From an optimization exercise on the open Yosys and OpenROAD flow, aimed at small area, a short achievable clock period and few clock cycles per item; shortcuts taken in it are not production practice. At most, simulation tests tie the RTL to the original design; equivalence was not proved. The series may have gaps, and a smaller design here may also do less where the tests do not look. Only the layout flow was run in runs 4 to 10; the RTL was not checked for function there. Power figures rest on the tool's default switching activity, not on a simulated workload.

[design/flow/design.v]
module fpadd (
    clk, reset, start,
    a, b,
    sum,
    done,
    nan
);
    input clk, reset, start;
    input [31:0] a, b;
    output [31:0] sum;
    output done;
    output nan;
    wire       sa = a[31], sb = b[31];
    wire [7:0] ea = a[30:23], eb = b[30:23];
    wire [22:0] fa = a[22:0], fb = b[22:0];
    wire fa_z = (fa == 23'd0);
    wire fb_z = (fb == 23'd0);
    wire ea_0 = (ea == 8'd0), eb_0 = (eb == 8'd0);
    wire ea_1 = (ea == 8'hff), eb_1 = (eb == 8'hff);
    wire za = ea_0 & fa_z, zb = eb_0 & fb_z;    
    wire ia = ea_1 & fa_z, ib = eb_1 & fb_z;    
    wire na = ea_1 & ~fa_z, nb = eb_1 & ~fb_z;  
    wire is_nan = na | nb;
    wire special = za | zb | ia | ib;
    wire pick_b = za | (~zb & ~ia);
    wire a_lt_b = (a[30:0] < b[30:0]);
    wire swap = special ? pick_b : a_lt_b;
    wire [7:0] dab = ea - eb;
    wire [7:0] dba = eb - ea;
    wire [7:0] d = a_lt_b ? dba : dab;
    wire [23:0] mx = swap ? {1'b1, fb} : {1'b1, fa};
    wire [23:0] my = swap ? {1'b1, fa} : {1'b1, fb};
    wire [7:0]  ex = swap ? eb : ea;
    wire        sx = swap ? sb : sa;
    wire        sub = sa ^ sb;
    wire kill = special | (d[7:5] != 3'd0);
    wire [23:0] ys = kill ? 24'd0 : (my >> d[4:0]);
    wire [24:0] r = sub ? ({1'b0, mx} - {1'b0, ys}) : ({1'b0, mx} + {1'b0, ys});
    reg [24:0] r_q;
    reg [7:0]  e_q;      
    reg        s_q;
    reg        nan_q;
    reg        done_q;
    always @(posedge clk) begin
        if (start) begin
            r_q   <= r;
            e_q   <= ex + 8'd1;
            s_q   <= sx;
            nan_q <= is_nan;
        end
        if (reset)
            done_q <= 1'b0;
        else if (start)
            done_q <= 1'b1;
    end
    reg [4:0] k;
    integer i;
    always @(*) begin
        k = 5'd25;
        for (i = 0; i < 25; i = i + 1)
            if (r_q[i]) k = 5'd24 - i;
    end
    wire        zero = (r_q == 25'd0) | nan_q;
    wire [24:0] rn = r_q << k;
    wire [7:0]  en = e_q - {3'd0, k};
    assign sum  = zero ? 32'd0 : {s_q, en, rn[23:1]};
    assign nan  = nan_q;
    assign done = done_q;
endmodule
[design/flow/run.sh]
#!/bin/bash
# synth_recipe.tcl (not shown) runs the flow's synth.tcl, then flattens the netlist and writes it again
# the make line also repeats each setting of config.mk as NAME=value (left out here)
make -C /OpenROAD-flow-scripts/flow DESIGN_CONFIG=/design/flow/config.mk WORK_HOME=/design/flow/orfs CLKGATE_MAP_FILE= SYNTH_SCRIPT=/design/flow/synth_recipe.tcl finish
[design/flow/config.mk]
export PLATFORM = sky130hd
export DESIGN_NAME = fpadd
export DESIGN_NICKNAME = fpadd
export VERILOG_FILES = /design/flow/design.v
export SDC_FILE = /design/flow/constraint.sdc
export NUM_CORES = 4
export LEC_CHECK = 0
export CAP_MARGIN = 20
export CORE_MARGIN = 2
export CORE_UTILIZATION = 40
export SLEW_MARGIN = 20
[design/flow/constraint.sdc]
create_clock -name core_clock -period 13.0 [get_ports {clk}]
set_input_delay 2.6000 -clock core_clock [delete_from_list [all_inputs] [get_ports {clk}]]
set_output_delay 2.6000 -clock core_clock [all_outputs]
set_load 0.01 [all_outputs]
Fig. 1: run 1, routed metal per tile
30 x 30 tiles, from black (low) to pale yellow (high), scaled to the fullest tile. Values are wire area over tile area, all layers added.
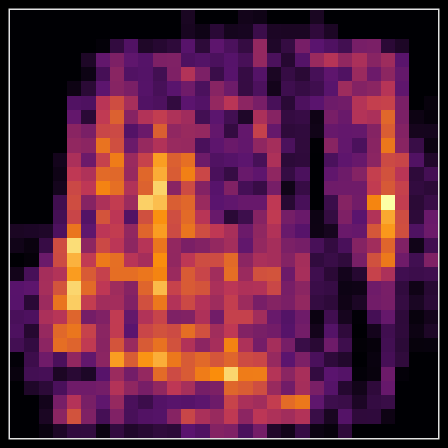
17% of the tiles are nearly empty. The fullest tile reaches 0.76. 19% of the tiles are over half the peak.
wire per inst: 20.44 um
Total Wirelength: 29.95 mm
Via Count: 8,931
all-layer global routing usage: 26.84%

Fig. 2: run 1, static IR drop
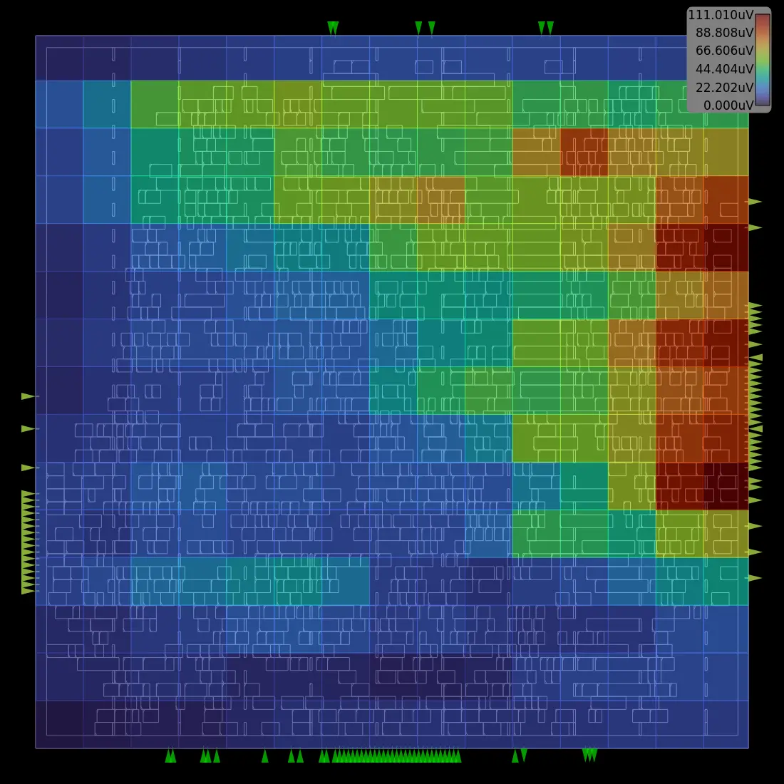
total chip power: 1905 uW
Cell Pwr Density: 194.9 nW/um2

==> metrics.md, run 1 <==
| Metric | Value |
|---|---|
| Gp weighted congestion | 0.9491 |
| Finished Layout Cells | 1,465 |
| Area Growth Syn to Fin | 15.60% |
| Combinational Power Share | 79.8% |
| HP Start | done_q$_SDFFE_PP0P_ |
| GR Layer Usage met3 | 1.988% |
| Placed cells | 1,457 |
| GR Overflow Total | 0 |
| Max reg flops | 25 |
| N_diodes | 0 |
| Multi-input gates | 962 |
| Non-clk invs | 69 |
| Final-layout clock buffer total | 6 |
| Setup CP Type | input pin to flop |
| Worst min-delay path category | flop to flop |
| GRT met2 Usage | 43.67% |
| DRT antenna net count | 0 |
| Synth unique cells | 81 |
| Simple-Gate Fraction of Synth Area | 20.88% |
| Core footprint | 20,890 um2 |
| Yosys warning count | 1 |
| Crit path to | r_q[24]$_DFFE_PP_ |
| XOR/XNOR Fraction of Synth Area | 5.683% |
| Logic power comb | 1520 uW |
| Dpl cell area | 9633 um2 |
| Clock latency on the worst-skew pair | 0.28 ns |
| Largest family of logic cells by synthesized area | compound AO/OA/AOI/OAI gates |
| Vias in the first global route | 8,249 |
| Most frequent cell after synthesis | mux2i_1 |
| Mean Syn Cell Area | 7.502 um2 |
| # DRC | 0 |
| # IOs | 101 |
| Complex-gate fraction of the synthesized area | 27.59% |
| Final period util | 88.13% |
| Area contributors post-synth | mux2i_1 (13%), edfxtp_1 (12%), ha_1 (10%) |
| Adder-cell share of the synthesized area | 11.01% |
| Wire length on met2 | 13.55 mm |
| Clock Power | 112 uW |
| IO buf count | 100 |
| Die height | 149.4 um |
| Lkg Pwr | 0.004103 uW |
| Area of the multi-input gates | 6845 um2 |
| WP data required | 13.11 ns |
| Stages on the worst setup path | 32 |
| Data buffer area share | 11.39% |
| Register area share after synthesis | 12.67% |
| First-pass GRT wire length | 47.03 mm |
| Commonest cells after routing, fill and taps aside | mux2i_1 (108), nand2_1 (102), nor2_1 (102) |
| Count of final hold-check violations | 0 |
| Max FO, Critical Path | 25 |
| Crit path max-delay family | compound AO/OA/AOI/OAI gates |
| CTS buffer count | 5 |
| H-tree levels | 2 |
| GRT busiest layer | met2 |
| Critical path's largest stage delay | 0.77 ns |
| CP dominant cell by count | a21o_1 |
| Initial antenna violation count | 0 |
| Top_reg_cell synth | edfxtp_1 |
| Crit path buffers/inverters | 2 |
| Non-clk bufs | 115 |
| Top Registers | r_q: 25 flops, e_q: 8 flops |
| Synth Register Bits | 36 |
| Dpl hpwl | 24.88 mm |
| Place WS | 1.405 ns |
| Reg2reg setup slack | 12.45 ns |
| Mapped Area | 8454 um2 |
| Max Cap Violations | 0 |
| Final instance area | 9773 um2 |
| Mux share of post-synthesis cell area | 15.45% |
| Fin crit period | 11.46 ns |
| Fillers | 2,148 |
| Largest cell class by area | multi-input combinational cells |
| DRT iter0 DRCs | 849 |
| FFs & Latches | 36 |
| Slew at the pin with the worst max-slew slack | 1.015 ns |
| Max VDD drop | 0.06216 mV |
| WP data arrival | 11.57 ns |
| Sequential power share | 14.4% |
| CP max-delay cell | a21o_1 |
| Synth top cells by count | mux2i_1 (108), nand2_1 (102), nor2_1 (102), a21oi_1 (88), ha_1 (68) |
| Setup ws final | 1.543 ns |
| Row count | 53 |
| Nets@finish | 1,328 |
| First-pass detailed-route iteration total | 8 |
| Worst Reg2Reg Path Length in Cells | 2 |
| TritonCTS clock tree | done |
| Sw power | 974.7 uW |
| Synth Instances | 1,127 |
| Largest Register | r_q |
| Commonest non-fill, non-tap cell in the layout | mux2i_1 |
| Achievable Freq | 0.08728 GHz |
| Crit path from | a[29] |
| Post-synth EDFFs | 35 |
| GR Layer Usage met1 | 37.65% |
| Outcome | complete, no violations |
| Slew Viols, Final | 0 |
Testbench counts for the RTL of run 1, summed over its fixed seeds: cycles 48,000, items 24,000.
Fig. 3: run 1, sequential cells grouped by signal name
Other sequential cells in the stronger grey, the rest of the logic in the fainter grey.
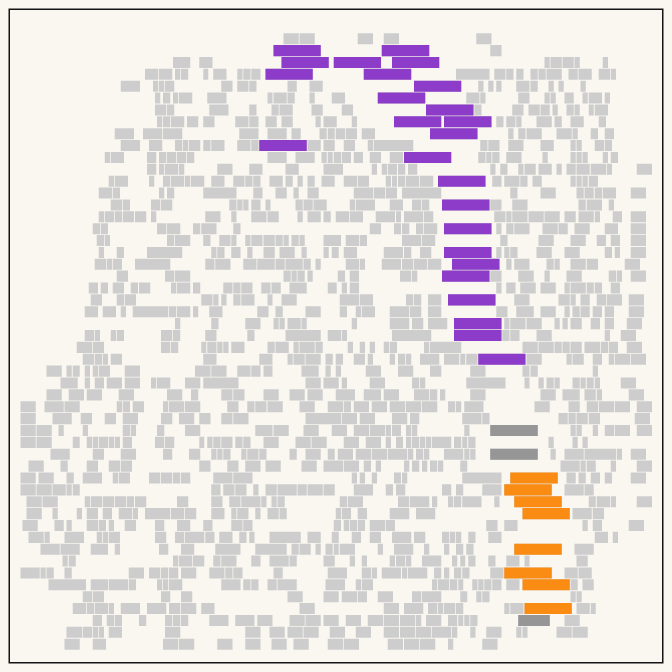
Key: purple = r_q [sequential cells 25]; orange = e_q [sequential cells 8, where south-east]
sequential share of cell area: 10.96%
post-layout util: 46.79%
Power Sequential: 274 uW
register area: 1071 um2

==> inputs of run 2 (changes only) <==
--- a/design/flow/config.mk
+++ b/design/flow/config.mk
@@ -5,7 +5,9 @@
 export SDC_FILE = /design/flow/constraint.sdc
 export NUM_CORES = 4
 export LEC_CHECK = 0
+export ABC_AREA = 1
 export CAP_MARGIN = 20
 export CORE_MARGIN = 2
-export CORE_UTILIZATION = 40
+export CORE_UTILIZATION = 60
+export SETUP_SLACK_MARGIN = 4
 export SLEW_MARGIN = 20
Fig. 4: run 2, CTS result over the die
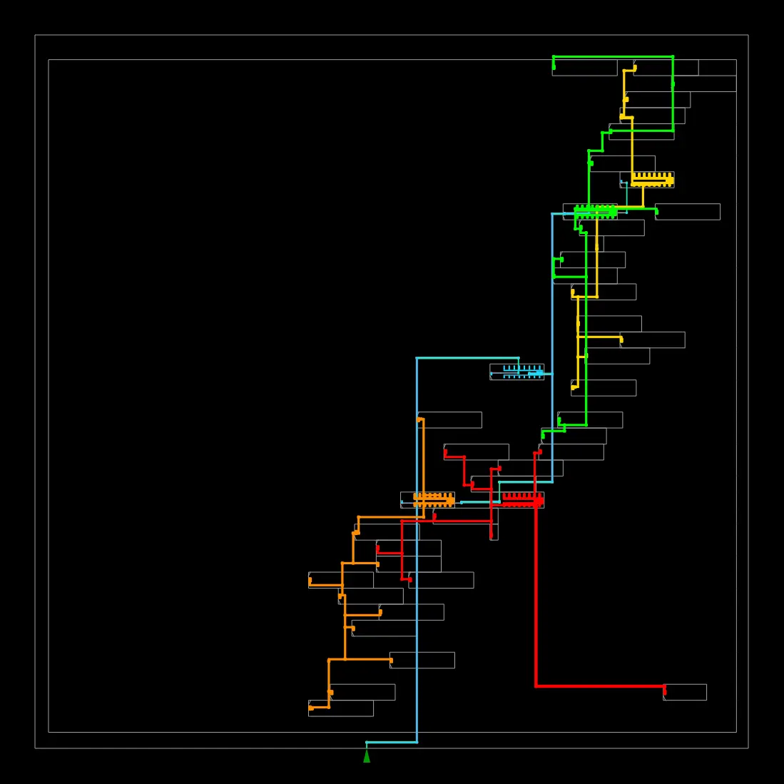
FFs & Latches: 36
clock tree root driver cell: clkbuf_16
H-tree levels: 2

Fig. 5: run 2, sequential cells grouped by signal name
Other sequential cells in the stronger grey, the rest of the logic in the fainter grey.
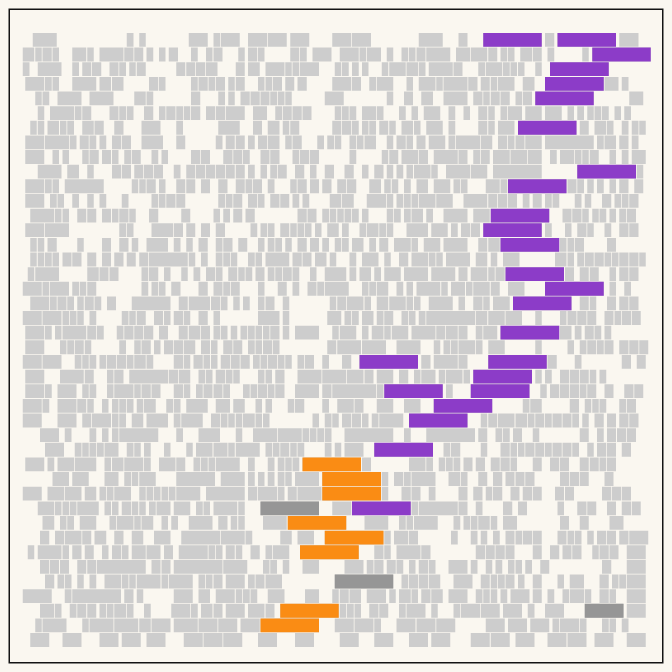
Key: orange = e_q [sequential cells 8, where south]; purple = r_q [sequential cells 25]

==> run 2 against run 1 <==
- utilization rose by 25 points
- register-to-register slack about the same
- cell area down 1.3%
- synthesized area fell by 2.6%
- power up 4.8%
- sequential power is 9.9% lower
- clock skew did not move
- count of clock-buffer cells in the layout fell by 1
- first-iteration DRC count rose by 52%
- via count rose by 12%
- clock power rose by 4%
- sequential share of layout area up 0.14 points
- critical path type unchanged
- critical endpoint is now r_q[23]$_DFFE_PP_
- largest cell class unchanged
==> metrics.md, run 2 <==
| Metric | Value |
|---|---|
| IO buf count | 100 |
| Simple-Gate Fraction of Synth Area | 46.32% |
| Gp weighted congestion | 0.9635 |
| Final-layout clock buffer total | 5 |
| Complex-gate fraction of the synthesized area | 11.56% |
| Reg2reg setup slack | 12.45 ns |
| Wire length on met2 | 12.62 mm |
| Top_reg_cell synth | edfxtp_1 |
| # DRC | 0 |
| Logic power comb | 1630 uW |
| Clock Power | 117 uW |
| XOR/XNOR Fraction of Synth Area | 6.168% |
| All-layer global routing usage | 35.59% |
| Initial antenna violation count | 0 |
| Via Count | 9,967 |
| # IOs | 101 |
| GR Overflow Total | 0 |
| Mapped Area | 8235 um2 |
| GRT busiest layer | met2 |
| Final instance area | 9648 um2 |
| DRT iter0 DRCs | 1,293 |
| Max Cap Violations | 0 |
| Fillers | 1,247 |
| Count of final hold-check violations | 0 |
| Nets@finish | 1,634 |
| Largest Register | r_q |
| Lkg Pwr | 0.004802 uW |
| Critical path's largest stage delay | 0.65 ns |
| Worst Reg2Reg Path Length in Cells | 2 |
| Clock latency on the worst-skew pair | 0.29 ns |
| Vias in the first global route | 8,892 |
| Commonest non-fill, non-tap cell in the layout | nand2_1 |
| Slew at the pin with the worst max-slew slack | 0.8393 ns |
| Crit path from | a[16] |
| Placed cells | 1,650 |
| TritonCTS clock tree | done |
| Place WS | 3.488 ns |
| Max reg flops | 25 |
| WP data arrival | 8.70 ns |
| Data buffer area share | 11.66% |
| Die height | 121.2 um |
| DRT antenna net count | 0 |
| Mean Syn Cell Area | 5.795 um2 |
| Max VDD drop | 0.1157 mV |
| Area Growth Syn to Fin | 17.15% |
| Synth unique cells | 51 |
| Wire per inst | 16.14 um |
| Non-clk invs | 180 |
| Register area | 1071 um2 |
| Post-layout util | 72.28% |
| Combinational Power Share | 81.7% |
| Largest family of logic cells by synthesized area | simple AND/OR/NAND/NOR gates |
| N_diodes | 0 |
| Slew Viols, Final | 0 |
| GR Layer Usage met1 | 45.96% |
| Mux share of post-synthesis cell area | 0% |
| Crit path to | r_q[23]$_DFFE_PP_ |
| Top Registers | r_q: 25 flops, e_q: 8 flops |
| Crit path max-delay family | simple AND/OR/NAND/NOR gates |
| Sequential share of cell area | 11.10% |
| Total Wirelength | 26.97 mm |
| Most frequent cell after synthesis | nand2_1 |
| Achievable Freq | 0.1155 GHz |
| Power Sequential | 247 uW |
| Multi-input gates | 1,160 |
| Fin crit period | 8.659 ns |
| Row count | 42 |
| First-pass detailed-route iteration total | 6 |
| Core footprint | 13,350 um2 |
| Outcome | complete, no violations |
| GRT met2 Usage | 59.34% |
| Register area share after synthesis | 13.01% |
| Yosys warning count | 1 |
| CTS buffer count | 5 |
| Synth Register Bits | 36 |
| Sequential power share | 12.4% |
| Setup CP Type | input pin to flop |
| Dpl hpwl | 20.86 mm |
| Max FO, Critical Path | 7 |
Fig. 6: run 2, static IR drop
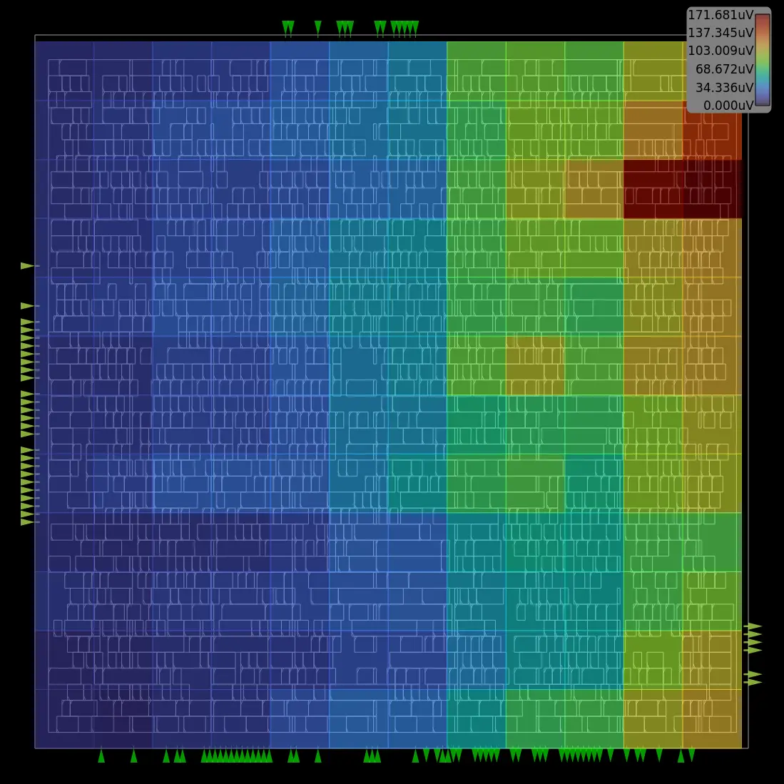
total chip power: 1995 uW
Int Pwr: 905.1 uW
sw power: 1090 uW
Cell Pwr Density: 206.8 nW/um2

==> inputs of run 3 (changes only) <==
--- a/design/flow/config.mk
+++ b/design/flow/config.mk
@@ -9,5 +9,4 @@
 export CAP_MARGIN = 20
 export CORE_MARGIN = 2
 export CORE_UTILIZATION = 60
-export SETUP_SLACK_MARGIN = 4
 export SLEW_MARGIN = 20
Fig. 7: run 3, static IR drop
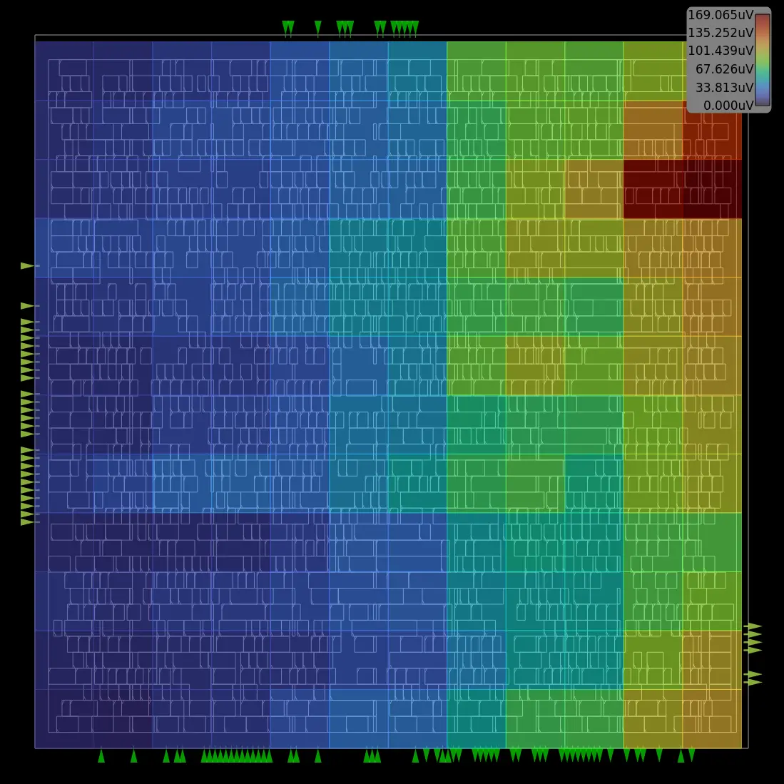
Int Pwr: 880.8 uW
total chip power: 1944 uW
Cell Pwr Density: 207.8 nW/um2
sw power: 1063 uW

Fig. 8: run 3, sequential cells grouped by signal name
Other sequential cells in the stronger grey, the rest of the logic in the fainter grey.
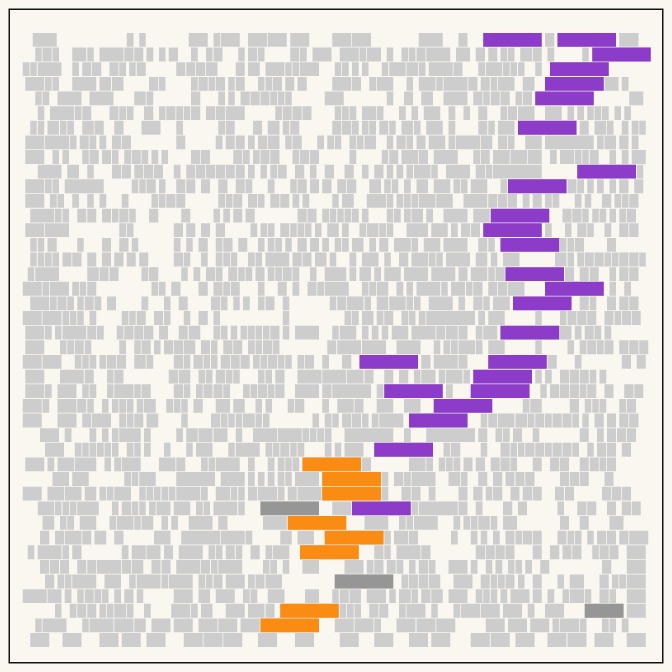
Key: purple = r_q [sequential cells 25]; orange = e_q [sequential cells 8, where south]
post-layout util: 70.07%
Power Sequential: 247 uW
sequential share of cell area: 11.45%

==> run 3 against run 2 <==
- still clean
- utilization is 2.2 points lower
- global-route usage is 0.57 points lower
- cell count is 0.84% lower
- hold slack worse by 0.00084 ns
- critical endpoint unchanged
==> metrics.md, run 3 <==
| Metric | Value |
|---|---|
| Setup ws final | 3.609 ns |
| Row count | 42 |
| First-pass GRT wire length | 41.86 mm |
| Critical path's largest stage delay | 0.56 ns |
| Gp weighted congestion | 0.9635 |
| Area of the multi-input gates | 6211 um2 |
| Fillers | 1,292 |
| Worst Reg2Reg Path Length in Cells | 2 |
| TritonCTS clock tree | done |
| Post-synth EDFFs | 35 |
| Dpl hpwl | 20.86 mm |
| Largest cell class by area | multi-input combinational cells |
| # IOs | 101 |
| Mux share of post-synthesis cell area | 0% |
| Reg2reg start | done_q$_SDFFE_PP0P_ |
| GR Layer Usage met3 | 4.323% |
| WP data arrival | 9.43 ns |
| Slew Viols, Final | 0 |
| Crit path to | r_q[23]$_DFFE_PP_ |
| Wire length on met2 | 12.30 mm |
| Non-clk invs | 179 |
| Complex-gate fraction of the synthesized area | 11.56% |
| Initial antenna violation count | 0 |
| HP Start | done_q$_SDFFE_PP0P_ |
| Area Growth Syn to Fin | 13.57% |
| Most frequent cell after synthesis | nand2_1 |
| H-tree levels | 2 |
| Clock buf/inv share | 1.418% |
| Register area share after synthesis | 13.01% |
| Worst min-delay path category | flop to flop |
| Wire per inst | 15.56 um |
| Dpl cell area | 9220 um2 |
| WP data required | 13.04 ns |
| Count of final hold-check violations | 0 |
| CP max-delay cell | clkdlybuf4s50_1 |
| IO buf count | 100 |
| Max FO, Critical Path | 89 |
| Final instance area | 9353 um2 |
| Crit path from | a[27] |
| Vias in the first global route | 8,782 |
| Nets@finish | 1,620 |
| Top Registers | r_q: 25 flops, e_q: 8 flops |
| Crit path max-delay family | simple AND/OR/NAND/NOR gates |
| Multi-input gates | 1,153 |
| Initial Utilization | 61.70% |
| Combinational Power Share | 81.3% |
| DRT antenna net count | 0 |
| Max reg flops | 25 |
| Crit path buffers/inverters | 5 |
| Commonest cells after routing, fill and taps aside | nand2_1 (389), nand3_1 (288), inv_1 (166) |
| Synth top cells by count | nand2_1 (389), nand3_1 (288), inv_1 (166), nor2_1 (90), o21ai_0 (76) |
| Final-layout clock buffer total | 5 |
| Commonest non-fill, non-tap cell in the layout | nand2_1 |
| First-pass detailed-route iteration total | 9 |
| Adder-cell share of the synthesized area | 11.30% |
| Register area | 1071 um2 |
| Core footprint | 13,350 um2 |
| N_diodes | 0 |
| Slew at the pin with the worst max-slew slack | 0.8177 ns |
| Stages on the worst setup path | 49 |
| FFs & Latches | 36 |
| Logic power comb | 1580 uW |
| Non-clk bufs | 106 |
| Yosys warning count | 1 |
| Clock latency on the worst-skew pair | 0.28 ns |
| Mapped Area | 8235 um2 |
| GRT met2 Usage | 59.52% |
| # DRC | 0 |
| All-layer global routing usage | 35.02% |
| XOR/XNOR Fraction of Synth Area | 6.168% |
| Largest family of logic cells by synthesized area | simple AND/OR/NAND/NOR gates |
| CP dominant cell by count | nand2_1 |
| Finished Layout Cells | 1,657 |
| Lkg Pwr | 0.004700 uW |
| Outcome | complete, no violations |
| GRT busiest layer | met2 |
| Synth Register Bits | 36 |
| Area contributors post-synth | nand2_1 (18%), nand3_1 (18%), edfxtp_1 (13%) |
| Setup CP Type | input pin to flop |
| Synth unique cells | 51 |
| Data buffer area share | 11.18% |
| Achievable Freq | 0.1065 GHz |
| Synth Instances | 1,421 |
| GR Overflow Total | 0 |
| Top_reg_cell synth | edfxtp_1 |
| DRT iter0 DRCs | 1,177 |
| Largest Register | r_q |
| Reg2reg setup slack | 12.45 ns |
| Simple-Gate Fraction of Synth Area | 46.32% |
| CTS buffer count | 5 |
Fig. 9: run 3, the metal 1 layer
Scale bar: 20 um.
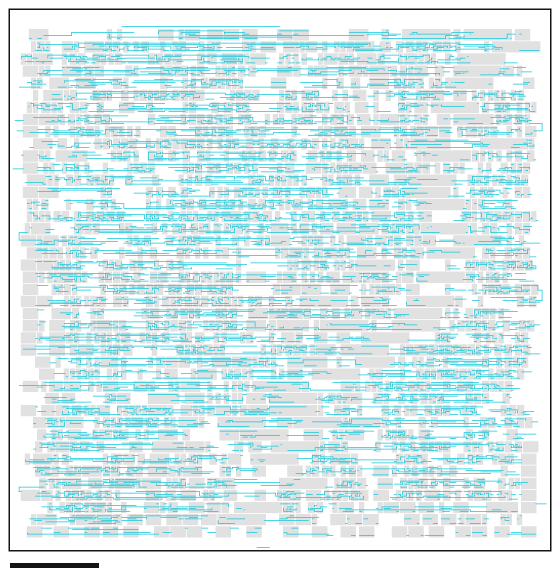
1,507 nets have wire on it. The wires run mostly horizontal. The layer holds 43% of the routed length. The longest straight run is 55.7 um.
GR Layer Usage met1: 46.19%
Via Count: 9,769
Total Wirelength: 25.78 mm

## Run 4: files that changed since run 3, shown whole
removed: design/flow/run.sh
==> design/flow/design.v <==
module fpadd (
    clk, reset, start,
    a, b,
    sum,
    done,
    nan
);
    input clk, reset, start;
    input [31:0] a, b;
    output [31:0] sum;
    output done;
    output nan;
    wire        sa = a[31], sb = b[31];
    wire [7:0]  ea = a[30:23], eb = b[30:23];
    wire [22:0] fa = a[22:0], fb = b[22:0];
    wire fa_z = (fa == 23'd0);
    wire fb_z = (fb == 23'd0);
    wire ea_0 = (ea == 8'd0), eb_0 = (eb == 8'd0);
    wire ea_1 = (ea == 8'hff), eb_1 = (eb == 8'hff);
    wire za = ea_0 & fa_z, zb = eb_0 & fb_z;    
    wire ia = ea_1 & fa_z, ib = eb_1 & fb_z;    
    wire na = ea_1 & ~fa_z, nb = eb_1 & ~fb_z;  
    wire is_nan = na | nb;
    wire special = za | zb | ia | ib;
    wire pick_b = za | (~zb & ~ia);
    wire [8:0] dab = {1'b0, ea} - {1'b0, eb};
    wire [7:0] dba = eb - ea;
    wire       e_lt = dab[8];
    wire       e_eq = (ea == eb);
    wire [7:0] d = e_lt ? dba : dab[7:0];
    wire        swap = special ? pick_b : e_lt;
    wire [23:0] mx = swap ? {1'b1, fb} : {1'b1, fa};
    wire [23:0] my = swap ? {1'b1, fa} : {1'b1, fb};
    wire [7:0]  ex = swap ? eb : ea;
    wire        sub = (sa ^ sb) & ~special;
    wire        sx0 = swap ? sb : sa;
    wire kill = special | (d[7:5] != 3'd0);
    wire [23:0] ys = kill ? 24'd0 : (my >> d[4:0]);
    wire [23:0] yo = ys ^ {24{sub}};
    wire [23:0] p = mx ^ yo;
    wire [23:0] g = mx & yo;
    wire pg1_g = g[1] | (p[1] & g[0]);
    wire pg1_p = p[1] & p[0];
    wire pg2_g = g[3] | (p[3] & g[2]);
    wire pg2_p = p[3] & p[2];
    wire pg3_g = g[5] | (p[5] & g[4]);
    wire pg3_p = p[5] & p[4];
    wire pg4_g = g[7] | (p[7] & g[6]);
    wire pg4_p = p[7] & p[6];
    wire pg5_g = g[9] | (p[9] & g[8]);
    wire pg5_p = p[9] & p[8];
    wire pg6_g = g[11] | (p[11] & g[10]);
    wire pg6_p = p[11] & p[10];
    wire pg7_g = g[13] | (p[13] & g[12]);
    wire pg7_p = p[13] & p[12];
    wire pg8_g = g[15] | (p[15] & g[14]);
    wire pg8_p = p[15] & p[14];
    wire pg9_g = g[17] | (p[17] & g[16]);
    wire pg9_p = p[17] & p[16];
    wire pg10_g = g[19] | (p[19] & g[18]);
    wire pg10_p = p[19] & p[18];
    wire pg11_g = g[21] | (p[21] & g[20]);
    wire pg11_p = p[21] & p[20];
    wire pg12_g = g[23] | (p[23] & g[22]);
    wire pg12_p = p[23] & p[22];
    wire pg13_g = g[2] | (p[2] & pg1_g);
    wire pg13_p = p[2] & pg1_p;
    wire pg14_g = pg2_g | (pg2_p & pg1_g);
    wire pg14_p = pg2_p & pg1_p;
    wire pg15_g = g[6] | (p[6] & pg3_g);
    wire pg15_p = p[6] & pg3_p;
    wire pg16_g = pg4_g | (pg4_p & pg3_g);
    wire pg16_p = pg4_p & pg3_p;
    wire pg17_g = g[10] | (p[10] & pg5_g);
    wire pg17_p = p[10] & pg5_p;
    wire pg18_g = pg6_g | (pg6_p & pg5_g);
    wire pg18_p = pg6_p & pg5_p;
    wire pg19_g = g[14] | (p[14] & pg7_g);
    wire pg19_p = p[14] & pg7_p;
    wire pg20_g = pg8_g | (pg8_p & pg7_g);
    wire pg20_p = pg8_p & pg7_p;
    wire pg21_g = g[18] | (p[18] & pg9_g);
    wire pg21_p = p[18] & pg9_p;
    wire pg22_g = pg10_g | (pg10_p & pg9_g);
    wire pg22_p = pg10_p & pg9_p;
    wire pg23_g = g[22] | (p[22] & pg11_g);
    wire pg23_p = p[22] & pg11_p;
    wire pg24_g = pg12_g | (pg12_p & pg11_g);
    wire pg24_p = pg12_p & pg11_p;
    wire pg25_g = g[4] | (p[4] & pg14_g);
    wire pg25_p = p[4] & pg14_p;
    wire pg26_g = pg3_g | (pg3_p & pg14_g);
    wire pg26_p = pg3_p & pg14_p;
    wire pg27_g = pg15_g | (pg15_p & pg14_g);
    wire pg27_p = pg15_p & pg14_p;
    wire pg28_g = pg16_g | (pg16_p & pg14_g);
    wire pg28_p = pg16_p & pg14_p;
    wire pg29_g = g[12] | (p[12] & pg18_g);
    wire pg29_p = p[12] & pg18_p;
    wire pg30_g = pg7_g | (pg7_p & pg18_g);
    wire pg30_p = pg7_p & pg18_p;
    wire pg31_g = pg19_g | (pg19_p & pg18_g);
    wire pg31_p = pg19_p & pg18_p;
    wire pg32_g = pg20_g | (pg20_p & pg18_g);
    wire pg32_p = pg20_p & pg18_p;
    wire pg33_g = g[20] | (p[20] & pg22_g);
    wire pg33_p = p[20] & pg22_p;
    wire pg34_g = pg11_g | (pg11_p & pg22_g);
    wire pg34_p = pg11_p & pg22_p;
    wire pg35_g = pg23_g | (pg23_p & pg22_g);
    wire pg35_p = pg23_p & pg22_p;
    wire pg36_g = pg24_g | (pg24_p & pg22_g);
    wire pg36_p = pg24_p & pg22_p;
    wire pg37_g = g[8] | (p[8] & pg28_g);
    wire pg37_p = p[8] & pg28_p;
    wire pg38_g = pg5_g | (pg5_p & pg28_g);
    wire pg38_p = pg5_p & pg28_p;
    wire pg39_g = pg17_g | (pg17_p & pg28_g);
    wire pg39_p = pg17_p & pg28_p;
    wire pg40_g = pg18_g | (pg18_p & pg28_g);
    wire pg40_p = pg18_p & pg28_p;
    wire pg41_g = pg29_g | (pg29_p & pg28_g);
    wire pg41_p = pg29_p & pg28_p;
    wire pg42_g = pg30_g | (pg30_p & pg28_g);
    wire pg42_p = pg30_p & pg28_p;
    wire pg43_g = pg31_g | (pg31_p & pg28_g);
    wire pg43_p = pg31_p & pg28_p;
    wire pg44_g = pg32_g | (pg32_p & pg28_g);
    wire pg44_p = pg32_p & pg28_p;
    wire pg45_g = g[16] | (p[16] & pg44_g);
    wire pg45_p = p[16] & pg44_p;
    wire pg46_g = pg9_g | (pg9_p & pg44_g);
    wire pg46_p = pg9_p & pg44_p;
    wire pg47_g = pg21_g | (pg21_p & pg44_g);
    wire pg47_p = pg21_p & pg44_p;
    wire pg48_g = pg22_g | (pg22_p & pg44_g);
    wire pg48_p = pg22_p & pg44_p;
    wire pg49_g = pg33_g | (pg33_p & pg44_g);
    wire pg49_p = pg33_p & pg44_p;
    wire pg50_g = pg34_g | (pg34_p & pg44_g);
    wire pg50_p = pg34_p & pg44_p;
    wire pg51_g = pg35_g | (pg35_p & pg44_g);
    wire pg51_p = pg35_p & pg44_p;
    wire pg52_g = pg36_g | (pg36_p & pg44_g);
    wire pg52_p = pg36_p & pg44_p;
    wire        co = pg52_g;
    wire        eac = sub & co;
    wire        inv = sub & ~co;
    wire [23:0] cc = {pg51_g | (pg51_p & eac), pg50_g | (pg50_p & eac), pg49_g | (pg49_p & eac), pg48_g | (pg48_p & eac), pg47_g | (pg47_p & eac), pg46_g | (pg46_p & eac), pg45_g | (pg45_p & eac), pg44_g | (pg44_p & eac), pg43_g | (pg43_p & eac), pg42_g | (pg42_p & eac), pg41_g | (pg41_p & eac), pg40_g | (pg40_p & eac), pg39_g | (pg39_p & eac), pg38_g | (pg38_p & eac), pg37_g | (pg37_p & eac), pg28_g | (pg28_p & eac), pg27_g | (pg27_p & eac), pg26_g | (pg26_p & eac), pg25_g | (pg25_p & eac), pg14_g | (pg14_p & eac), pg13_g | (pg13_p & eac), pg1_g | (pg1_p & eac), g[0] | (p[0] & eac), eac};
    wire [24:0] r = {co & ~sub, (p ^ cc) ^ {24{inv}}};
    wire        sx = sx0 ^ inv;
    reg [24:0] r_q;
    reg [7:0]  e_q;      
    reg        s_q;
    reg        nan_q;
    reg        done_q;
    always @(posedge clk) begin
        if (start) begin
            r_q   <= r;
            e_q   <= ex + 8'd1;
            s_q   <= sx;
            nan_q <= is_nan;
        end
        if (reset)
            done_q <= 1'b0;
        else if (start)
            done_q <= 1'b1;
    end
    reg [4:0] lz;
    integer i;
    always @(*) begin
        lz = 5'd25;
        for (i = 0; i < 25; i = i + 1)
            if (r_q[i]) lz = 5'd24 - i;
    end
    wire [4:0]  k = nan_q ? 5'd24 : lz;
    wire [24:0] rn = r_q << k;
    wire        zero = ~rn[24] | nan_q;
    wire [7:0]  en = e_q - {3'd0, k};
    assign sum  = {{9{~zero}} & {s_q, en}, rn[23:1]};
    assign nan  = nan_q;
    assign done = done_q;
endmodule
==> design/flow/flow/run.sh <==
#!/bin/bash
# Standard layout with extra ORFS settings: BUFFER_PORTS_ARGS="-buffer_cell sky130_fd_sc_hd__buf_1"
set -euo pipefail
bash standard.sh BUFFER_PORTS_ARGS="-buffer_cell sky130_fd_sc_hd__buf_1" finish > standard_flow.log 2>&1
==> design/flow/standard.sh <==
#!/bin/bash
# synth_recipe.tcl (not shown) runs the flow's synth.tcl, then flattens the netlist and writes it again
# the make line also repeats each setting of config.mk as NAME=value (left out here)
make -C /OpenROAD-flow-scripts/flow DESIGN_CONFIG=/design/flow/config.mk WORK_HOME=/design/flow/orfs CLKGATE_MAP_FILE= SYNTH_SCRIPT=/design/flow/synth_recipe.tcl "${@:-finish}"
==> design/flow/config.mk <==
export PLATFORM = sky130hd
export DESIGN_NAME = fpadd
export DESIGN_NICKNAME = fpadd
export VERILOG_FILES = /design/flow/design.v
export SDC_FILE = /design/flow/constraint.sdc
export NUM_CORES = 4
export LEC_CHECK = 0
export ABC_AREA = 1
export CAP_MARGIN = 20
export CORE_MARGIN = 2
export CORE_UTILIZATION = 60
export SETUP_SLACK_MARGIN = 5
export SLEW_MARGIN = 20
Fig. 10: run 4, static IR drop
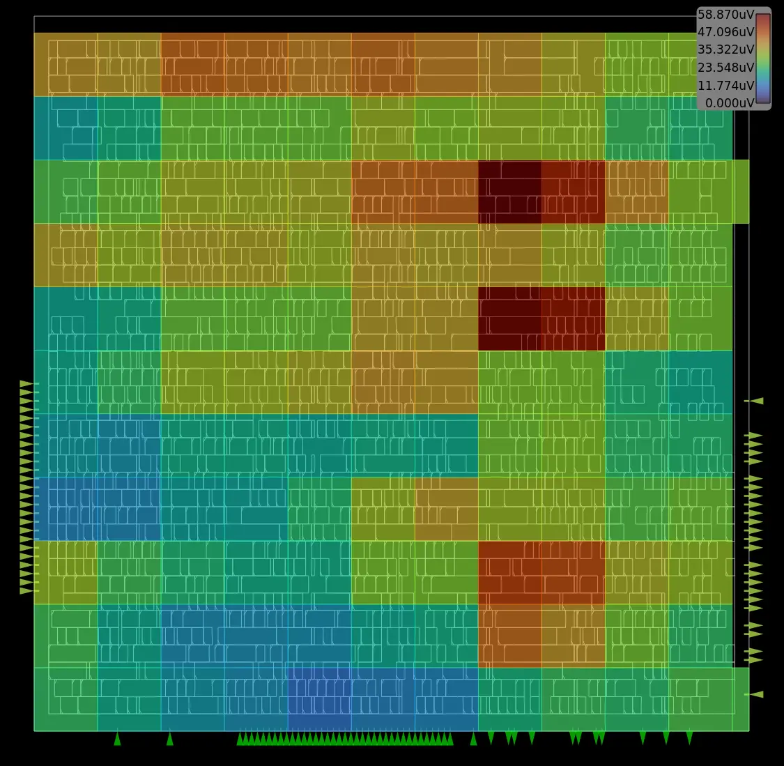
Cell Pwr Density: 140.9 nW/um2
Int Pwr: 600.0 uW
total chip power: 1224 uW

Fig. 11: run 4, the metal 1 layer
Scale bar: 20 um.
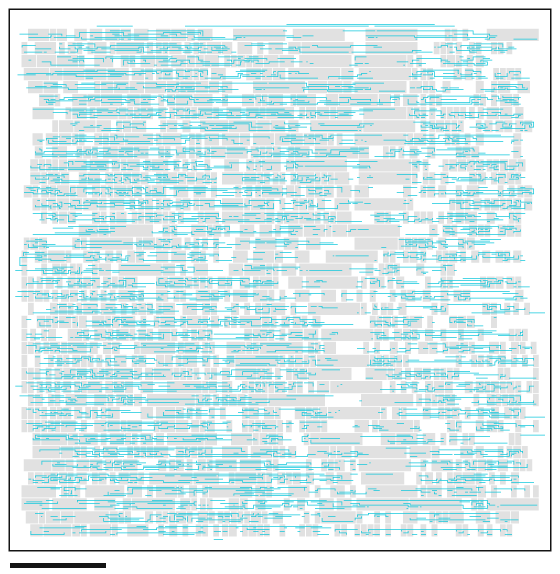
The wires run mostly horizontal. The layer holds 40% of the routed length. The layer carries 9,540 um of wire.
Via Count: 8,777
Total Wirelength: 24.14 mm
GR Layer Usage met1: 44.08%

==> run 4 against run 3 <==
- non-clock buffer count up 54
- synthesized cell count is 15% lower
- still clean on timing, DRC and antenna
- die area down 14%
- fmax is 19% higher
- sequential power shrank 15%
- combinational power is 44% lower
- sequential share of layout area is 0.87 points higher
- worst setup slack better by 1.5 ns
- routed wire length fell by 6.4%
- critical path type unchanged
- register-to-register slack barely moved
- clock power rose by 17%
==> metrics.md, run 4 <==
| Metric | Value |
|---|---|
| Slew at the pin with the worst max-slew slack | 0.8706 ns |
| Crit path from | a[28] |
| All-layer global routing usage | 34.43% |
| Yosys warning count | 1 |
| Top_reg_cell synth | edfxtp_1 |
| Row count | 39 |
| XOR/XNOR Fraction of Synth Area | 10.56% |
| Most frequent cell after synthesis | nand2_1 |
| First-pass GRT wire length | 35.62 mm |
| Largest family of logic cells by synthesized area | simple AND/OR/NAND/NOR gates |
| # IOs | 101 |
| Commonest non-fill, non-tap cell in the layout | nand2_1 |
| Clock buf/inv share | 1.929% |
| Setup ws final | 5.110 ns |
| WP data required | 13.02 ns |
| Clock latency on the worst-skew pair | 0.28 ns |
| Sequential power share | 17.2% |
| Logic power comb | 877 uW |
| Register area share after synthesis | 15.12% |
| Max reg flops | 25 |
| Core footprint | 11,470 um2 |
| Initial antenna violation count | 0 |
| Sequential share of cell area | 12.33% |
| Stages on the worst setup path | 40 |
| GRT busiest layer | met2 |
| Fillers | 940 |
| Combinational Power Share | 71.6% |
| Final-layout clock buffer total | 5 |
| GR Layer Usage met3 | 2.538% |
| Outcome | complete, no violations |
| Commonest cells after routing, fill and taps aside | nand2_1 (329), inv_1 (130), nand3_1 (111) |
| Place WS | 3.077 ns |
| Worst Reg2Reg Path Length in Cells | 2 |
| Area Growth Syn to Fin | 22.68% |
| CP max-delay cell | ha_2 |
| Non-clk invs | 141 |
| Data buffer area share | 11.53% |
| Mean Syn Cell Area | 5.854 um2 |
| HP Start | done_q$_SDFFE_PP0P_ |
| Mux share of post-synthesis cell area | 0.4416% |
| Register area | 1071 um2 |
| First-pass detailed-route iteration total | 6 |
| Max Cap Violations | 0 |
| DRT iter0 DRCs | 880 |
| Finished Layout Cells | 1,471 |
| Crit path buffers/inverters | 5 |
| Area contributors post-synth | nand2_1 (18%), edfxtp_1 (15%), o21ai_0 (9.3%) |
| Worst min-delay path category | flop to flop |
| TritonCTS clock tree | done |
| FFs & Latches | 36 |
| Complex-gate fraction of the synthesized area | 18.64% |
| Mapped Area | 7083 um2 |
Fig. 12: run 4, CTS result over the die
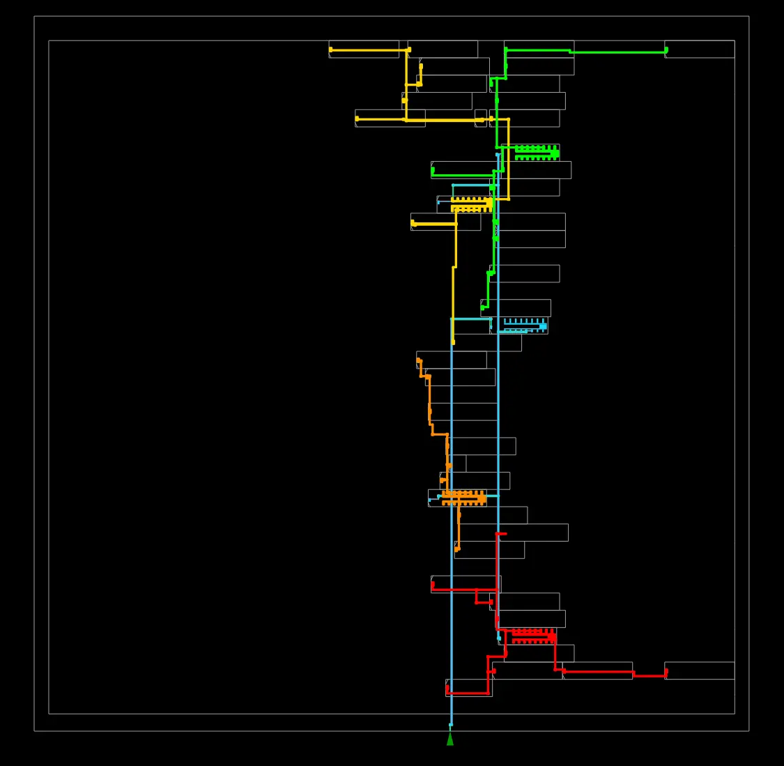
clock tree sinks: 36
CTS buffer count: 5

==> inputs of run 5 (changes only) <==
--- a/design/flow/design.v
+++ b/design/flow/design.v
@@ -27,8 +27,8 @@
     wire [7:0] dba = eb - ea;
     wire       e_lt = dab[8];
     wire       e_eq = (ea == eb);
+    wire       swap = special ? pick_b : e_lt;
     wire [7:0] d = e_lt ? dba : dab[7:0];
-    wire        swap = special ? pick_b : e_lt;
     wire [23:0] mx = swap ? {1'b1, fb} : {1'b1, fa};
     wire [23:0] my = swap ? {1'b1, fa} : {1'b1, fb};
     wire [7:0]  ex = swap ? eb : ea;
@@ -143,10 +143,59 @@
     wire pg51_p = pg35_p & pg44_p;
     wire pg52_g = pg36_g | (pg36_p & pg44_g);
     wire pg52_p = pg36_p & pg44_p;
-    wire        co = pg52_g;
+    wire [23:0] gg, gp;
+    assign gg[0] = g[0];
+    assign gp[0] = p[0];
+    assign gg[1] = pg1_g;
+    assign gp[1] = pg1_p;
+    assign gg[2] = pg13_g;
+    assign gp[2] = pg13_p;
+    assign gg[3] = pg14_g;
+    assign gp[3] = pg14_p;
+    assign gg[4] = pg25_g;
+    assign gp[4] = pg25_p;
+    assign gg[5] = pg26_g;
+    assign gp[5] = pg26_p;
+    assign gg[6] = pg27_g;
+    assign gp[6] = pg27_p;
+    assign gg[7] = pg28_g;
+    assign gp[7] = pg28_p;
+    assign gg[8] = pg37_g;
+    assign gp[8] = pg37_p;
+    assign gg[9] = pg38_g;
+    assign gp[9] = pg38_p;
+    assign gg[10] = pg39_g;
+    assign gp[10] = pg39_p;
+    assign gg[11] = pg40_g;
+    assign gp[11] = pg40_p;
+    assign gg[12] = pg41_g;
+    assign gp[12] = pg41_p;
+    assign gg[13] = pg42_g;
+    assign gp[13] = pg42_p;
+    assign gg[14] = pg43_g;
+    assign gp[14] = pg43_p;
+    assign gg[15] = pg44_g;
+    assign gp[15] = pg44_p;
+    assign gg[16] = pg45_g;
+    assign gp[16] = pg45_p;
+    assign gg[17] = pg46_g;
+    assign gp[17] = pg46_p;
+    assign gg[18] = pg47_g;
+    assign gp[18] = pg47_p;
+    assign gg[19] = pg48_g;
+    assign gp[19] = pg48_p;
+    assign gg[20] = pg49_g;
+    assign gp[20] = pg49_p;
+    assign gg[21] = pg50_g;
+    assign gp[21] = pg50_p;
+    assign gg[22] = pg51_g;
+    assign gp[22] = pg51_p;
+    assign gg[23] = pg52_g;
+    assign gp[23] = pg52_p;
+    wire        co = gg[23];
     wire        eac = sub & co;
     wire        inv = sub & ~co;
-    wire [23:0] cc = {pg51_g | (pg51_p & eac), pg50_g | (pg50_p & eac), pg49_g | (pg49_p & eac), pg48_g | (pg48_p & eac), pg47_g | (pg47_p & eac), pg46_g | (pg46_p & eac), pg45_g | (pg45_p & eac), pg44_g | (pg44_p & eac), pg43_g | (pg43_p & eac), pg42_g | (pg42_p & eac), pg41_g | (pg41_p & eac), pg40_g | (pg40_p & eac), pg39_g | (pg39_p & eac), pg38_g | (pg38_p & eac), pg37_g | (pg37_p & eac), pg28_g | (pg28_p & eac), pg27_g | (pg27_p & eac), pg26_g | (pg26_p & eac), pg25_g | (pg25_p & eac), pg14_g | (pg14_p & eac), pg13_g | (pg13_p & eac), pg1_g | (pg1_p & eac), g[0] | (p[0] & eac), eac};
+    wire [23:0] cc = {gg[22:0] | (gp[22:0] & {23{eac}}), eac};
     wire [24:0] r = {co & ~sub, (p ^ cc) ^ {24{inv}}};
     wire        sx = sx0 ^ inv;
     reg [24:0] r_q;
@@ -166,17 +215,18 @@
         else if (start)
             done_q <= 1'b1;
     end
-    reg [4:0] lz;
-    integer i;
-    always @(*) begin
-        lz = 5'd25;
-        for (i = 0; i < 25; i = i + 1)
-            if (r_q[i]) lz = 5'd24 - i;
-    end
-    wire [4:0]  k = nan_q ? 5'd24 : lz;
-    wire [24:0] rn = r_q << k;
+    wire        k4 = (r_q[24:9] == 16'd0) | nan_q;
+    wire [24:0] n4 = k4 ? {r_q[8:0], 16'd0} : r_q;
+    wire        k3 = (n4[24:17] == 8'd0) | nan_q;
+    wire [24:0] n3 = k3 ? {n4[16:0], 8'd0} : n4;
+    wire        k2 = (n3[24:21] == 4'd0);
+    wire [24:0] n2 = k2 ? {n3[20:0], 4'd0} : n3;
+    wire        k1 = (n2[24:23] == 2'd0);
+    wire [24:0] n1 = k1 ? {n2[22:0], 2'd0} : n2;
+    wire        k0 = ~n1[24];
+    wire [24:0] rn = k0 ? {n1[23:0], 1'b0} : n1;
     wire        zero = ~rn[24] | nan_q;
-    wire [7:0]  en = e_q - {3'd0, k};
+    wire [7:0]  en = e_q - {3'd0, k4, k3, k2, k1, k0};
     assign sum  = {{9{~zero}} & {s_q, en}, rn[23:1]};
     assign nan  = nan_q;
     assign done = done_q;
Fig. 13: run 5, static IR drop
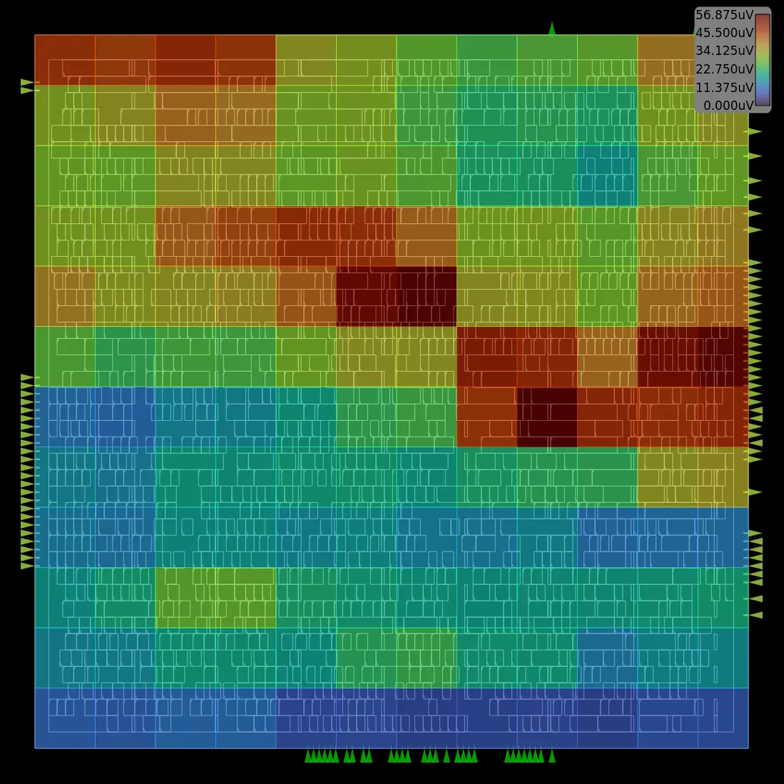
Cell Pwr Density: 130.6 nW/um2
total chip power: 1149 uW

Fig. 14: run 5, the metal 1 layer
Scale bar: 20 um.
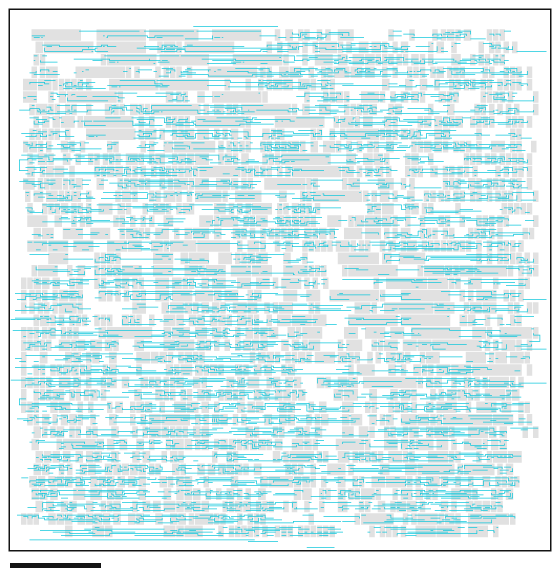
The layer carries 10,500 um of wire. 1,476 nets have wire on it.

==> run 5 against run 4 <==
- register-to-register slack about the same
- routed wire length increased by 1.8%
- via count is 8.0% higher
- synthesized cell count rose by 17%
- critical endpoint is now r_q[13]$_DFFE_PP_
- critical path type unchanged
- global-route usage down 0.48 points
- power fell by 6.2%
==> metrics.md, run 5 <==
| Metric | Value |
|---|---|
| WP data required | 13.04 ns |
| Max Cap Violations | 0 |
| Stages on the worst setup path | 36 |
| Core footprint | 12,670 um2 |
| Logic power comb | 842 uW |
| GR Overflow Total | 0 |
| Sequential share of cell area | 12.18% |
| CP max-delay cell | fa_2 |
| Final instance area | 8793 um2 |
| Combinational Power Share | 73.3% |
| Area Growth Syn to Fin | 12.07% |
| Top_reg_cell synth | edfxtp_1 |
| Worst min-delay path category | flop to flop |
| Sw power | 620.1 uW |
| Slew at the pin with the worst max-slew slack | 0.9074 ns |
| Reg2reg start | done_q$_SDFFE_PP0P_ |
| # IOs | 101 |
| Mapped Area | 7846 um2 |
| Largest Register | r_q |
| Critical path's largest stage delay | 0.37 ns |
| Wire length on met2 | 11.35 mm |
| Final period util | 58.71% |
| Synth top cells by count | nand2_1 (529), nand3_1 (221), inv_1 (134), nor2_1 (104), o21ai_0 (47) |
| Outcome | complete, no violations |
| Clock latency on the worst-skew pair | 0.28 ns |
| Clock Power | 118 uW |
| Nets@finish | 1,614 |
| GRT busiest layer | met2 |
| Area contributors post-synth | nand2_1 (25%), nand3_1 (14%), edfxtp_1 (13%) |
| Adder-cell share of the synthesized area | 7.782% |
| Clock tree sinks | 36 |
| Multi-input gates | 1,174 |
| N_diodes | 0 |
| Register area share after synthesis | 13.65% |
| Data buffer area share | 7.527% |
| Commonest non-fill, non-tap cell in the layout | nand2_1 |
| Commonest cells after routing, fill and taps aside | nand2_1 (524), nand3_1 (218), inv_1 (132) |
| Lkg Pwr | 0.004479 uW |
| Largest cell class by area | multi-input combinational cells |
| Fin crit period | 7.632 ns |
| HP Start | done_q$_SDFFE_PP0P_ |
| Place WS | 3.102 ns |
| Mux share of post-synthesis cell area | 0.4146% |
| Post-synth EDFFs | 35 |
| Via Count | 9,476 |
| Yosys warning count | 1 |
| DRT antenna net count | 0 |
| Most frequent cell after synthesis | nand2_1 |
| Simple-Gate Fraction of Synth Area | 52.16% |
| Register area | 1071 um2 |
| Post-layout util | 69.40% |
| Finished Layout Cells | 1,673 |
| Max reg flops | 25 |
| Total Wirelength | 24.58 mm |
| CP dominant cell by count | nand2_1 |
| Achievable Freq | 0.1310 GHz |
| Crit path max-delay family | simple AND/OR/NAND/NOR gates |
| Dpl hpwl | 18.73 mm |
| Dpl cell area | 8173 um2 |
| Setup CP Type | input pin to flop |
| CTS buffer count | 5 |
| First-pass GRT wire length | 39.64 mm |
| Max FO, Critical Path | 28 |
| TritonCTS clock tree | done |
| Non-clk bufs | 128 |
| Largest family of logic cells by synthesized area | simple AND/OR/NAND/NOR gates |
| Area of the multi-input gates | 6090 um2 |
| Fillers | 1,265 |
| Synth unique cells | 49 |
| Synth Register Bits | 36 |
| All-layer global routing usage | 33.95% |
| Slew Viols, Final | 0 |
| Setup ws final | 5.368 ns |
| H-tree levels | 2 |
| Die height | 118.4 um |
Fig. 15: run 5, clock distribution
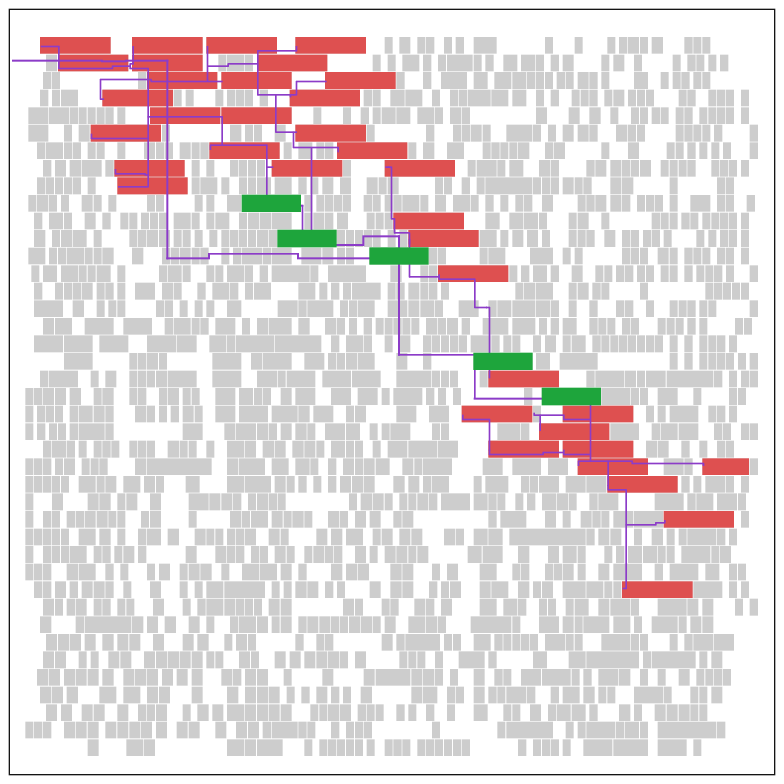
Key: red = flip-flops [count 36]; green = cells driving clock nets [count 5]; purple = clock wires [length 530 um]
There are 6 routed clock nets.

--- run 6 (changed files replaced; the others as in run 5) ---
removed: design/flow/flow/run.sh
removed: design/flow/standard.sh
==> design/flow/design.v <==
module fpadd (
    clk, reset, start,
    a, b,
    sum,
    done,
    nan
);
    input clk, reset, start;
    input [31:0] a, b;
    output [31:0] sum;
    output done;
    output nan;
    wire        sa = a[31], sb = b[31];
    wire [7:0]  ea = a[30:23], eb = b[30:23];
    wire [22:0] fa = a[22:0], fb = b[22:0];
    wire fa_z = (fa == 23'd0);
    wire fb_z = (fb == 23'd0);
    wire ea_0 = (ea == 8'd0), eb_0 = (eb == 8'd0);
    wire ea_1 = (ea == 8'hff), eb_1 = (eb == 8'hff);
    wire za = ea_0 & fa_z, zb = eb_0 & fb_z;    
    wire ia = ea_1 & fa_z, ib = eb_1 & fb_z;    
    wire na = ea_1 & ~fa_z, nb = eb_1 & ~fb_z;  
    wire is_nan = na | nb;
    wire special = za | zb | ia | ib;
    wire pick_b = za | (~zb & ~ia);
    wire [8:0] dab = {1'b0, ea} - {1'b0, eb};
    wire [7:0] dba = eb - ea;
    wire       e_lt = dab[8];
    wire       e_eq = (ea == eb);
    wire       swap = special ? pick_b : e_lt;
    wire [7:0] d = e_lt ? dba : dab[7:0];
    wire [23:0] mx = swap ? {1'b1, fb} : {1'b1, fa};
    wire [23:0] my = swap ? {1'b1, fa} : {1'b1, fb};
    wire [7:0]  ex = swap ? eb : ea;
    wire        sub = (sa ^ sb) & ~special;
    wire        neg = sub & e_eq & (fa < fb);
    wire        sx = (swap ? sb : sa) ^ neg;
    wire kill = special | (d[7:5] != 3'd0);
    wire [23:0] ys = kill ? 24'd0 : (my >> d[4:0]);
    wire [23:0] yo = ys ^ {24{sub}};
    wire [23:0] p = mx ^ yo;
    wire [23:0] g = mx & yo;
    wire        cin = sub & ~neg;
    wire pg1_g = g[0] | (p[0] & cin);
    wire pg2_g = g[2] | (p[2] & g[1]);
    wire pg2_p = p[2] & p[1];
    wire pg3_g = g[4] | (p[4] & g[3]);
    wire pg3_p = p[4] & p[3];
    wire pg4_g = g[6] | (p[6] & g[5]);
    wire pg4_p = p[6] & p[5];
    wire pg5_g = g[8] | (p[8] & g[7]);
    wire pg5_p = p[8] & p[7];
    wire pg6_g = g[10] | (p[10] & g[9]);
    wire pg6_p = p[10] & p[9];
    wire pg7_g = g[12] | (p[12] & g[11]);
    wire pg7_p = p[12] & p[11];
    wire pg8_g = g[14] | (p[14] & g[13]);
    wire pg8_p = p[14] & p[13];
    wire pg9_g = g[16] | (p[16] & g[15]);
    wire pg9_p = p[16] & p[15];
    wire pg10_g = g[18] | (p[18] & g[17]);
    wire pg10_p = p[18] & p[17];
    wire pg11_g = g[20] | (p[20] & g[19]);
    wire pg11_p = p[20] & p[19];
    wire pg12_g = g[22] | (p[22] & g[21]);
    wire pg12_p = p[22] & p[21];
    wire pg13_g = g[1] | (p[1] & pg1_g);
    wire pg14_g = pg2_g | (pg2_p & pg1_g);
    wire pg15_g = g[5] | (p[5] & pg3_g);
    wire pg15_p = p[5] & pg3_p;
    wire pg16_g = pg4_g | (pg4_p & pg3_g);
    wire pg16_p = pg4_p & pg3_p;
    wire pg17_g = g[9] | (p[9] & pg5_g);
    wire pg17_p = p[9] & pg5_p;
    wire pg18_g = pg6_g | (pg6_p & pg5_g);
    wire pg18_p = pg6_p & pg5_p;
    wire pg19_g = g[13] | (p[13] & pg7_g);
    wire pg19_p = p[13] & pg7_p;
    wire pg20_g = pg8_g | (pg8_p & pg7_g);
    wire pg20_p = pg8_p & pg7_p;
    wire pg21_g = g[17] | (p[17] & pg9_g);
    wire pg21_p = p[17] & pg9_p;
    wire pg22_g = pg10_g | (pg10_p & pg9_g);
    wire pg22_p = pg10_p & pg9_p;
    wire pg23_g = g[21] | (p[21] & pg11_g);
    wire pg23_p = p[21] & pg11_p;
    wire pg24_g = pg12_g | (pg12_p & pg11_g);
    wire pg24_p = pg12_p & pg11_p;
    wire pg25_g = g[3] | (p[3] & pg14_g);
    wire pg26_g = pg3_g | (pg3_p & pg14_g);
    wire pg27_g = pg15_g | (pg15_p & pg14_g);
    wire pg28_g = pg16_g | (pg16_p & pg14_g);
    wire pg29_g = g[11] | (p[11] & pg18_g);
    wire pg29_p = p[11] & pg18_p;
    wire pg30_g = pg7_g | (pg7_p & pg18_g);
    wire pg30_p = pg7_p & pg18_p;
    wire pg31_g = pg19_g | (pg19_p & pg18_g);
    wire pg31_p = pg19_p & pg18_p;
    wire pg32_g = pg20_g | (pg20_p & pg18_g);
    wire pg32_p = pg20_p & pg18_p;
    wire pg33_g = g[19] | (p[19] & pg22_g);
    wire pg33_p = p[19] & pg22_p;
    wire pg34_g = pg11_g | (pg11_p & pg22_g);
    wire pg34_p = pg11_p & pg22_p;
    wire pg35_g = pg23_g | (pg23_p & pg22_g);
    wire pg35_p = pg23_p & pg22_p;
    wire pg36_g = pg24_g | (pg24_p & pg22_g);
    wire pg36_p = pg24_p & pg22_p;
    wire pg37_g = g[7] | (p[7] & pg28_g);
    wire pg38_g = pg5_g | (pg5_p & pg28_g);
    wire pg39_g = pg17_g | (pg17_p & pg28_g);
    wire pg40_g = pg18_g | (pg18_p & pg28_g);
    wire pg41_g = pg29_g | (pg29_p & pg28_g);
    wire pg42_g = pg30_g | (pg30_p & pg28_g);
    wire pg43_g = pg31_g | (pg31_p & pg28_g);
    wire pg44_g = pg32_g | (pg32_p & pg28_g);
    wire pg45_g = g[23] | (p[23] & pg36_g);
    wire pg45_p = p[23] & pg36_p;
    wire pg46_g = g[15] | (p[15] & pg44_g);
    wire pg47_g = pg9_g | (pg9_p & pg44_g);
    wire pg48_g = pg21_g | (pg21_p & pg44_g);
    wire pg49_g = pg22_g | (pg22_p & pg44_g);
    wire pg50_g = pg33_g | (pg33_p & pg44_g);
    wire pg51_g = pg34_g | (pg34_p & pg44_g);
    wire pg52_g = pg35_g | (pg35_p & pg44_g);
    wire pg53_g = pg36_g | (pg36_p & pg44_g);
    wire pg54_g = pg45_g | (pg45_p & pg44_g);
    wire [24:0] c;
    assign c[0] = cin;
    assign c[1] = pg1_g;
    assign c[2] = pg13_g;
    assign c[3] = pg14_g;
    assign c[4] = pg25_g;
    assign c[5] = pg26_g;
    assign c[6] = pg27_g;
    assign c[7] = pg28_g;
    assign c[8] = pg37_g;
    assign c[9] = pg38_g;
    assign c[10] = pg39_g;
    assign c[11] = pg40_g;
    assign c[12] = pg41_g;
    assign c[13] = pg42_g;
    assign c[14] = pg43_g;
    assign c[15] = pg44_g;
    assign c[16] = pg46_g;
    assign c[17] = pg47_g;
    assign c[18] = pg48_g;
    assign c[19] = pg49_g;
    assign c[20] = pg50_g;
    assign c[21] = pg51_g;
    assign c[22] = pg52_g;
    assign c[23] = pg53_g;
    assign c[24] = pg54_g;
    wire [24:0] r = {c[24] & ~sub, p ^ c[23:0] ^ {24{neg}}};
    reg [24:0] r_q;
    reg [7:0]  e_q;      
    reg        s_q;
    reg        nan_q;
    reg        done_q;
    always @(posedge clk) begin
        if (start) begin
            r_q   <= r;
            e_q   <= ex + 8'd1;
            s_q   <= sx;
            nan_q <= is_nan;
        end
        if (reset)
            done_q <= 1'b0;
        else if (start)
            done_q <= 1'b1;
    end
    wire        k4 = (r_q[24:9] == 16'd0) | nan_q;
    wire [24:0] n4 = k4 ? {r_q[8:0], 16'd0} : r_q;
    wire        k3 = (n4[24:17] == 8'd0) | nan_q;
    wire [24:0] n3 = k3 ? {n4[16:0], 8'd0} : n4;
    wire        k2 = (n3[24:21] == 4'd0);
    wire [24:0] n2 = k2 ? {n3[20:0], 4'd0} : n3;
    wire        k1 = (n2[24:23] == 2'd0);
    wire [24:0] n1 = k1 ? {n2[22:0], 2'd0} : n2;
    wire        k0 = ~n1[24];
    wire [24:0] rn = k0 ? {n1[23:0], 1'b0} : n1;
    wire        zero = ~rn[24] | nan_q;
    wire [7:0]  en = e_q - {3'd0, k4, k3, k2, k1, k0};
    assign sum  = {{9{~zero}} & {s_q, en}, rn[23:1]};
    assign nan  = nan_q;
    assign done = done_q;
endmodule
==> design/flow/run.sh <==
#!/bin/bash
# synth_recipe.tcl (not shown) runs the flow's synth.tcl, then flattens the netlist and writes it again
# the make line also repeats each setting of config.mk as NAME=value (left out here)
make -C /OpenROAD-flow-scripts/flow DESIGN_CONFIG=/design/flow/config.mk WORK_HOME=/design/flow/orfs CLKGATE_MAP_FILE= SYNTH_SCRIPT=/design/flow/synth_recipe.tcl finish
==> design/flow/config.mk <==
export PLATFORM = sky130hd
export DESIGN_NAME = fpadd
export DESIGN_NICKNAME = fpadd
export VERILOG_FILES = /design/flow/design.v
export SDC_FILE = /design/flow/constraint.sdc
export NUM_CORES = 4
export LEC_CHECK = 0
export ABC_AREA = 0
export CAP_MARGIN = 20
export CORE_MARGIN = 2
export CORE_UTILIZATION = 60
export SETUP_SLACK_MARGIN = 5
export SLEW_MARGIN = 20
Fig. 16: run 6, static IR drop
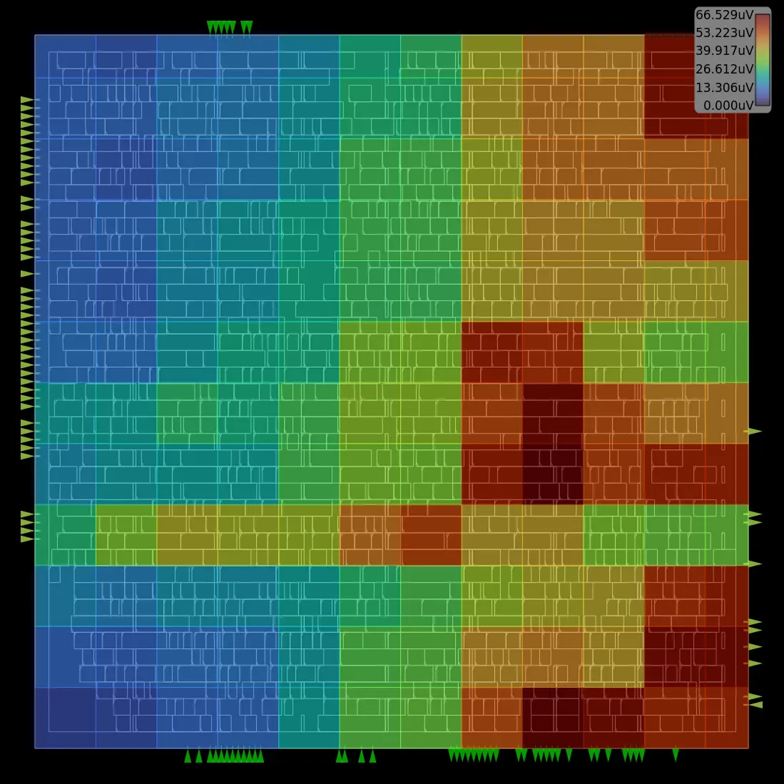
Cell Pwr Density: 140.1 nW/um2
sw power: 650.0 uW
total chip power: 1431 uW
Int Pwr: 780.9 uW

Fig. 17: run 6, routed metal per tile
23 x 23 tiles, from black (low) to pale yellow (high), scaled to the fullest tile. Values are wire area over tile area, all layers added.
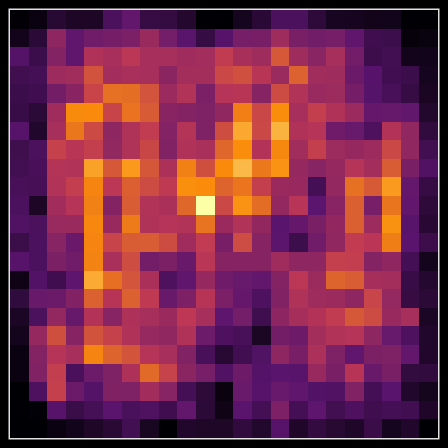
20% of the tiles are over half the peak. The fullest tile reaches 0.96. 2.5% of the tiles are nearly empty. The densest ninth of the die: centre. The mean over all tiles is 0.34.
all-layer global routing usage: 37.10%
Total Wirelength: 27.32 mm
wire per inst: 22.58 um

==> run 6 against run 5 <==
- via count fell by 14%
- flip-flop and latch count unchanged
- synthesized cell count is 38% lower
- cell count is 28% lower
- fmax down 5.5%
- clock power shrank 3%
- count of clock-buffer cells in the layout is the same
- non-clock buffer count grew 66
- routed wire length is 11% higher
- first-iteration DRC count down 24%
- power is 25% higher
- critical path type unchanged
- largest cell class unchanged
- largest power group unchanged
==> metrics.md, run 6 <==
| Metric | Value |
|---|---|
| Clock buf/inv share | 1.347% |
| Final period util | 62.15% |
| Largest Register | r_q |
| TritonCTS clock tree | done |
| CTS buffer count | 5 |
| Clock tree sinks | 36 |
| Stages on the worst setup path | 23 |
| Max FO, Critical Path | 5 |
| Crit path to | r_q[23]$_DFFE_PP_ |
| # DRC | 0 |
| Wire length on met2 | 13.25 mm |
| Slew at the pin with the worst max-slew slack | 0.7360 ns |
| Synth unique cells | 92 |
| Clock tree root driver cell | clkbuf_16 |
| H-tree levels | 2 |
| Crit path buffers/inverters | 3 |
| Final-layout clock buffer total | 5 |
| Mux share of post-synthesis cell area | 21.49% |
| Area contributors post-synth | edfxtp_1 (14%), ha_1 (11%), mux2i_1 (8.7%) |
| Fin crit period | 8.079 ns |
| Setup CP Type | input pin to flop |
| Crit path from | a[10] |
| Initial antenna violation count | 0 |
| Sequential share of cell area | 10.48% |
| Yosys warning count | 1 |
| Core footprint | 12,570 um2 |
| Outcome | complete, no violations |
| Mean Syn Cell Area | 8.703 um2 |
| Lkg Pwr | 0.004533 uW |
| Max Cap Violations | 0 |
| Top_reg_cell synth | edfxtp_1 |
| XOR/XNOR Fraction of Synth Area | 10.17% |
| Crit path max-delay family | compound AO/OA/AOI/OAI gates |
| IO buf count | 100 |
| CP max-delay cell | mux4_2 |
| Largest cell class by area | multi-input combinational cells |
| Multi-input gates | 741 |
| GR Overflow Total | 0 |
| Non-clk bufs | 194 |
| Non-clk invs | 60 |
| Synth top cells by count | nand2_1 (68), mux2i_1 (67), ha_1 (65), inv_1 (58), xnor2_1 (55) |
| FFs & Latches | 36 |
| Register area share after synthesis | 13.97% |
| Sequential power share | 15.9% |
| Simple-Gate Fraction of Synth Area | 16.42% |
| Complex-gate fraction of the synthesized area | 19.29% |
| Worst min-delay path category | flop to flop |
| First-pass detailed-route iteration total | 6 |
| WP data arrival | 8.10 ns |
| Post-synth EDFFs | 35 |
| Mapped Area | 7667 um2 |
| GRT met2 Usage | 63.04% |
| Reg2reg setup slack | 12.45 ns |
| First-pass GRT wire length | 39.14 mm |
| Clock Power | 114 uW |
| Synth Register Bits | 36 |
| Place WS | 3.025 ns |
| Post-layout util | 81.28% |
| Dpl cell area | 8738 um2 |
| Max reg flops | 25 |
| Adder-cell share of the synthesized area | 12.70% |
| Gp weighted congestion | 0.9564 |
| Commonest non-fill, non-tap cell in the layout | buf_4 |
| N_diodes | 0 |
| Achievable Freq | 0.1238 GHz |
| Commonest cells after routing, fill and taps aside | buf_4 (79), nand2_1 (68), mux2i_1 (61) |
| Critical path's largest stage delay | 0.55 ns |
| DRT antenna net count | 0 |
| Power Sequential | 227 uW |
| Most frequent cell after synthesis | nand2_1 |
| Reg2reg start | done_q$_SDFFE_PP0P_ |
| DRT iter0 DRCs | 890 |
| Finished Layout Cells | 1,210 |
| Vias in the first global route | 7,530 |
| Register area | 1071 um2 |
| GR Layer Usage met3 | 6.437% |
| GRT busiest layer | met2 |
| Area Growth Syn to Fin | 33.24% |
| WP data required | 13.02 ns |
| Combinational Power Share | 76.1% |
| Top Registers | r_q: 25 flops, e_q: 8 flops |
| Placed cells | 1,118 |
| Largest family of logic cells by synthesized area | multiplexers |
| Count of final hold-check violations | 0 |
| Logic power comb | 1090 uW |
| Max VDD drop | 0.07945 mV |
| Area of the multi-input gates | 6718 um2 |
| Data buffer area share | 18.03% |
| Fillers | 770 |
| Final instance area | 10,220 um2 |
| Setup ws final | 4.921 ns |
Fig. 18: run 6, the metal 1 layer
Scale bar: 20 um.
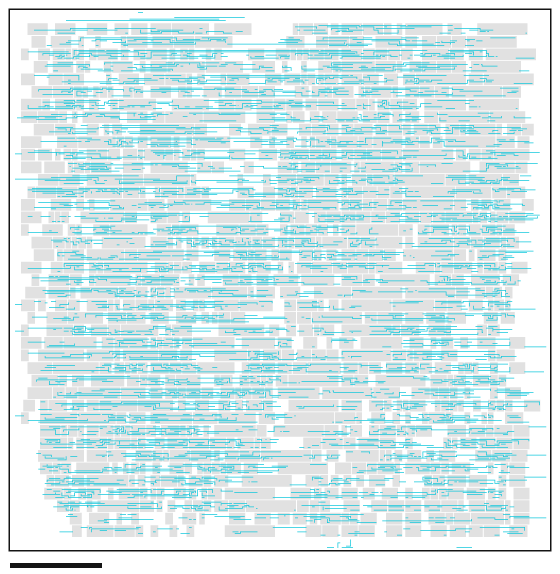
Via Count: 8,102
GR Layer Usage met1: 45.90%

==> inputs of run 7 (changes only) <==
--- a/design/flow/config.mk
+++ b/design/flow/config.mk
@@ -5,7 +5,7 @@
 export SDC_FILE = /design/flow/constraint.sdc
 export NUM_CORES = 4
 export LEC_CHECK = 0
-export ABC_AREA = 0
+export ABC_AREA = 1
 export CAP_MARGIN = 20
 export CORE_MARGIN = 2
 export CORE_UTILIZATION = 60
Fig. 19: run 7, sequential cells grouped by signal name
Other sequential cells in the stronger grey, the rest of the logic in the fainter grey.
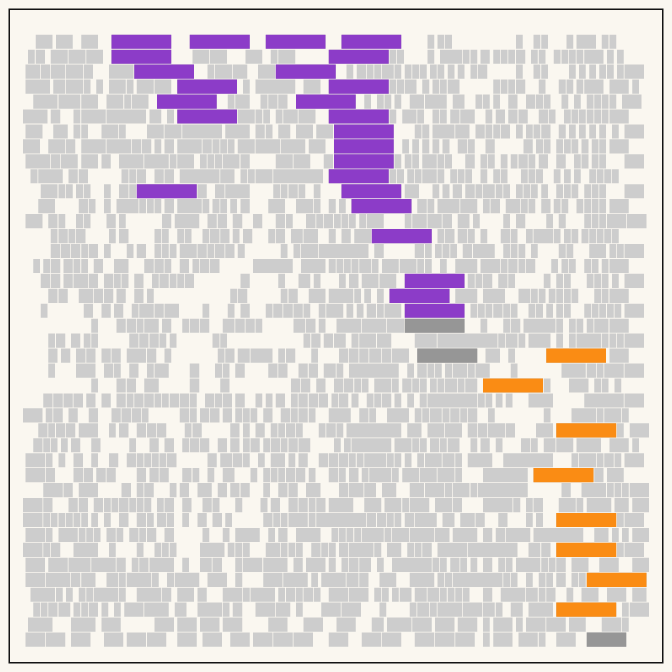
post-layout util: 74.23%
Power Sequential: 200 uW
sequential share of cell area: 11.34%

Fig. 20: run 7, static IR drop
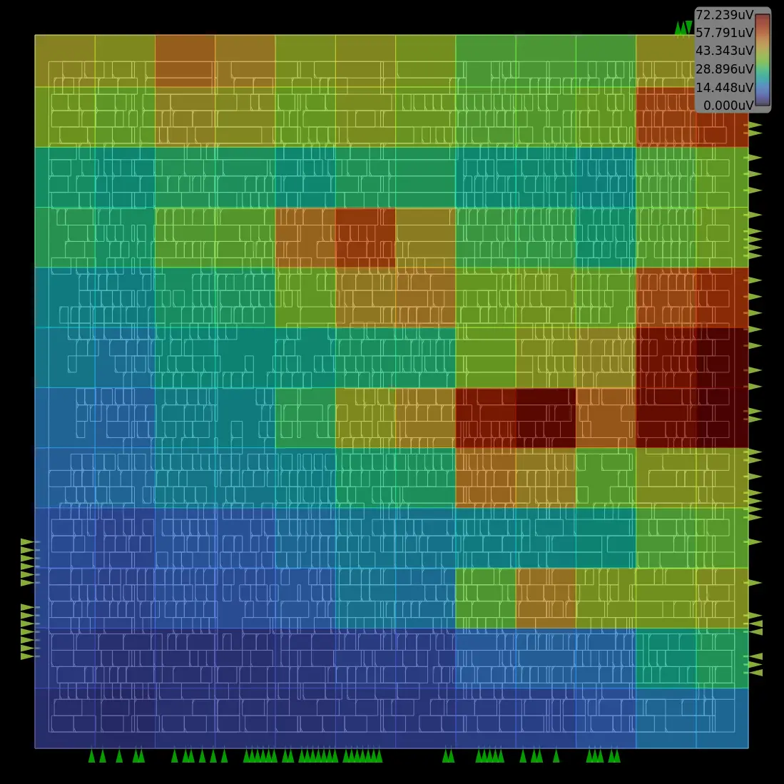
sw power: 588.9 uW
total chip power: 1197 uW
Int Pwr: 608.3 uW
Cell Pwr Density: 126.8 nW/um2

==> run 7 against run 6 <==
- synthesized area up 2.9%
- flip-flop and latch count unchanged
- clock skew did not move
- via count up 13%
- cell area decreased by 7.6%
- critical path depth rose by 7
- routed wire length fell by 8.8%
- sequential share of layout area increased by 0.86 points
- non-clock buffer count down 72
- critical endpoint is now r_q[15]$_DFFE_PP_
==> metrics.md, run 7 <==
| Metric | Value |
|---|---|
| Via Count | 9,140 |
| Worst min-delay path category | flop to flop |
| Reg2reg setup slack | 12.45 ns |
| HP Start | done_q$_SDFFE_PP0P_ |
| # IOs | 101 |
| Setup CP Type | input pin to flop |
| Crit path max-delay family | simple AND/OR/NAND/NOR gates |
| Mapped Area | 7889 um2 |
| Final-layout clock buffer total | 6 |
| GR Layer Usage met3 | 4.247% |
| Crit path buffers/inverters | 5 |
| Outcome | complete, no violations |
| Yosys warning count | 1 |
| Area Growth Syn to Fin | 19.71% |
| Mux share of post-synthesis cell area | 0% |
| Synth top cells by count | nand2_1 (436), nand3_1 (215), inv_1 (136), nor2_1 (97) |
| Lkg Pwr | 0.004684 uW |
| Reg2reg end | done_q$_SDFFE_PP0P_ |
| Top Registers | r_q: 25 flops, e_q: 8 flops |
| N_diodes | 0 |
| Largest cell class by area | multi-input combinational cells |
| Max FO, Critical Path | 10 |
| Largest family of logic cells by synthesized area | simple AND/OR/NAND/NOR gates |
| Place WS | 3.735 ns |
| Fin crit period | 7.806 ns |
| GR Layer Usage met1 | 38.97% |
| Core footprint | 12,720 um2 |
| GRT busiest layer | met2 |
| Clock tree sinks | 36 |
| Placed cells | 1,567 |
| Sequential power share | 16.7% |
| Nets@finish | 1,565 |
| Reg2reg start | done_q$_SDFFE_PP0P_ |
| FFs & Latches | 36 |
| Top_reg_cell synth | edfxtp_1 |
| First-pass GRT wire length | 39.24 mm |
| Fillers | 1,130 |
| DRT iter0 DRCs | 861 |
| Slew Viols, Final | 0 |
| Multi-input gates | 1,115 |
| Synth Register Bits | 36 |
| Register area | 1071 um2 |
| Commonest cells after routing, fill and taps aside | nand2_1 (432), nand3_1 (212), inv_1 (131) |
| Clock buf/inv share | 1.736% |
| Max Cap Violations | 0 |
| Largest Register | r_q |
| Crit path from | a[26] |
| H-tree levels | 2 |
| Slew at the pin with the worst max-slew slack | 0.8213 ns |
| # DRC | 0 |
| Complex-gate fraction of the synthesized area | 10.36% |
| Logic power comb | 861 uW |
| Gp weighted congestion | 0.9690 |
| GR Overflow Total | 0 |
| Area contributors post-synth | nand2_1 (21%), nand3_1 (14%), edfxtp_1 (13%) |
| Die height | 118.7 um |
| Finished Layout Cells | 1,598 |
| Adder-cell share of the synthesized area | 12.34% |
| Total Wirelength | 24.92 mm |
| CTS buffer count | 5 |
| CP max-delay cell | clkdlybuf4s50_1 |
| First-pass detailed-route iteration total | 6 |
| WP data required | 13.02 ns |
| Simple-Gate Fraction of Synth Area | 44.74% |
| Commonest non-fill, non-tap cell in the layout | nand2_1 |
| Crit path to | r_q[15]$_DFFE_PP_ |
| Worst Reg2Reg Path Length in Cells | 2 |
| Count of final hold-check violations | 0 |
| Row count | 41 |
| Post-synth EDFFs | 35 |
| WP data arrival | 7.83 ns |
| Register area share after synthesis | 13.58% |
| Synth Instances | 1,345 |
| Achievable Freq | 0.1281 GHz |
| XOR/XNOR Fraction of Synth Area | 8.549% |
| Mean Syn Cell Area | 5.865 um2 |
| GRT met2 Usage | 59.30% |
| Wire per inst | 15.59 um |
| Non-clk invs | 145 |
| Setup ws final | 5.194 ns |
| Combinational Power Share | 71.9% |
| IO buf count | 100 |
| Dpl cell area | 8871 um2 |
| Initial antenna violation count | 0 |
| Dpl hpwl | 19.36 mm |
| Final instance area | 9444 um2 |
| Area of the multi-input gates | 6203 um2 |
| Stages on the worst setup path | 30 |
Fig. 21: run 7, clock distribution
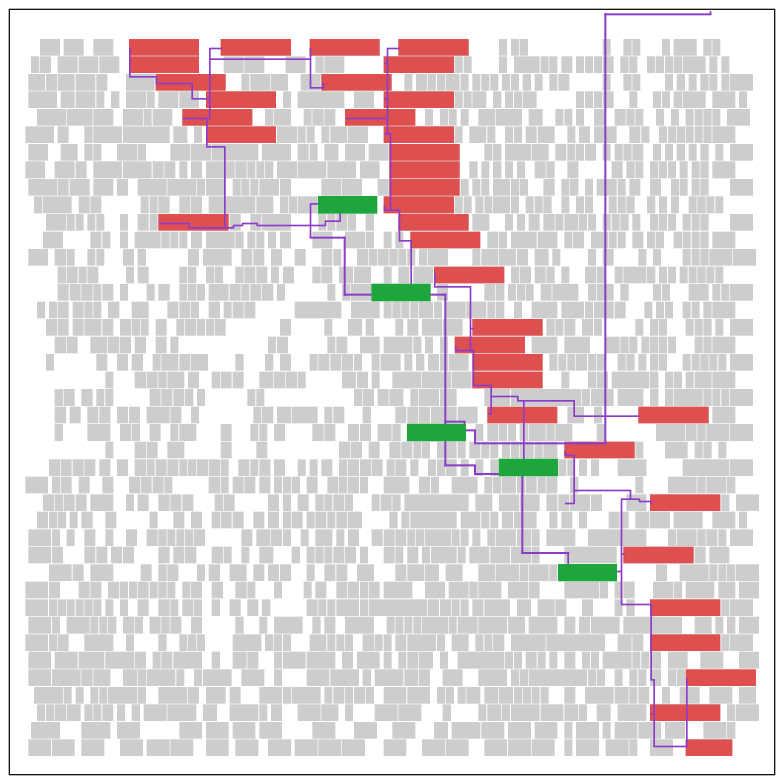
Key: red = flip-flops [count 36]; purple = clock wires [length 556 um]; green = cells driving clock nets [count 5]
There are 6 routed clock nets.
clock latency on the worst-skew pair: 0.28 ns
clock skew: 0 ns
fraction of power consumed by the clock network: 11.4%
Clock Power: 136 uW

==> inputs of run 8 (changes only) <==
==> design/flow/flow/run.sh (new file) <==
#!/bin/bash
# Standard layout, with port buffers of type buf_1 instead of the default choice.
set -euo pipefail
bash standard.sh BUFFER_PORTS_ARGS="-buffer_cell sky130_fd_sc_hd__buf_1" finish > standard_flow.log 2>&1
==> design/flow/standard.sh (new file) <==
#!/bin/bash
# synth_recipe.tcl (not shown) runs the flow's synth.tcl, then flattens the netlist and writes it again
# the make line also repeats each setting of config.mk as NAME=value (left out here)
make -C /OpenROAD-flow-scripts/flow DESIGN_CONFIG=/design/flow/config.mk WORK_HOME=/design/flow/orfs CLKGATE_MAP_FILE= SYNTH_SCRIPT=/design/flow/synth_recipe.tcl "${@:-finish}"
removed: design/flow/run.sh
Fig. 22: run 8, clock distribution
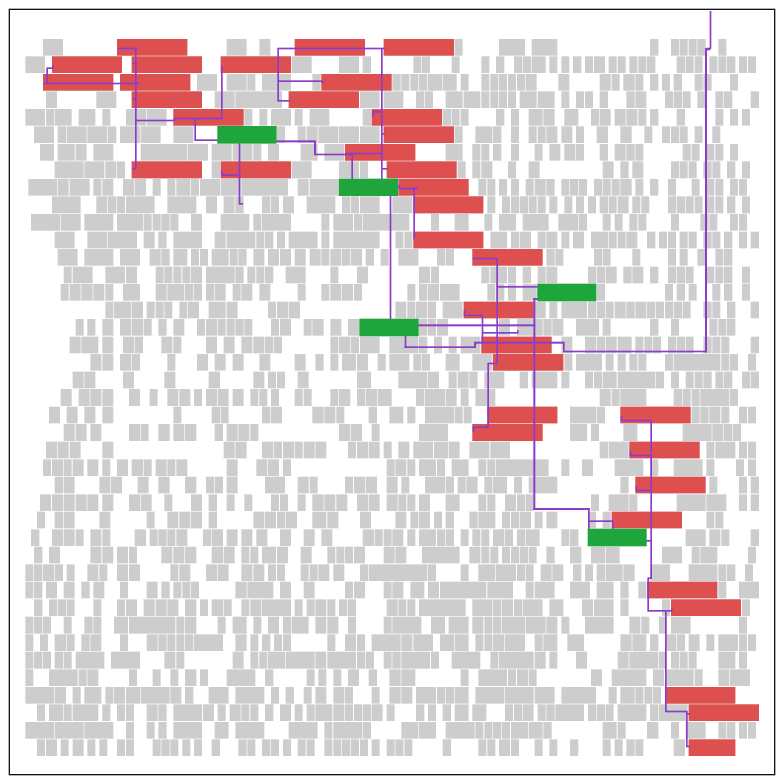
Clock Power: 115 uW
fraction of power consumed by the clock network: 10.6%

Fig. 23: run 8, routed metal per tile
24 x 24 tiles, from black (low) to pale yellow (high), scaled to the fullest tile. Values are wire area over tile area, all layers added.
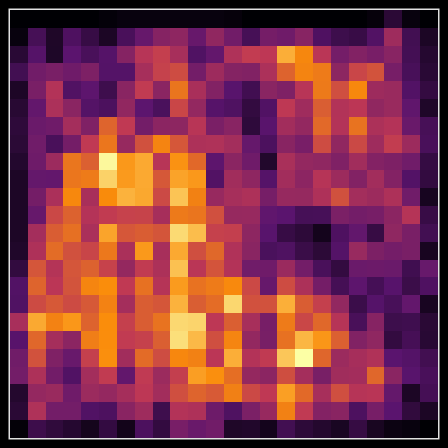
The emptiest ninth of the die: north-west. 3.1% of the tiles are nearly empty. 30% of the tiles are over half the peak. The fullest tile reaches 0.71. The mean over all tiles is 0.28.
all-layer global routing usage: 32.71%
Via Count: 9,056
Total Wirelength: 23.70 mm

==> run 8 against run 7 <==
- fmax up 2.4%
- sequential share of layout area up 1.1 points
- worst setup slack better by 0.19 ns
- first-iteration DRC count down 9.5%
- clock power down 15%
- global-route usage down 1.4 points
- utilization down 6.8 points
- routed wire length down 4.9%
- die area unchanged
- count of clock-buffer cells in the layout unchanged
- largest cell class unchanged
- largest power group unchanged
==> metrics.md, run 8 <==
| Metric | Value |
|---|---|
| Most frequent cell after synthesis | nand2_1 |
| WP data required | 13.02 ns |
| GR Overflow Total | 0 |
| Post-layout util | 67.45% |
| Clock tree root driver cell | clkbuf_16 |
| # IOs | 101 |
| Fin crit period | 7.620 ns |
| Max reg flops | 25 |
| Mapped Area | 7889 um2 |
| GRT met2 Usage | 58.80% |
| IO buf count | 100 |
| Clock latency on the worst-skew pair | 0.28 ns |
| HP Start | done_q$_SDFFE_PP0P_ |
| Register area share after synthesis | 13.58% |
| Synth Instances | 1,345 |
| Max Cap Violations | 0 |
| Yosys warning count | 1 |
| Stages on the worst setup path | 31 |
| Largest family of logic cells by synthesized area | simple AND/OR/NAND/NOR gates |
| Placed cells | 1,567 |
| Total chip power | 1083 uW |
| Lkg Pwr | 0.004332 uW |
| Non-clk invs | 144 |
| Commonest non-fill, non-tap cell in the layout | nand2_1 |
| Vias in the first global route | 8,102 |
| GR Layer Usage met3 | 3.813% |
| Achievable Freq | 0.1312 GHz |
| Crit path buffers/inverters | 6 |
| Initial Utilization | 62.01% |
| CTS buffer count | 5 |
| Nets@finish | 1,552 |
| CP dominant cell by count | nand2_1 |
| Mux share of post-synthesis cell area | 0% |
| Top_reg_cell synth | edfxtp_1 |
| Gp weighted congestion | 1.003 |
| Area contributors post-synth | nand2_1 (21%), nand3_1 (14%), edfxtp_1 (13%) |
| Crit path max-delay family | simple AND/OR/NAND/NOR gates |
| Outcome | complete, no violations |
| Worst Reg2Reg Path Length in Cells | 2 |
| WP data arrival | 7.64 ns |
| Power Sequential | 201 uW |
| Row count | 41 |
| First-pass GRT wire length | 37.79 mm |
| Reg2reg end | done_q$_SDFFE_PP0P_ |
| Place WS | 4.280 ns |
| FFs & Latches | 36 |
| Reg2reg setup slack | 12.44 ns |
| Slew Viols, Final | 0 |
Fig. 24: run 8, the metal 1 layer
Scale bar: 20 um.
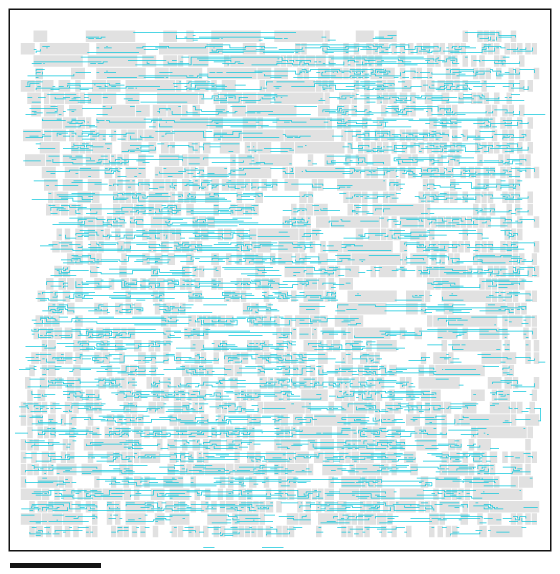
The layer carries 9,490 um of wire. The layer holds 40% of the routed length. The wires run mostly horizontal. 1,396 nets have wire on it.
GR Layer Usage met1: 37.73%

==> inputs of run 9 (changes only) <==
==> design/flow/flow/run.sh (replaced) <==
#!/bin/bash
# Standard layout, with port buffers of type buf_2 instead of the default choice.
set -euo pipefail
bash standard.sh BUFFER_PORTS_ARGS="-buffer_cell sky130_fd_sc_hd__buf_2" finish > standard_flow.log 2>&1
Fig. 25: run 9, the metal 1 layer
Scale bar: 20 um.
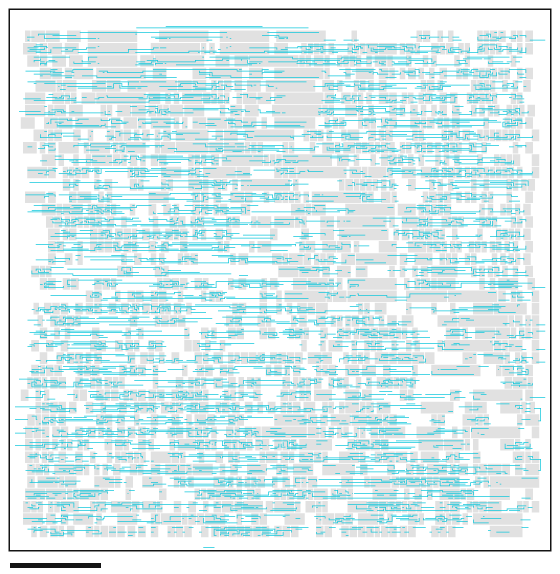
The layer carries 9,820 um of wire. The wires run mostly horizontal.
Total Wirelength: 23.72 mm
Via Count: 8,958

Fig. 26: run 9, sequential cells grouped by signal name
Other sequential cells in the stronger grey, the rest of the logic in the fainter grey.
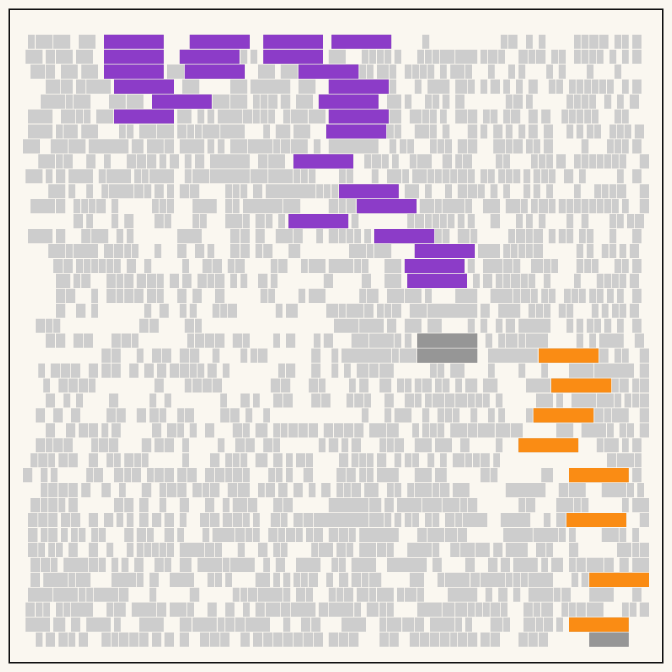
Key: orange = e_q [sequential cells 8]; purple = r_q [sequential cells 25]

==> run 9 against run 8 <==
- still clean on timing, DRC and antenna
- count of clock-buffer cells in the layout is the same
- hold slack better by 0.0062 ns
- sequential power about the same
- synthesized cell count did not move
- die area unchanged
- power barely moved
- cell count fell by 0.19%
- sequential share of layout area fell by 0.11 points
- critical endpoint unchanged
==> metrics.md, run 9 <==
| Metric | Value |
|---|---|
| Commonest non-fill, non-tap cell in the layout | nand2_1 |
| Placed cells | 1,567 |
| Clock Power | 113 uW |
| Clock tree root driver cell | clkbuf_16 |
| Synth Register Bits | 36 |
| XOR/XNOR Fraction of Synth Area | 8.549% |
| HP Start | done_q$_SDFFE_PP0P_ |
| Gp weighted congestion | 0.9825 |
| Int Pwr | 519.4 uW |
| WP data arrival | 7.69 ns |
| Fin crit period | 7.680 ns |
| # IOs | 101 |
| First-pass detailed-route iteration total | 5 |
| Dpl cell area | 8371 um2 |
| Synth top cells by count | nand2_1 (436), nand3_1 (215), inv_1 (136), nor2_1 (97) |
| Initial Utilization | 62.01% |
| Finished Layout Cells | 1,582 |
| Clock skew | 0 ns |
| GR Layer Usage met3 | 3.813% |
| Max VDD drop | 0.07490 mV |
| Combinational Power Share | 71.1% |
| Row count | 41 |
| Nets@finish | 1,549 |
| Area Growth Syn to Fin | 9.738% |
| Crit path from | a[23] |
| Area of the multi-input gates | 6088 um2 |
| First-pass GRT wire length | 37.99 mm |
| Simple-Gate Fraction of Synth Area | 44.74% |
| Initial antenna violation count | 0 |
| Stages on the worst setup path | 34 |
| Outcome | complete, no violations |
| Top_reg_cell synth | edfxtp_1 |
| Commonest cells after routing, fill and taps aside | nand2_1 (434), nand3_1 (215), inv_1 (134) |
| DRT antenna net count | 0 |
| Wire length on met2 | 11.31 mm |
| Top Registers | r_q: 25 flops, e_q: 8 flops |
| Crit path to | r_q[15]$_DFFE_PP_ |
| Register area share after synthesis | 13.58% |
| GR Layer Usage met1 | 38.41% |
| Max reg flops | 25 |
| Cell Pwr Density | 125.1 nW/um2 |
| Total chip power | 1083 uW |
| FFs & Latches | 36 |
| Mean Syn Cell Area | 5.865 um2 |
| Slew Viols, Final | 0 |
| Max FO, Critical Path | 60 |
| Vias in the first global route | 8,092 |
| Dpl hpwl | 18.87 mm |
| CTS buffer count | 5 |
| Mapped Area | 7889 um2 |
| Worst Reg2Reg Path Length in Cells | 2 |
| Reg2reg end | done_q$_SDFFE_PP0P_ |
| Adder-cell share of the synthesized area | 12.34% |
| Slew at the pin with the worst max-slew slack | 0.8889 ns |
| Sequential share of cell area | 12.37% |
| GRT busiest layer | met2 |
| GRT met2 Usage | 57.97% |
| Reg2reg start | done_q$_SDFFE_PP0P_ |
| All-layer global routing usage | 32.74% |
| Crit path max-delay family | simple AND/OR/NAND/NOR gates |
| Power Sequential | 200 uW |
Fig. 27: run 9, clock distribution
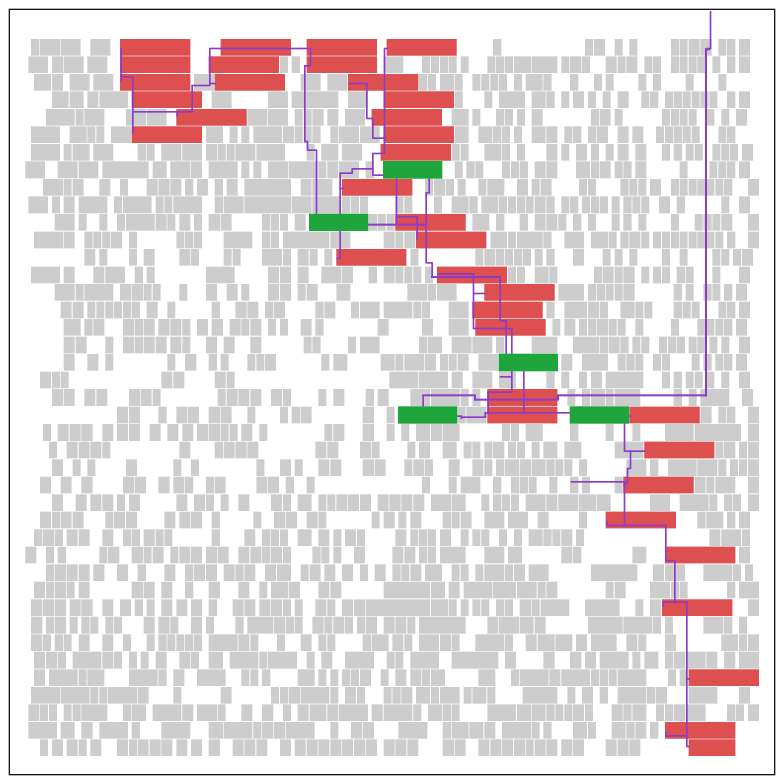
Key: green = cells driving clock nets [count 5]; red = flip-flops [count 36]; purple = clock wires [length 510 um]
There are 6 routed clock nets.

==> inputs of run 10 (changes only) <==
==> design/flow/flow/run.sh (replaced) <==
#!/bin/bash
# Standard layout, with buf_1 port buffers and a larger setup repair margin.
set -euo pipefail
bash standard.sh BUFFER_PORTS_ARGS="-buffer_cell sky130_fd_sc_hd__buf_1" SETUP_SLACK_MARGIN=8 finish > standard_flow.log 2>&1
==> run 10 against run 9 <==
- the flow now stops in global routing (5_1_grt)
- synthesized area did not move
- synthesized cell count is the same
==> metrics.md, run 10 <==
| Metric | Value |
|---|---|
| XOR/XNOR Fraction of Synth Area | 8.549% |
| Yosys warning count | 1 |
| Synth Register Bits | 36 |
| Die height | 118.7 um |
| Simple-Gate Fraction of Synth Area | 44.74% |
| Row count | 41 |
| Placed cells | 1,563 |
| Synth Instances | 1,345 |
| Die Span X | 118.7 um |
| Setup bufs post-CTS | 94 |
| Mapped Area | 7889 um2 |
| Largest net degree at the start of global routing | 45 |
| Complex-gate fraction of the synthesized area | 10.36% |
| Gp weighted congestion | 0.9869 |
| Outcome | stopped before the end |
| Largest family of logic cells by synthesized area | simple AND/OR/NAND/NOR gates |
| Dpl hpwl | 18.96 mm |
| Mux share of post-synthesis cell area | 0% |
| Halt Stage | global routing (5_1_grt) |
| Initial Utilization | 62.01% |
| First Err | [ERROR DPL-0038] Utilization greater than 100%, impossible to legalize |
| Post-synth EDFFs | 35 |
| Adder-cell share of the synthesized area | 12.34% |
| Register area share after synthesis | 13.58% |
| Dpl cell area | 8640 um2 |
| Place WS | 4.532 ns |
| Clock tree root driver cell | clkbuf_16 |
| Hold buffer count at cts | 0 |
| Worst EP kind | register data pin |
| Synth unique cells | 47 |
| Top_reg_cell synth | edfxtp_1 |
| CTS max path bufs | 2 |
| # IOs | 101 |
| H-tree levels | 2 |
| Share of the synthesized area in the top cell type | 20.75% |
| Worst_ep grt | r_q[23]$_DFFE_PP_/D |
| Area contributors post-synth | nand2_1 (21%), nand3_1 (14%), edfxtp_1 (13%) |
| CTS buffer count | 5 |
| Synth Net Count | 1,485 |
| Synth top cells by count | nand2_1 (436), nand3_1 (215), inv_1 (136), nor2_1 (97) |
| Clock tree sinks | 36 |
| IO buf count | 100 |
| Async set-or-reset flop fraction in the synthesized netlist | 0% |
| Cell taking the most area after synthesis | nand2_1 |
| Most frequent cell after synthesis | nand2_1 |
| Mean Syn Cell Area | 5.865 um2 |
| CTS resizes | 302 |
==> inputs of run 11 (changes only) <==
--- a/design/flow/design.v
+++ b/design/flow/design.v
@@ -27,20 +27,22 @@
     wire [7:0] dba = eb - ea;
     wire       e_lt = dab[8];
     wire       e_eq = (ea == eb);
-    wire       swap = special ? pick_b : e_lt;
     wire [7:0] d = e_lt ? dba : dab[7:0];
+    wire        swap = special ? pick_b : e_lt;
     wire [23:0] mx = swap ? {1'b1, fb} : {1'b1, fa};
     wire [23:0] my = swap ? {1'b1, fa} : {1'b1, fb};
     wire [7:0]  ex = swap ? eb : ea;
     wire        sub = (sa ^ sb) & ~special;
-    wire        neg = sub & e_eq & (fa < fb);
-    wire        sx = (swap ? sb : sa) ^ neg;
+    wire        sx0 = swap ? sb : sa;
     wire kill = special | (d[7:5] != 3'd0);
     wire [23:0] ys = kill ? 24'd0 : (my >> d[4:0]);
     wire [23:0] yo = ys ^ {24{sub}};
     wire [23:0] p = mx ^ yo;
     wire [23:0] g = mx & yo;
+    wire        neg = sub & e_eq & (fa < fb);
+    wire        sx = sx0 ^ neg;
     wire        cin = sub & ~neg;
+    wire [23:0] pn = p ^ {24{neg}};
     wire pg1_g = g[0] | (p[0] & cin);
     wire pg2_g = g[2] | (p[2] & g[1]);
     wire pg2_p = p[2] & p[1];
@@ -125,33 +127,8 @@
     wire pg52_g = pg35_g | (pg35_p & pg44_g);
     wire pg53_g = pg36_g | (pg36_p & pg44_g);
     wire pg54_g = pg45_g | (pg45_p & pg44_g);
-    wire [24:0] c;
-    assign c[0] = cin;
-    assign c[1] = pg1_g;
-    assign c[2] = pg13_g;
-    assign c[3] = pg14_g;
-    assign c[4] = pg25_g;
-    assign c[5] = pg26_g;
-    assign c[6] = pg27_g;
-    assign c[7] = pg28_g;
-    assign c[8] = pg37_g;
-    assign c[9] = pg38_g;
-    assign c[10] = pg39_g;
-    assign c[11] = pg40_g;
-    assign c[12] = pg41_g;
-    assign c[13] = pg42_g;
-    assign c[14] = pg43_g;
-    assign c[15] = pg44_g;
-    assign c[16] = pg46_g;
-    assign c[17] = pg47_g;
-    assign c[18] = pg48_g;
-    assign c[19] = pg49_g;
-    assign c[20] = pg50_g;
-    assign c[21] = pg51_g;
-    assign c[22] = pg52_g;
-    assign c[23] = pg53_g;
-    assign c[24] = pg54_g;
-    wire [24:0] r = {c[24] & ~sub, p ^ c[23:0] ^ {24{neg}}};
+    wire [24:0] c = {pg54_g, pg53_g, pg52_g, pg51_g, pg50_g, pg49_g, pg48_g, pg47_g, pg46_g, pg44_g, pg43_g, pg42_g, pg41_g, pg40_g, pg39_g, pg38_g, pg37_g, pg28_g, pg27_g, pg26_g, pg25_g, pg14_g, pg13_g, pg1_g, cin};
+    wire [24:0] r = {c[24] & ~sub, pn ^ c[23:0]};
     reg [24:0] r_q;
     reg [7:0]  e_q;      
     reg        s_q;
@@ -169,18 +146,17 @@
         else if (start)
             done_q <= 1'b1;
     end
-    wire        k4 = (r_q[24:9] == 16'd0) | nan_q;
-    wire [24:0] n4 = k4 ? {r_q[8:0], 16'd0} : r_q;
-    wire        k3 = (n4[24:17] == 8'd0) | nan_q;
-    wire [24:0] n3 = k3 ? {n4[16:0], 8'd0} : n4;
-    wire        k2 = (n3[24:21] == 4'd0);
-    wire [24:0] n2 = k2 ? {n3[20:0], 4'd0} : n3;
-    wire        k1 = (n2[24:23] == 2'd0);
-    wire [24:0] n1 = k1 ? {n2[22:0], 2'd0} : n2;
-    wire        k0 = ~n1[24];
-    wire [24:0] rn = k0 ? {n1[23:0], 1'b0} : n1;
+    reg [4:0] lz;
+    integer i;
+    always @(*) begin
+        lz = 5'd25;
+        for (i = 0; i < 25; i = i + 1)
+            if (r_q[i]) lz = 5'd24 - i;
+    end
+    wire [4:0]  k = nan_q ? 5'd24 : lz;
+    wire [24:0] rn = r_q << k;
     wire        zero = ~rn[24] | nan_q;
-    wire [7:0]  en = e_q - {3'd0, k4, k3, k2, k1, k0};
+    wire [7:0]  en = e_q - {3'd0, k};
     assign sum  = {{9{~zero}} & {s_q, en}, rn[23:1]};
     assign nan  = nan_q;
     assign done = done_q;
==> design/flow/flow/run.sh (replaced) <==
#!/bin/bash
# Standard layout with extra ORFS settings: BUFFER_PORTS_ARGS="-buffer_cell sky130_fd_sc_hd__buf_1"
set -euo pipefail
bash standard.sh BUFFER_PORTS_ARGS="-buffer_cell sky130_fd_sc_hd__buf_1" finish > standard_flow.log 2>&1
Fig. 28: run 11, sequential cells grouped by signal name
Other sequential cells in the stronger grey, the rest of the logic in the fainter grey.
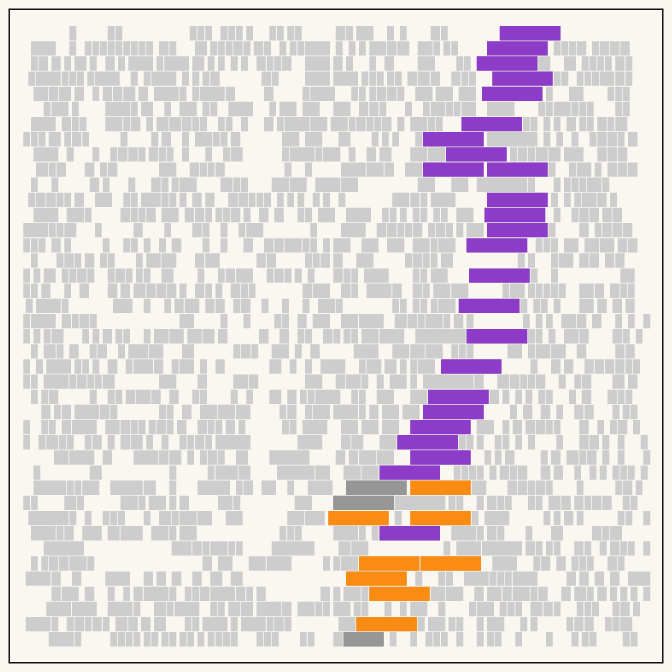
Key: purple = r_q [sequential cells 25]; orange = e_q [sequential cells 8, where south]
Power Sequential: 206 uW
sequential share of cell area: 12.97%
post-layout util: 65.72%

Fig. 29: run 11, the metal 1 layer
Scale bar: 20 um.
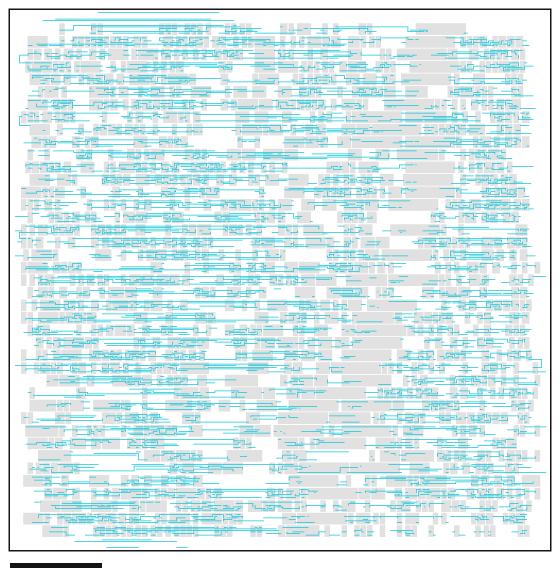
The longest straight run is 53.8 um. The layer carries 9,790 um of wire. 1,342 nets have wire on it. The wires run mostly horizontal.
Via Count: 8,189
Total Wirelength: 20.55 mm
GR Layer Usage met1: 42.79%

==> run 11 against run 10 <==
- now clean on timing, DRC and antenna
- synthesized cell count is 6.8% lower
- synthesized area fell by 2.8%
==> metrics.md, run 11 <==
| Metric | Value |
|---|---|
| Max FO, Critical Path | 14 |
| Row count | 41 |
| Place WS | 4.871 ns |
| Fin crit period | 7.270 ns |
| # DRC | 0 |
| Final instance area | 8260 um2 |
| Setup CP Type | input pin to flop |
| Complex-gate fraction of the synthesized area | 17.22% |
| Area contributors post-synth | nand2_1 (17%), edfxtp_1 (14%), ha_1 (11%) |
| Placed cells | 1,484 |
| Mux share of post-synthesis cell area | 0.7833% |
| Async set-or-reset flop fraction in the synthesized netlist | 0% |
| Well Taps | 172 |
| Data buffer area share | 5.438% |
| Mapped Area | 7667 um2 |
| Register area share after synthesis | 13.97% |
| Slew Viols, Final | 0 |
| Critical path's largest stage delay | 0.73 ns |
| Crit path max-delay family | simple AND/OR/NAND/NOR gates |
| H-tree levels | 2 |
| Wire length on met2 | 9.337 mm |
| Most frequent cell after synthesis | nand2_1 |
| WP data arrival | 7.29 ns |
| Max reg flops | 25 |
| Largest Register | r_q |
| Synth unique cells | 52 |
| Synth Instances | 1,254 |
| Register area | 1071 um2 |
| Setup ws final | 5.730 ns |
| Area Growth Syn to Fin | 7.735% |
| Worst min-delay path category | flop to flop |
| Outcome | complete, no violations |
| Met1 wire length | 9.790 mm |
| Clock Power | 120 uW |
| Lkg Pwr | 0.003851 uW |
| Multi-input gates | 1,014 |
| Non-clk invs | 155 |
| FFs & Latches | 36 |
| Finished Layout Cells | 1,494 |
| Gp weighted congestion | 0.9752 |
| Hold buffer count at cts | 0 |
| Mean Syn Cell Area | 6.114 um2 |
| DRT antenna net count | 0 |
| CP max-delay cell | xor2_1 |
| Final period util | 55.93% |
| Crit path buffers/inverters | 2 |
| Simple-Gate Fraction of Synth Area | 36.60% |
| Area of the multi-input gates | 5787 um2 |
| Initial antenna violation count | 1 |
| Non-clk bufs | 108 |
| Synth Register Bits | 36 |
| Max Cap Violations | 0 |
| Top Registers | r_q: 25 flops, e_q: 8 flops |
| Wire per inst | 13.76 um |
| CP dominant cell by count | nor2_1 |
| Sw power | 542.5 uW |
| CTS resizes | 0 |
| Largest net degree at the start of global routing | 93 |
| Clock tree sinks | 36 |
| Yosys warning count | 1 |
| Cell taking the most area after synthesis | nand2_1 |
| First-pass GRT wire length | 33.66 mm |
| Synth top cells by count | nand2_1 (345), inv_1 (144), nand3_1 (121), nor2_1 (89), ha_1 (67) |
| Fillers | 1,249 |
| GRT met2 Usage | 49.79% |
| CTS buffer count | 5 |
| HP Start | done_q$_SDFFE_PP0P_ |
| First-pass detailed-route iteration total | 5 |
| Worst Reg2Reg Path Length in Cells | 2 |
| Logic power comb | 722 uW |
| Die height | 117.0 um |
| WP data required | 13.02 ns |
| Crit path from | a[23] |
| Count of final hold-check violations | 0 |
| Initial Utilization | 61.01% |
| Share of the synthesized area in the top cell type | 16.89% |
| Clock latency on the worst-skew pair | 0.28 ns |
| Combinational Power Share | 68.9% |
| Reg2reg start | done_q$_SDFFE_PP0P_ |
| Vias in the first global route | 7,067 |
| DRT iter0 DRCs | 609 |
| CTS max path bufs | 2 |
| All-layer global routing usage | 30.54% |
| Dpl cell area | 8079 um2 |
| Synth Net Count | 1,391 |
| Commonest cells after routing, fill and taps aside | nand2_1 (345), inv_1 (144), nand3_1 (121) |
| Setup bufs post-CTS | 0 |
| GR Overflow Total | 0 |
| Largest cell class by area | multi-input combinational cells |
| GRT busiest layer | met2 |
| Stages on the worst setup path | 23 |
| Clock buf/inv share | 1.863% |
| IO buf count | 100 |
| TritonCTS clock tree | done |
| N_diodes | 1 |
| Core footprint | 12,570 um2 |
| Clock tree root driver cell | clkbuf_16 |
| # IOs | 101 |
Testbench counts for the RTL of run 11, summed over its fixed seeds: cycles 48,000, items 24,000.
Fig. 30: run 11, static IR drop
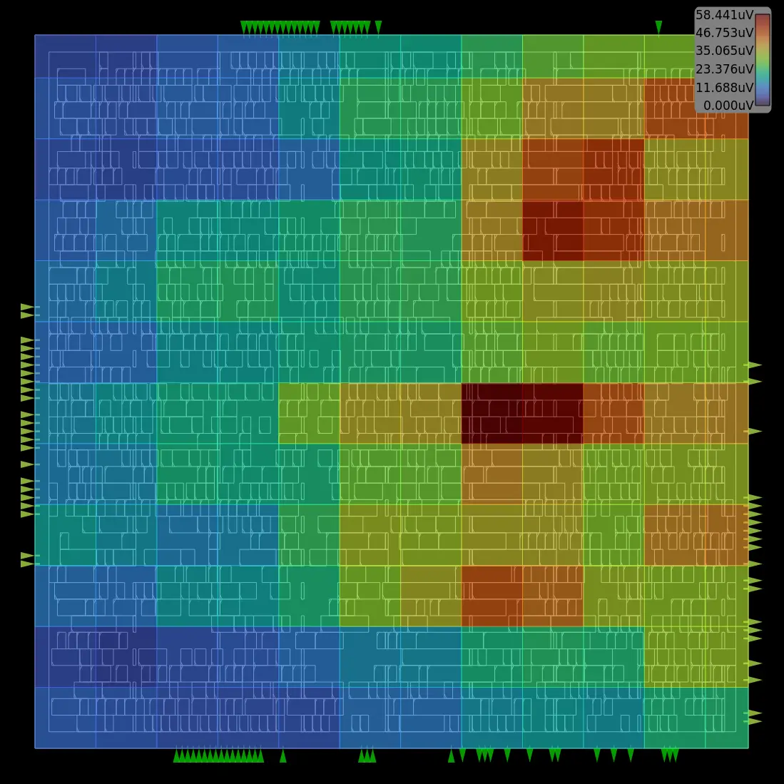
Cell Pwr Density: 126.9 nW/um2
total chip power: 1048 uW
Int Pwr: 505.9 uW

==> inputs of run 12 (changes only) <==
--- a/design/flow/config.mk
+++ b/design/flow/config.mk
@@ -9,5 +9,6 @@
 export CAP_MARGIN = 20
 export CORE_MARGIN = 2
 export CORE_UTILIZATION = 60
+export CTS_BUF_LIST = sky130_fd_sc_hd__clkbuf_4 sky130_fd_sc_hd__clkbuf_8
 export SETUP_SLACK_MARGIN = 5
 export SLEW_MARGIN = 20
Fig. 31: run 12, clock distribution
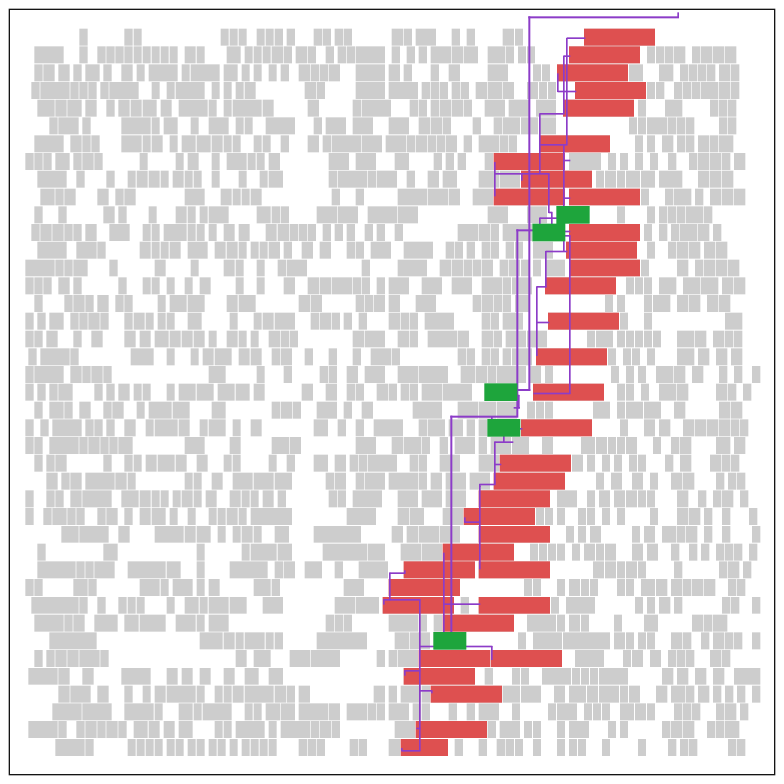
Key: purple = clock wires [length 441 um]; red = flip-flops [count 36]; green = cells driving clock nets [count 5]
There are 6 routed clock nets.
fraction of power consumed by the clock network: 8.1%
clock latency on the worst-skew pair: 0.29 ns
Clock Power: 82.0 uW

Fig. 32: run 12, static IR drop
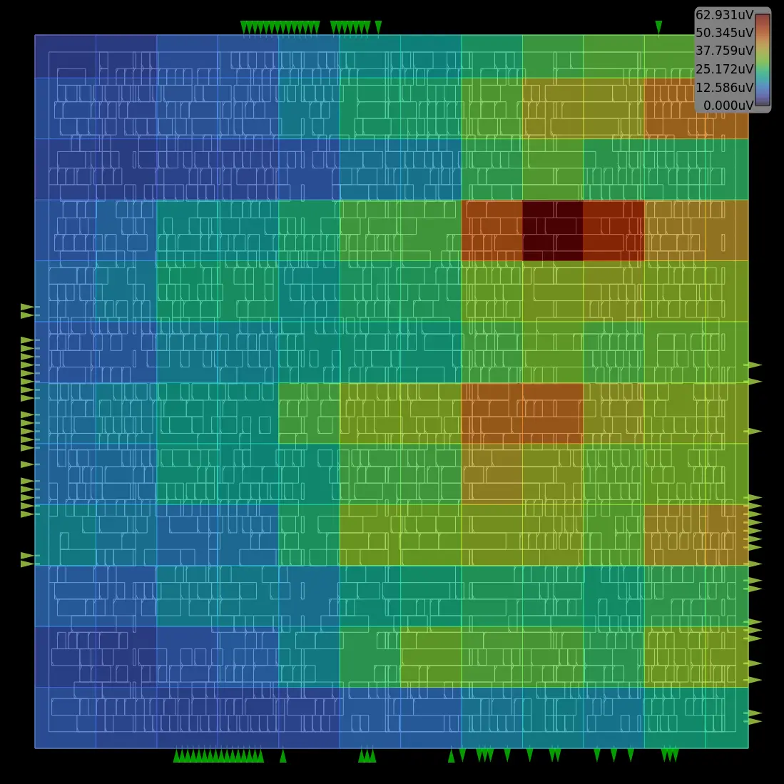
Cell Pwr Density: 123.1 nW/um2
total chip power: 1010 uW
Int Pwr: 472.4 uW

==> run 12 against run 11 <==
- clock power fell by 32%
- via count fell by 0.20%
- largest power group unchanged
- synthesized cell count did not move
- sequential power barely moved
- hold slack got worse by 0.0044 ns
- critical path type unchanged
- critical endpoint unchanged
- first-iteration DRC count fell by 10%
- highest routed layer unchanged
- utilization fell by 0.45 points
- clock skew did not move
==> metrics.md, run 12 <==
| Metric | Value |
|---|---|
| Outcome | complete, no violations |
| Hold buffer count at cts | 0 |
| N_diodes | 1 |
| All-layer global routing usage | 30.51% |
| GR Overflow Total | 0 |
| Mux share of post-synthesis cell area | 0.7833% |
| Critical path's largest stage delay | 0.73 ns |
| Initial Utilization | 61.01% |
| WP data required | 13.04 ns |
| H-tree levels | 2 |
| IO buf count | 100 |
| Met1 wire length | 9.696 mm |
| Clock skew | 0 ns |
| Clock tree sinks | 36 |
| Mean Syn Cell Area | 6.114 um2 |
| Slew Viols, Final | 0 |
| Achievable Freq | 0.1378 GHz |
| Area contributors post-synth | nand2_1 (17%), edfxtp_1 (14%), ha_1 (11%) |
| Register area | 1071 um2 |
| Yosys warning count | 1 |
| Initial antenna violation count | 1 |
| Placed cells | 1,484 |
| Die height | 117.0 um |
| GRT busiest layer | met2 |
| # IOs | 101 |
| Row count | 41 |
| Worst min-delay path category | flop to flop |
| Crit path max-delay family | simple AND/OR/NAND/NOR gates |
| Dpl hpwl | 16.91 mm |
| Commonest non-fill, non-tap cell in the layout | nand2_1 |
| Die Span X | 117.0 um |
| Synth unique cells | 52 |
| Synth Register Bits | 36 |
| Nets@finish | 1,457 |
| Slew at the pin with the worst max-slew slack | 0.8888 ns |
| Top Registers | r_q: 25 flops, e_q: 8 flops |
| Simple-Gate Fraction of Synth Area | 36.60% |
| Wire length on met2 | 9.213 mm |
| Finished Layout Cells | 1,494 |
| Fillers | 1,258 |
Fig. 33: run 12, CTS result over the die
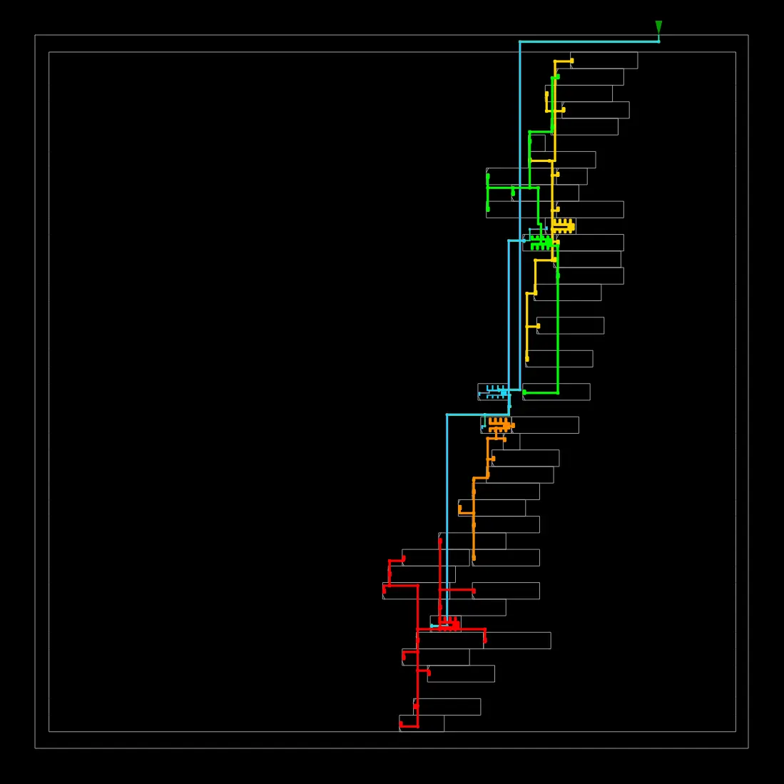
clock tree root driver cell: clkbuf_8

==> inputs of run 13 (changes only) <==
--- a/design/flow/config.mk
+++ b/design/flow/config.mk
@@ -8,7 +8,7 @@
 export ABC_AREA = 1
 export CAP_MARGIN = 20
 export CORE_MARGIN = 2
-export CORE_UTILIZATION = 60
+export CORE_UTILIZATION = 50
 export CTS_BUF_LIST = sky130_fd_sc_hd__clkbuf_4 sky130_fd_sc_hd__clkbuf_8
 export SETUP_SLACK_MARGIN = 5
 export SLEW_MARGIN = 20
Fig. 34: run 13, sequential cells grouped by signal name
Other sequential cells in the stronger grey, the rest of the logic in the fainter grey.
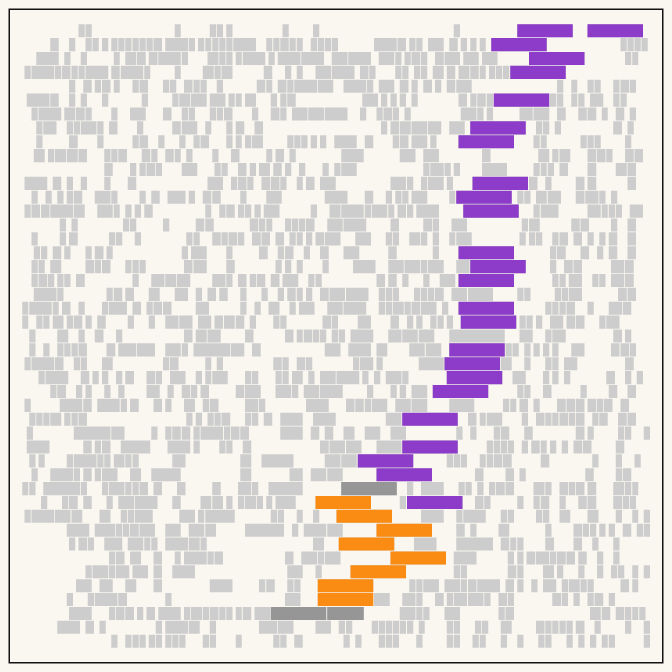
Key: purple = r_q [sequential cells 25]; orange = e_q [sequential cells 8, where south]
Another 3 sequential cells are not coloured.
post-layout util: 54.71%
sequential share of cell area: 12.97%
Power Sequential: 207 uW

Fig. 35: run 13, the metal 1 layer
Scale bar: 50 um.
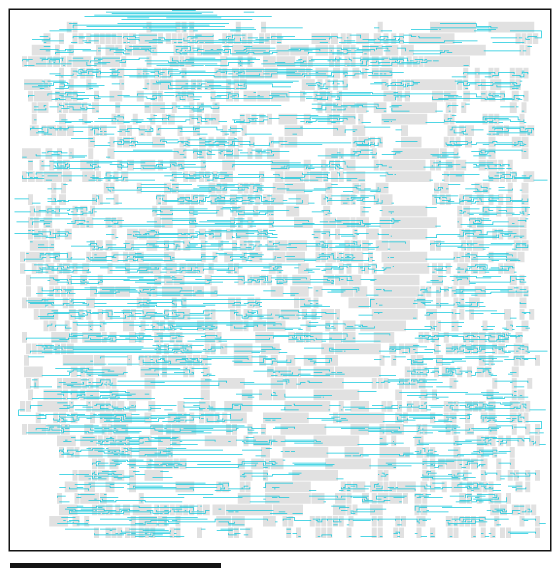
The layer carries 10,500 um of wire. The longest straight run is 57.0 um. The layer holds 49% of the routed length. 1,322 nets have wire on it. The wires run mostly horizontal.
Total Wirelength: 21.55 mm
GR Layer Usage met1: 36.93%

==> run 13 against run 12 <==
- still clean
- synthesized cell count unchanged
- first-iteration DRC count shrank 8.2%
- critical path depth is 12 higher
- flip-flop and latch count unchanged
- non-clock buffer count increased by 1
- count of clock-buffer cells in the layout down 1
- combinational power up 0.6%
- fmax down 2.5%
- worst setup slack worse by 0.19 ns
==> metrics.md, run 13 <==
| Metric | Value |
|---|---|
| Synth top cells by count | nand2_1 (345), inv_1 (144), nand3_1 (121), nor2_1 (89), ha_1 (67) |
| Setup CP Type | input pin to flop |
| Max reg flops | 25 |
| DRT iter0 DRCs | 501 |
| Fin crit period | 7.444 ns |
| Wire length on met2 | 9.916 mm |
| Data buffer area share | 5.532% |
| First-pass GRT wire length | 34.88 mm |
| Slew Viols, Final | 0 |
| Multi-input gates | 1,016 |
| Worst Reg2Reg Path Length in Cells | 2 |
| Mux share of post-synthesis cell area | 0.7833% |
| WP data required | 13.02 ns |
| Setup bufs post-CTS | 0 |
| Commonest non-fill, non-tap cell in the layout | nand2_1 |
| CP max-delay cell | fa_1 |
| Synth Register Bits | 36 |
| Max FO, Critical Path | 67 |
| Final period util | 57.26% |
| Final-layout clock buffer total | 5 |
| Largest cell class by area | multi-input combinational cells |
| HP Start | done_q$_SDFFE_PP0P_ |
| Logic power comb | 726 uW |
| Mean Syn Cell Area | 6.114 um2 |
| Outcome | complete, no violations |
| Share of the synthesized area in the top cell type | 16.89% |
| Reg2reg setup slack | 12.44 ns |
| Initial Utilization | 50.81% |
| Met1 wire length | 10.49 mm |
| Int Pwr | 487.2 uW |
| Simple-Gate Fraction of Synth Area | 36.60% |
| H-tree levels | 2 |
| Total chip power | 1027 uW |
| Crit path max-delay family | simple AND/OR/NAND/NOR gates |
| GRT busiest layer | met2 |
| Crit path to | r_q[24]$_DFFE_PP_ |
| # IOs | 101 |
| Critical path's largest stage delay | 0.42 ns |
| Combinational Power Share | 70.7% |
| CTS resizes | 0 |
| Area contributors post-synth | nand2_1 (17%), edfxtp_1 (14%), ha_1 (11%) |
| Nets@finish | 1,460 |
| Clock buf/inv share | 1.349% |
| Top Registers | r_q: 25 flops, e_q: 8 flops |
| Reg2reg start | done_q$_SDFFE_PP0P_ |
| Clock tree sinks | 36 |
| Dpl hpwl | 18.03 mm |
| Die height | 127.8 um |
| Synth Net Count | 1,391 |
| Most frequent cell after synthesis | nand2_1 |
Fig. 36: run 13, clock distribution
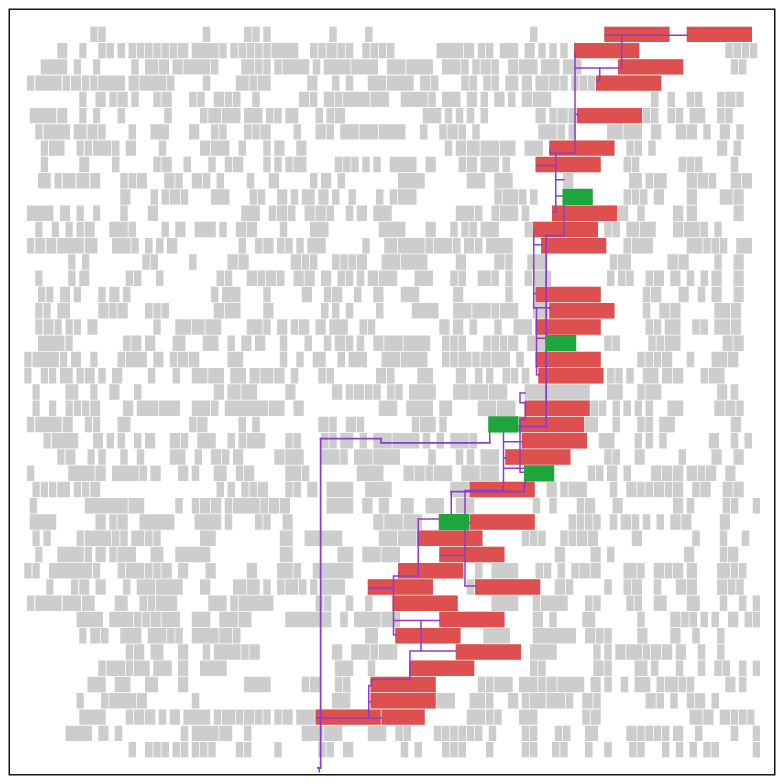
Key: purple = clock wires [length 423 um]; red = flip-flops [count 36]; green = cells driving clock nets [count 5]
There are 6 routed clock nets.
fraction of power consumed by the clock network: 9.2%
clock latency on the worst-skew pair: 0.28 ns
Clock Power: 94.5 uW

-- static timing again, ports no longer ideal --
No port has a modelled driver above. Below, the same layouts with a new extraction and two added sets of constraints. Step 1 (the two cells are an assumption about what drives the block):
set clk [get_ports {clk}]
set_driving_cell -lib_cell sky130_fd_sc_hd__clkbuf_16 $clk
set_driving_cell -lib_cell sky130_fd_sc_hd__buf_2 [delete_from_list [all_inputs] $clk]
Step 2 times the ports against the registers' clock, not the clock port: input delays grow and output delays shrink by t, the midpoint of the rising clock arrivals with the driver on. Three values: ideal, step 1, step 2; two values: the first two.
| run | t (ns) | slack for setup (ns) | worst setup path at the end | worst data-port slew with drivers (ns) | pins driven straight from the clock port |
|---|---|---|---|---|---|
| run 1 | 0.315 | 1.543 / 1.554 / 1.239 | input to register | 0.07 | 1 |
| run 2 | 0.323 | 4.341 / 4.352 / 4.030 | input to register | 0.05 | 1 |
| run 3 | 0.324 | 3.609 / 3.624 / 3.300 | input to register | 0.05 | 1 |
| run 4 | 0.316 | 5.110 / 5.123 / 4.807 | input to register | 0.06 | 1 |
| run 5 | 0.317 | 5.368 / 5.380 / 5.063 | input to register | 0.06 | 1 |
| run 6 | 0.321 | 4.921 / 4.940 / 4.619 | input to register | 0.05 | 1 |
| run 7 | 0.328 | 5.194 / 5.215 / 4.888 | input to register | 0.05 | 1 |
| run 8 | 0.324 | 5.380 / 5.398 / 5.074 | input to register | 0.03 | 1 |
| run 9 | 0.317 | 5.320 / 5.330 / 5.013 | input to register | 0.04 | 1 |
| run 11 | 0.312 | 5.730 / 5.740 / 5.428 | input to register | 0.07 | 1 |
| run 12 | 0.315 | 5.742 / 5.745 / 5.431 | input to register | 0.07 | 1 |
| run 13 | 0.311 | 5.556 / 5.566 / 5.254 | input to register | 0.07 | 1 |
After both steps setup and hold are still met in every run listed.
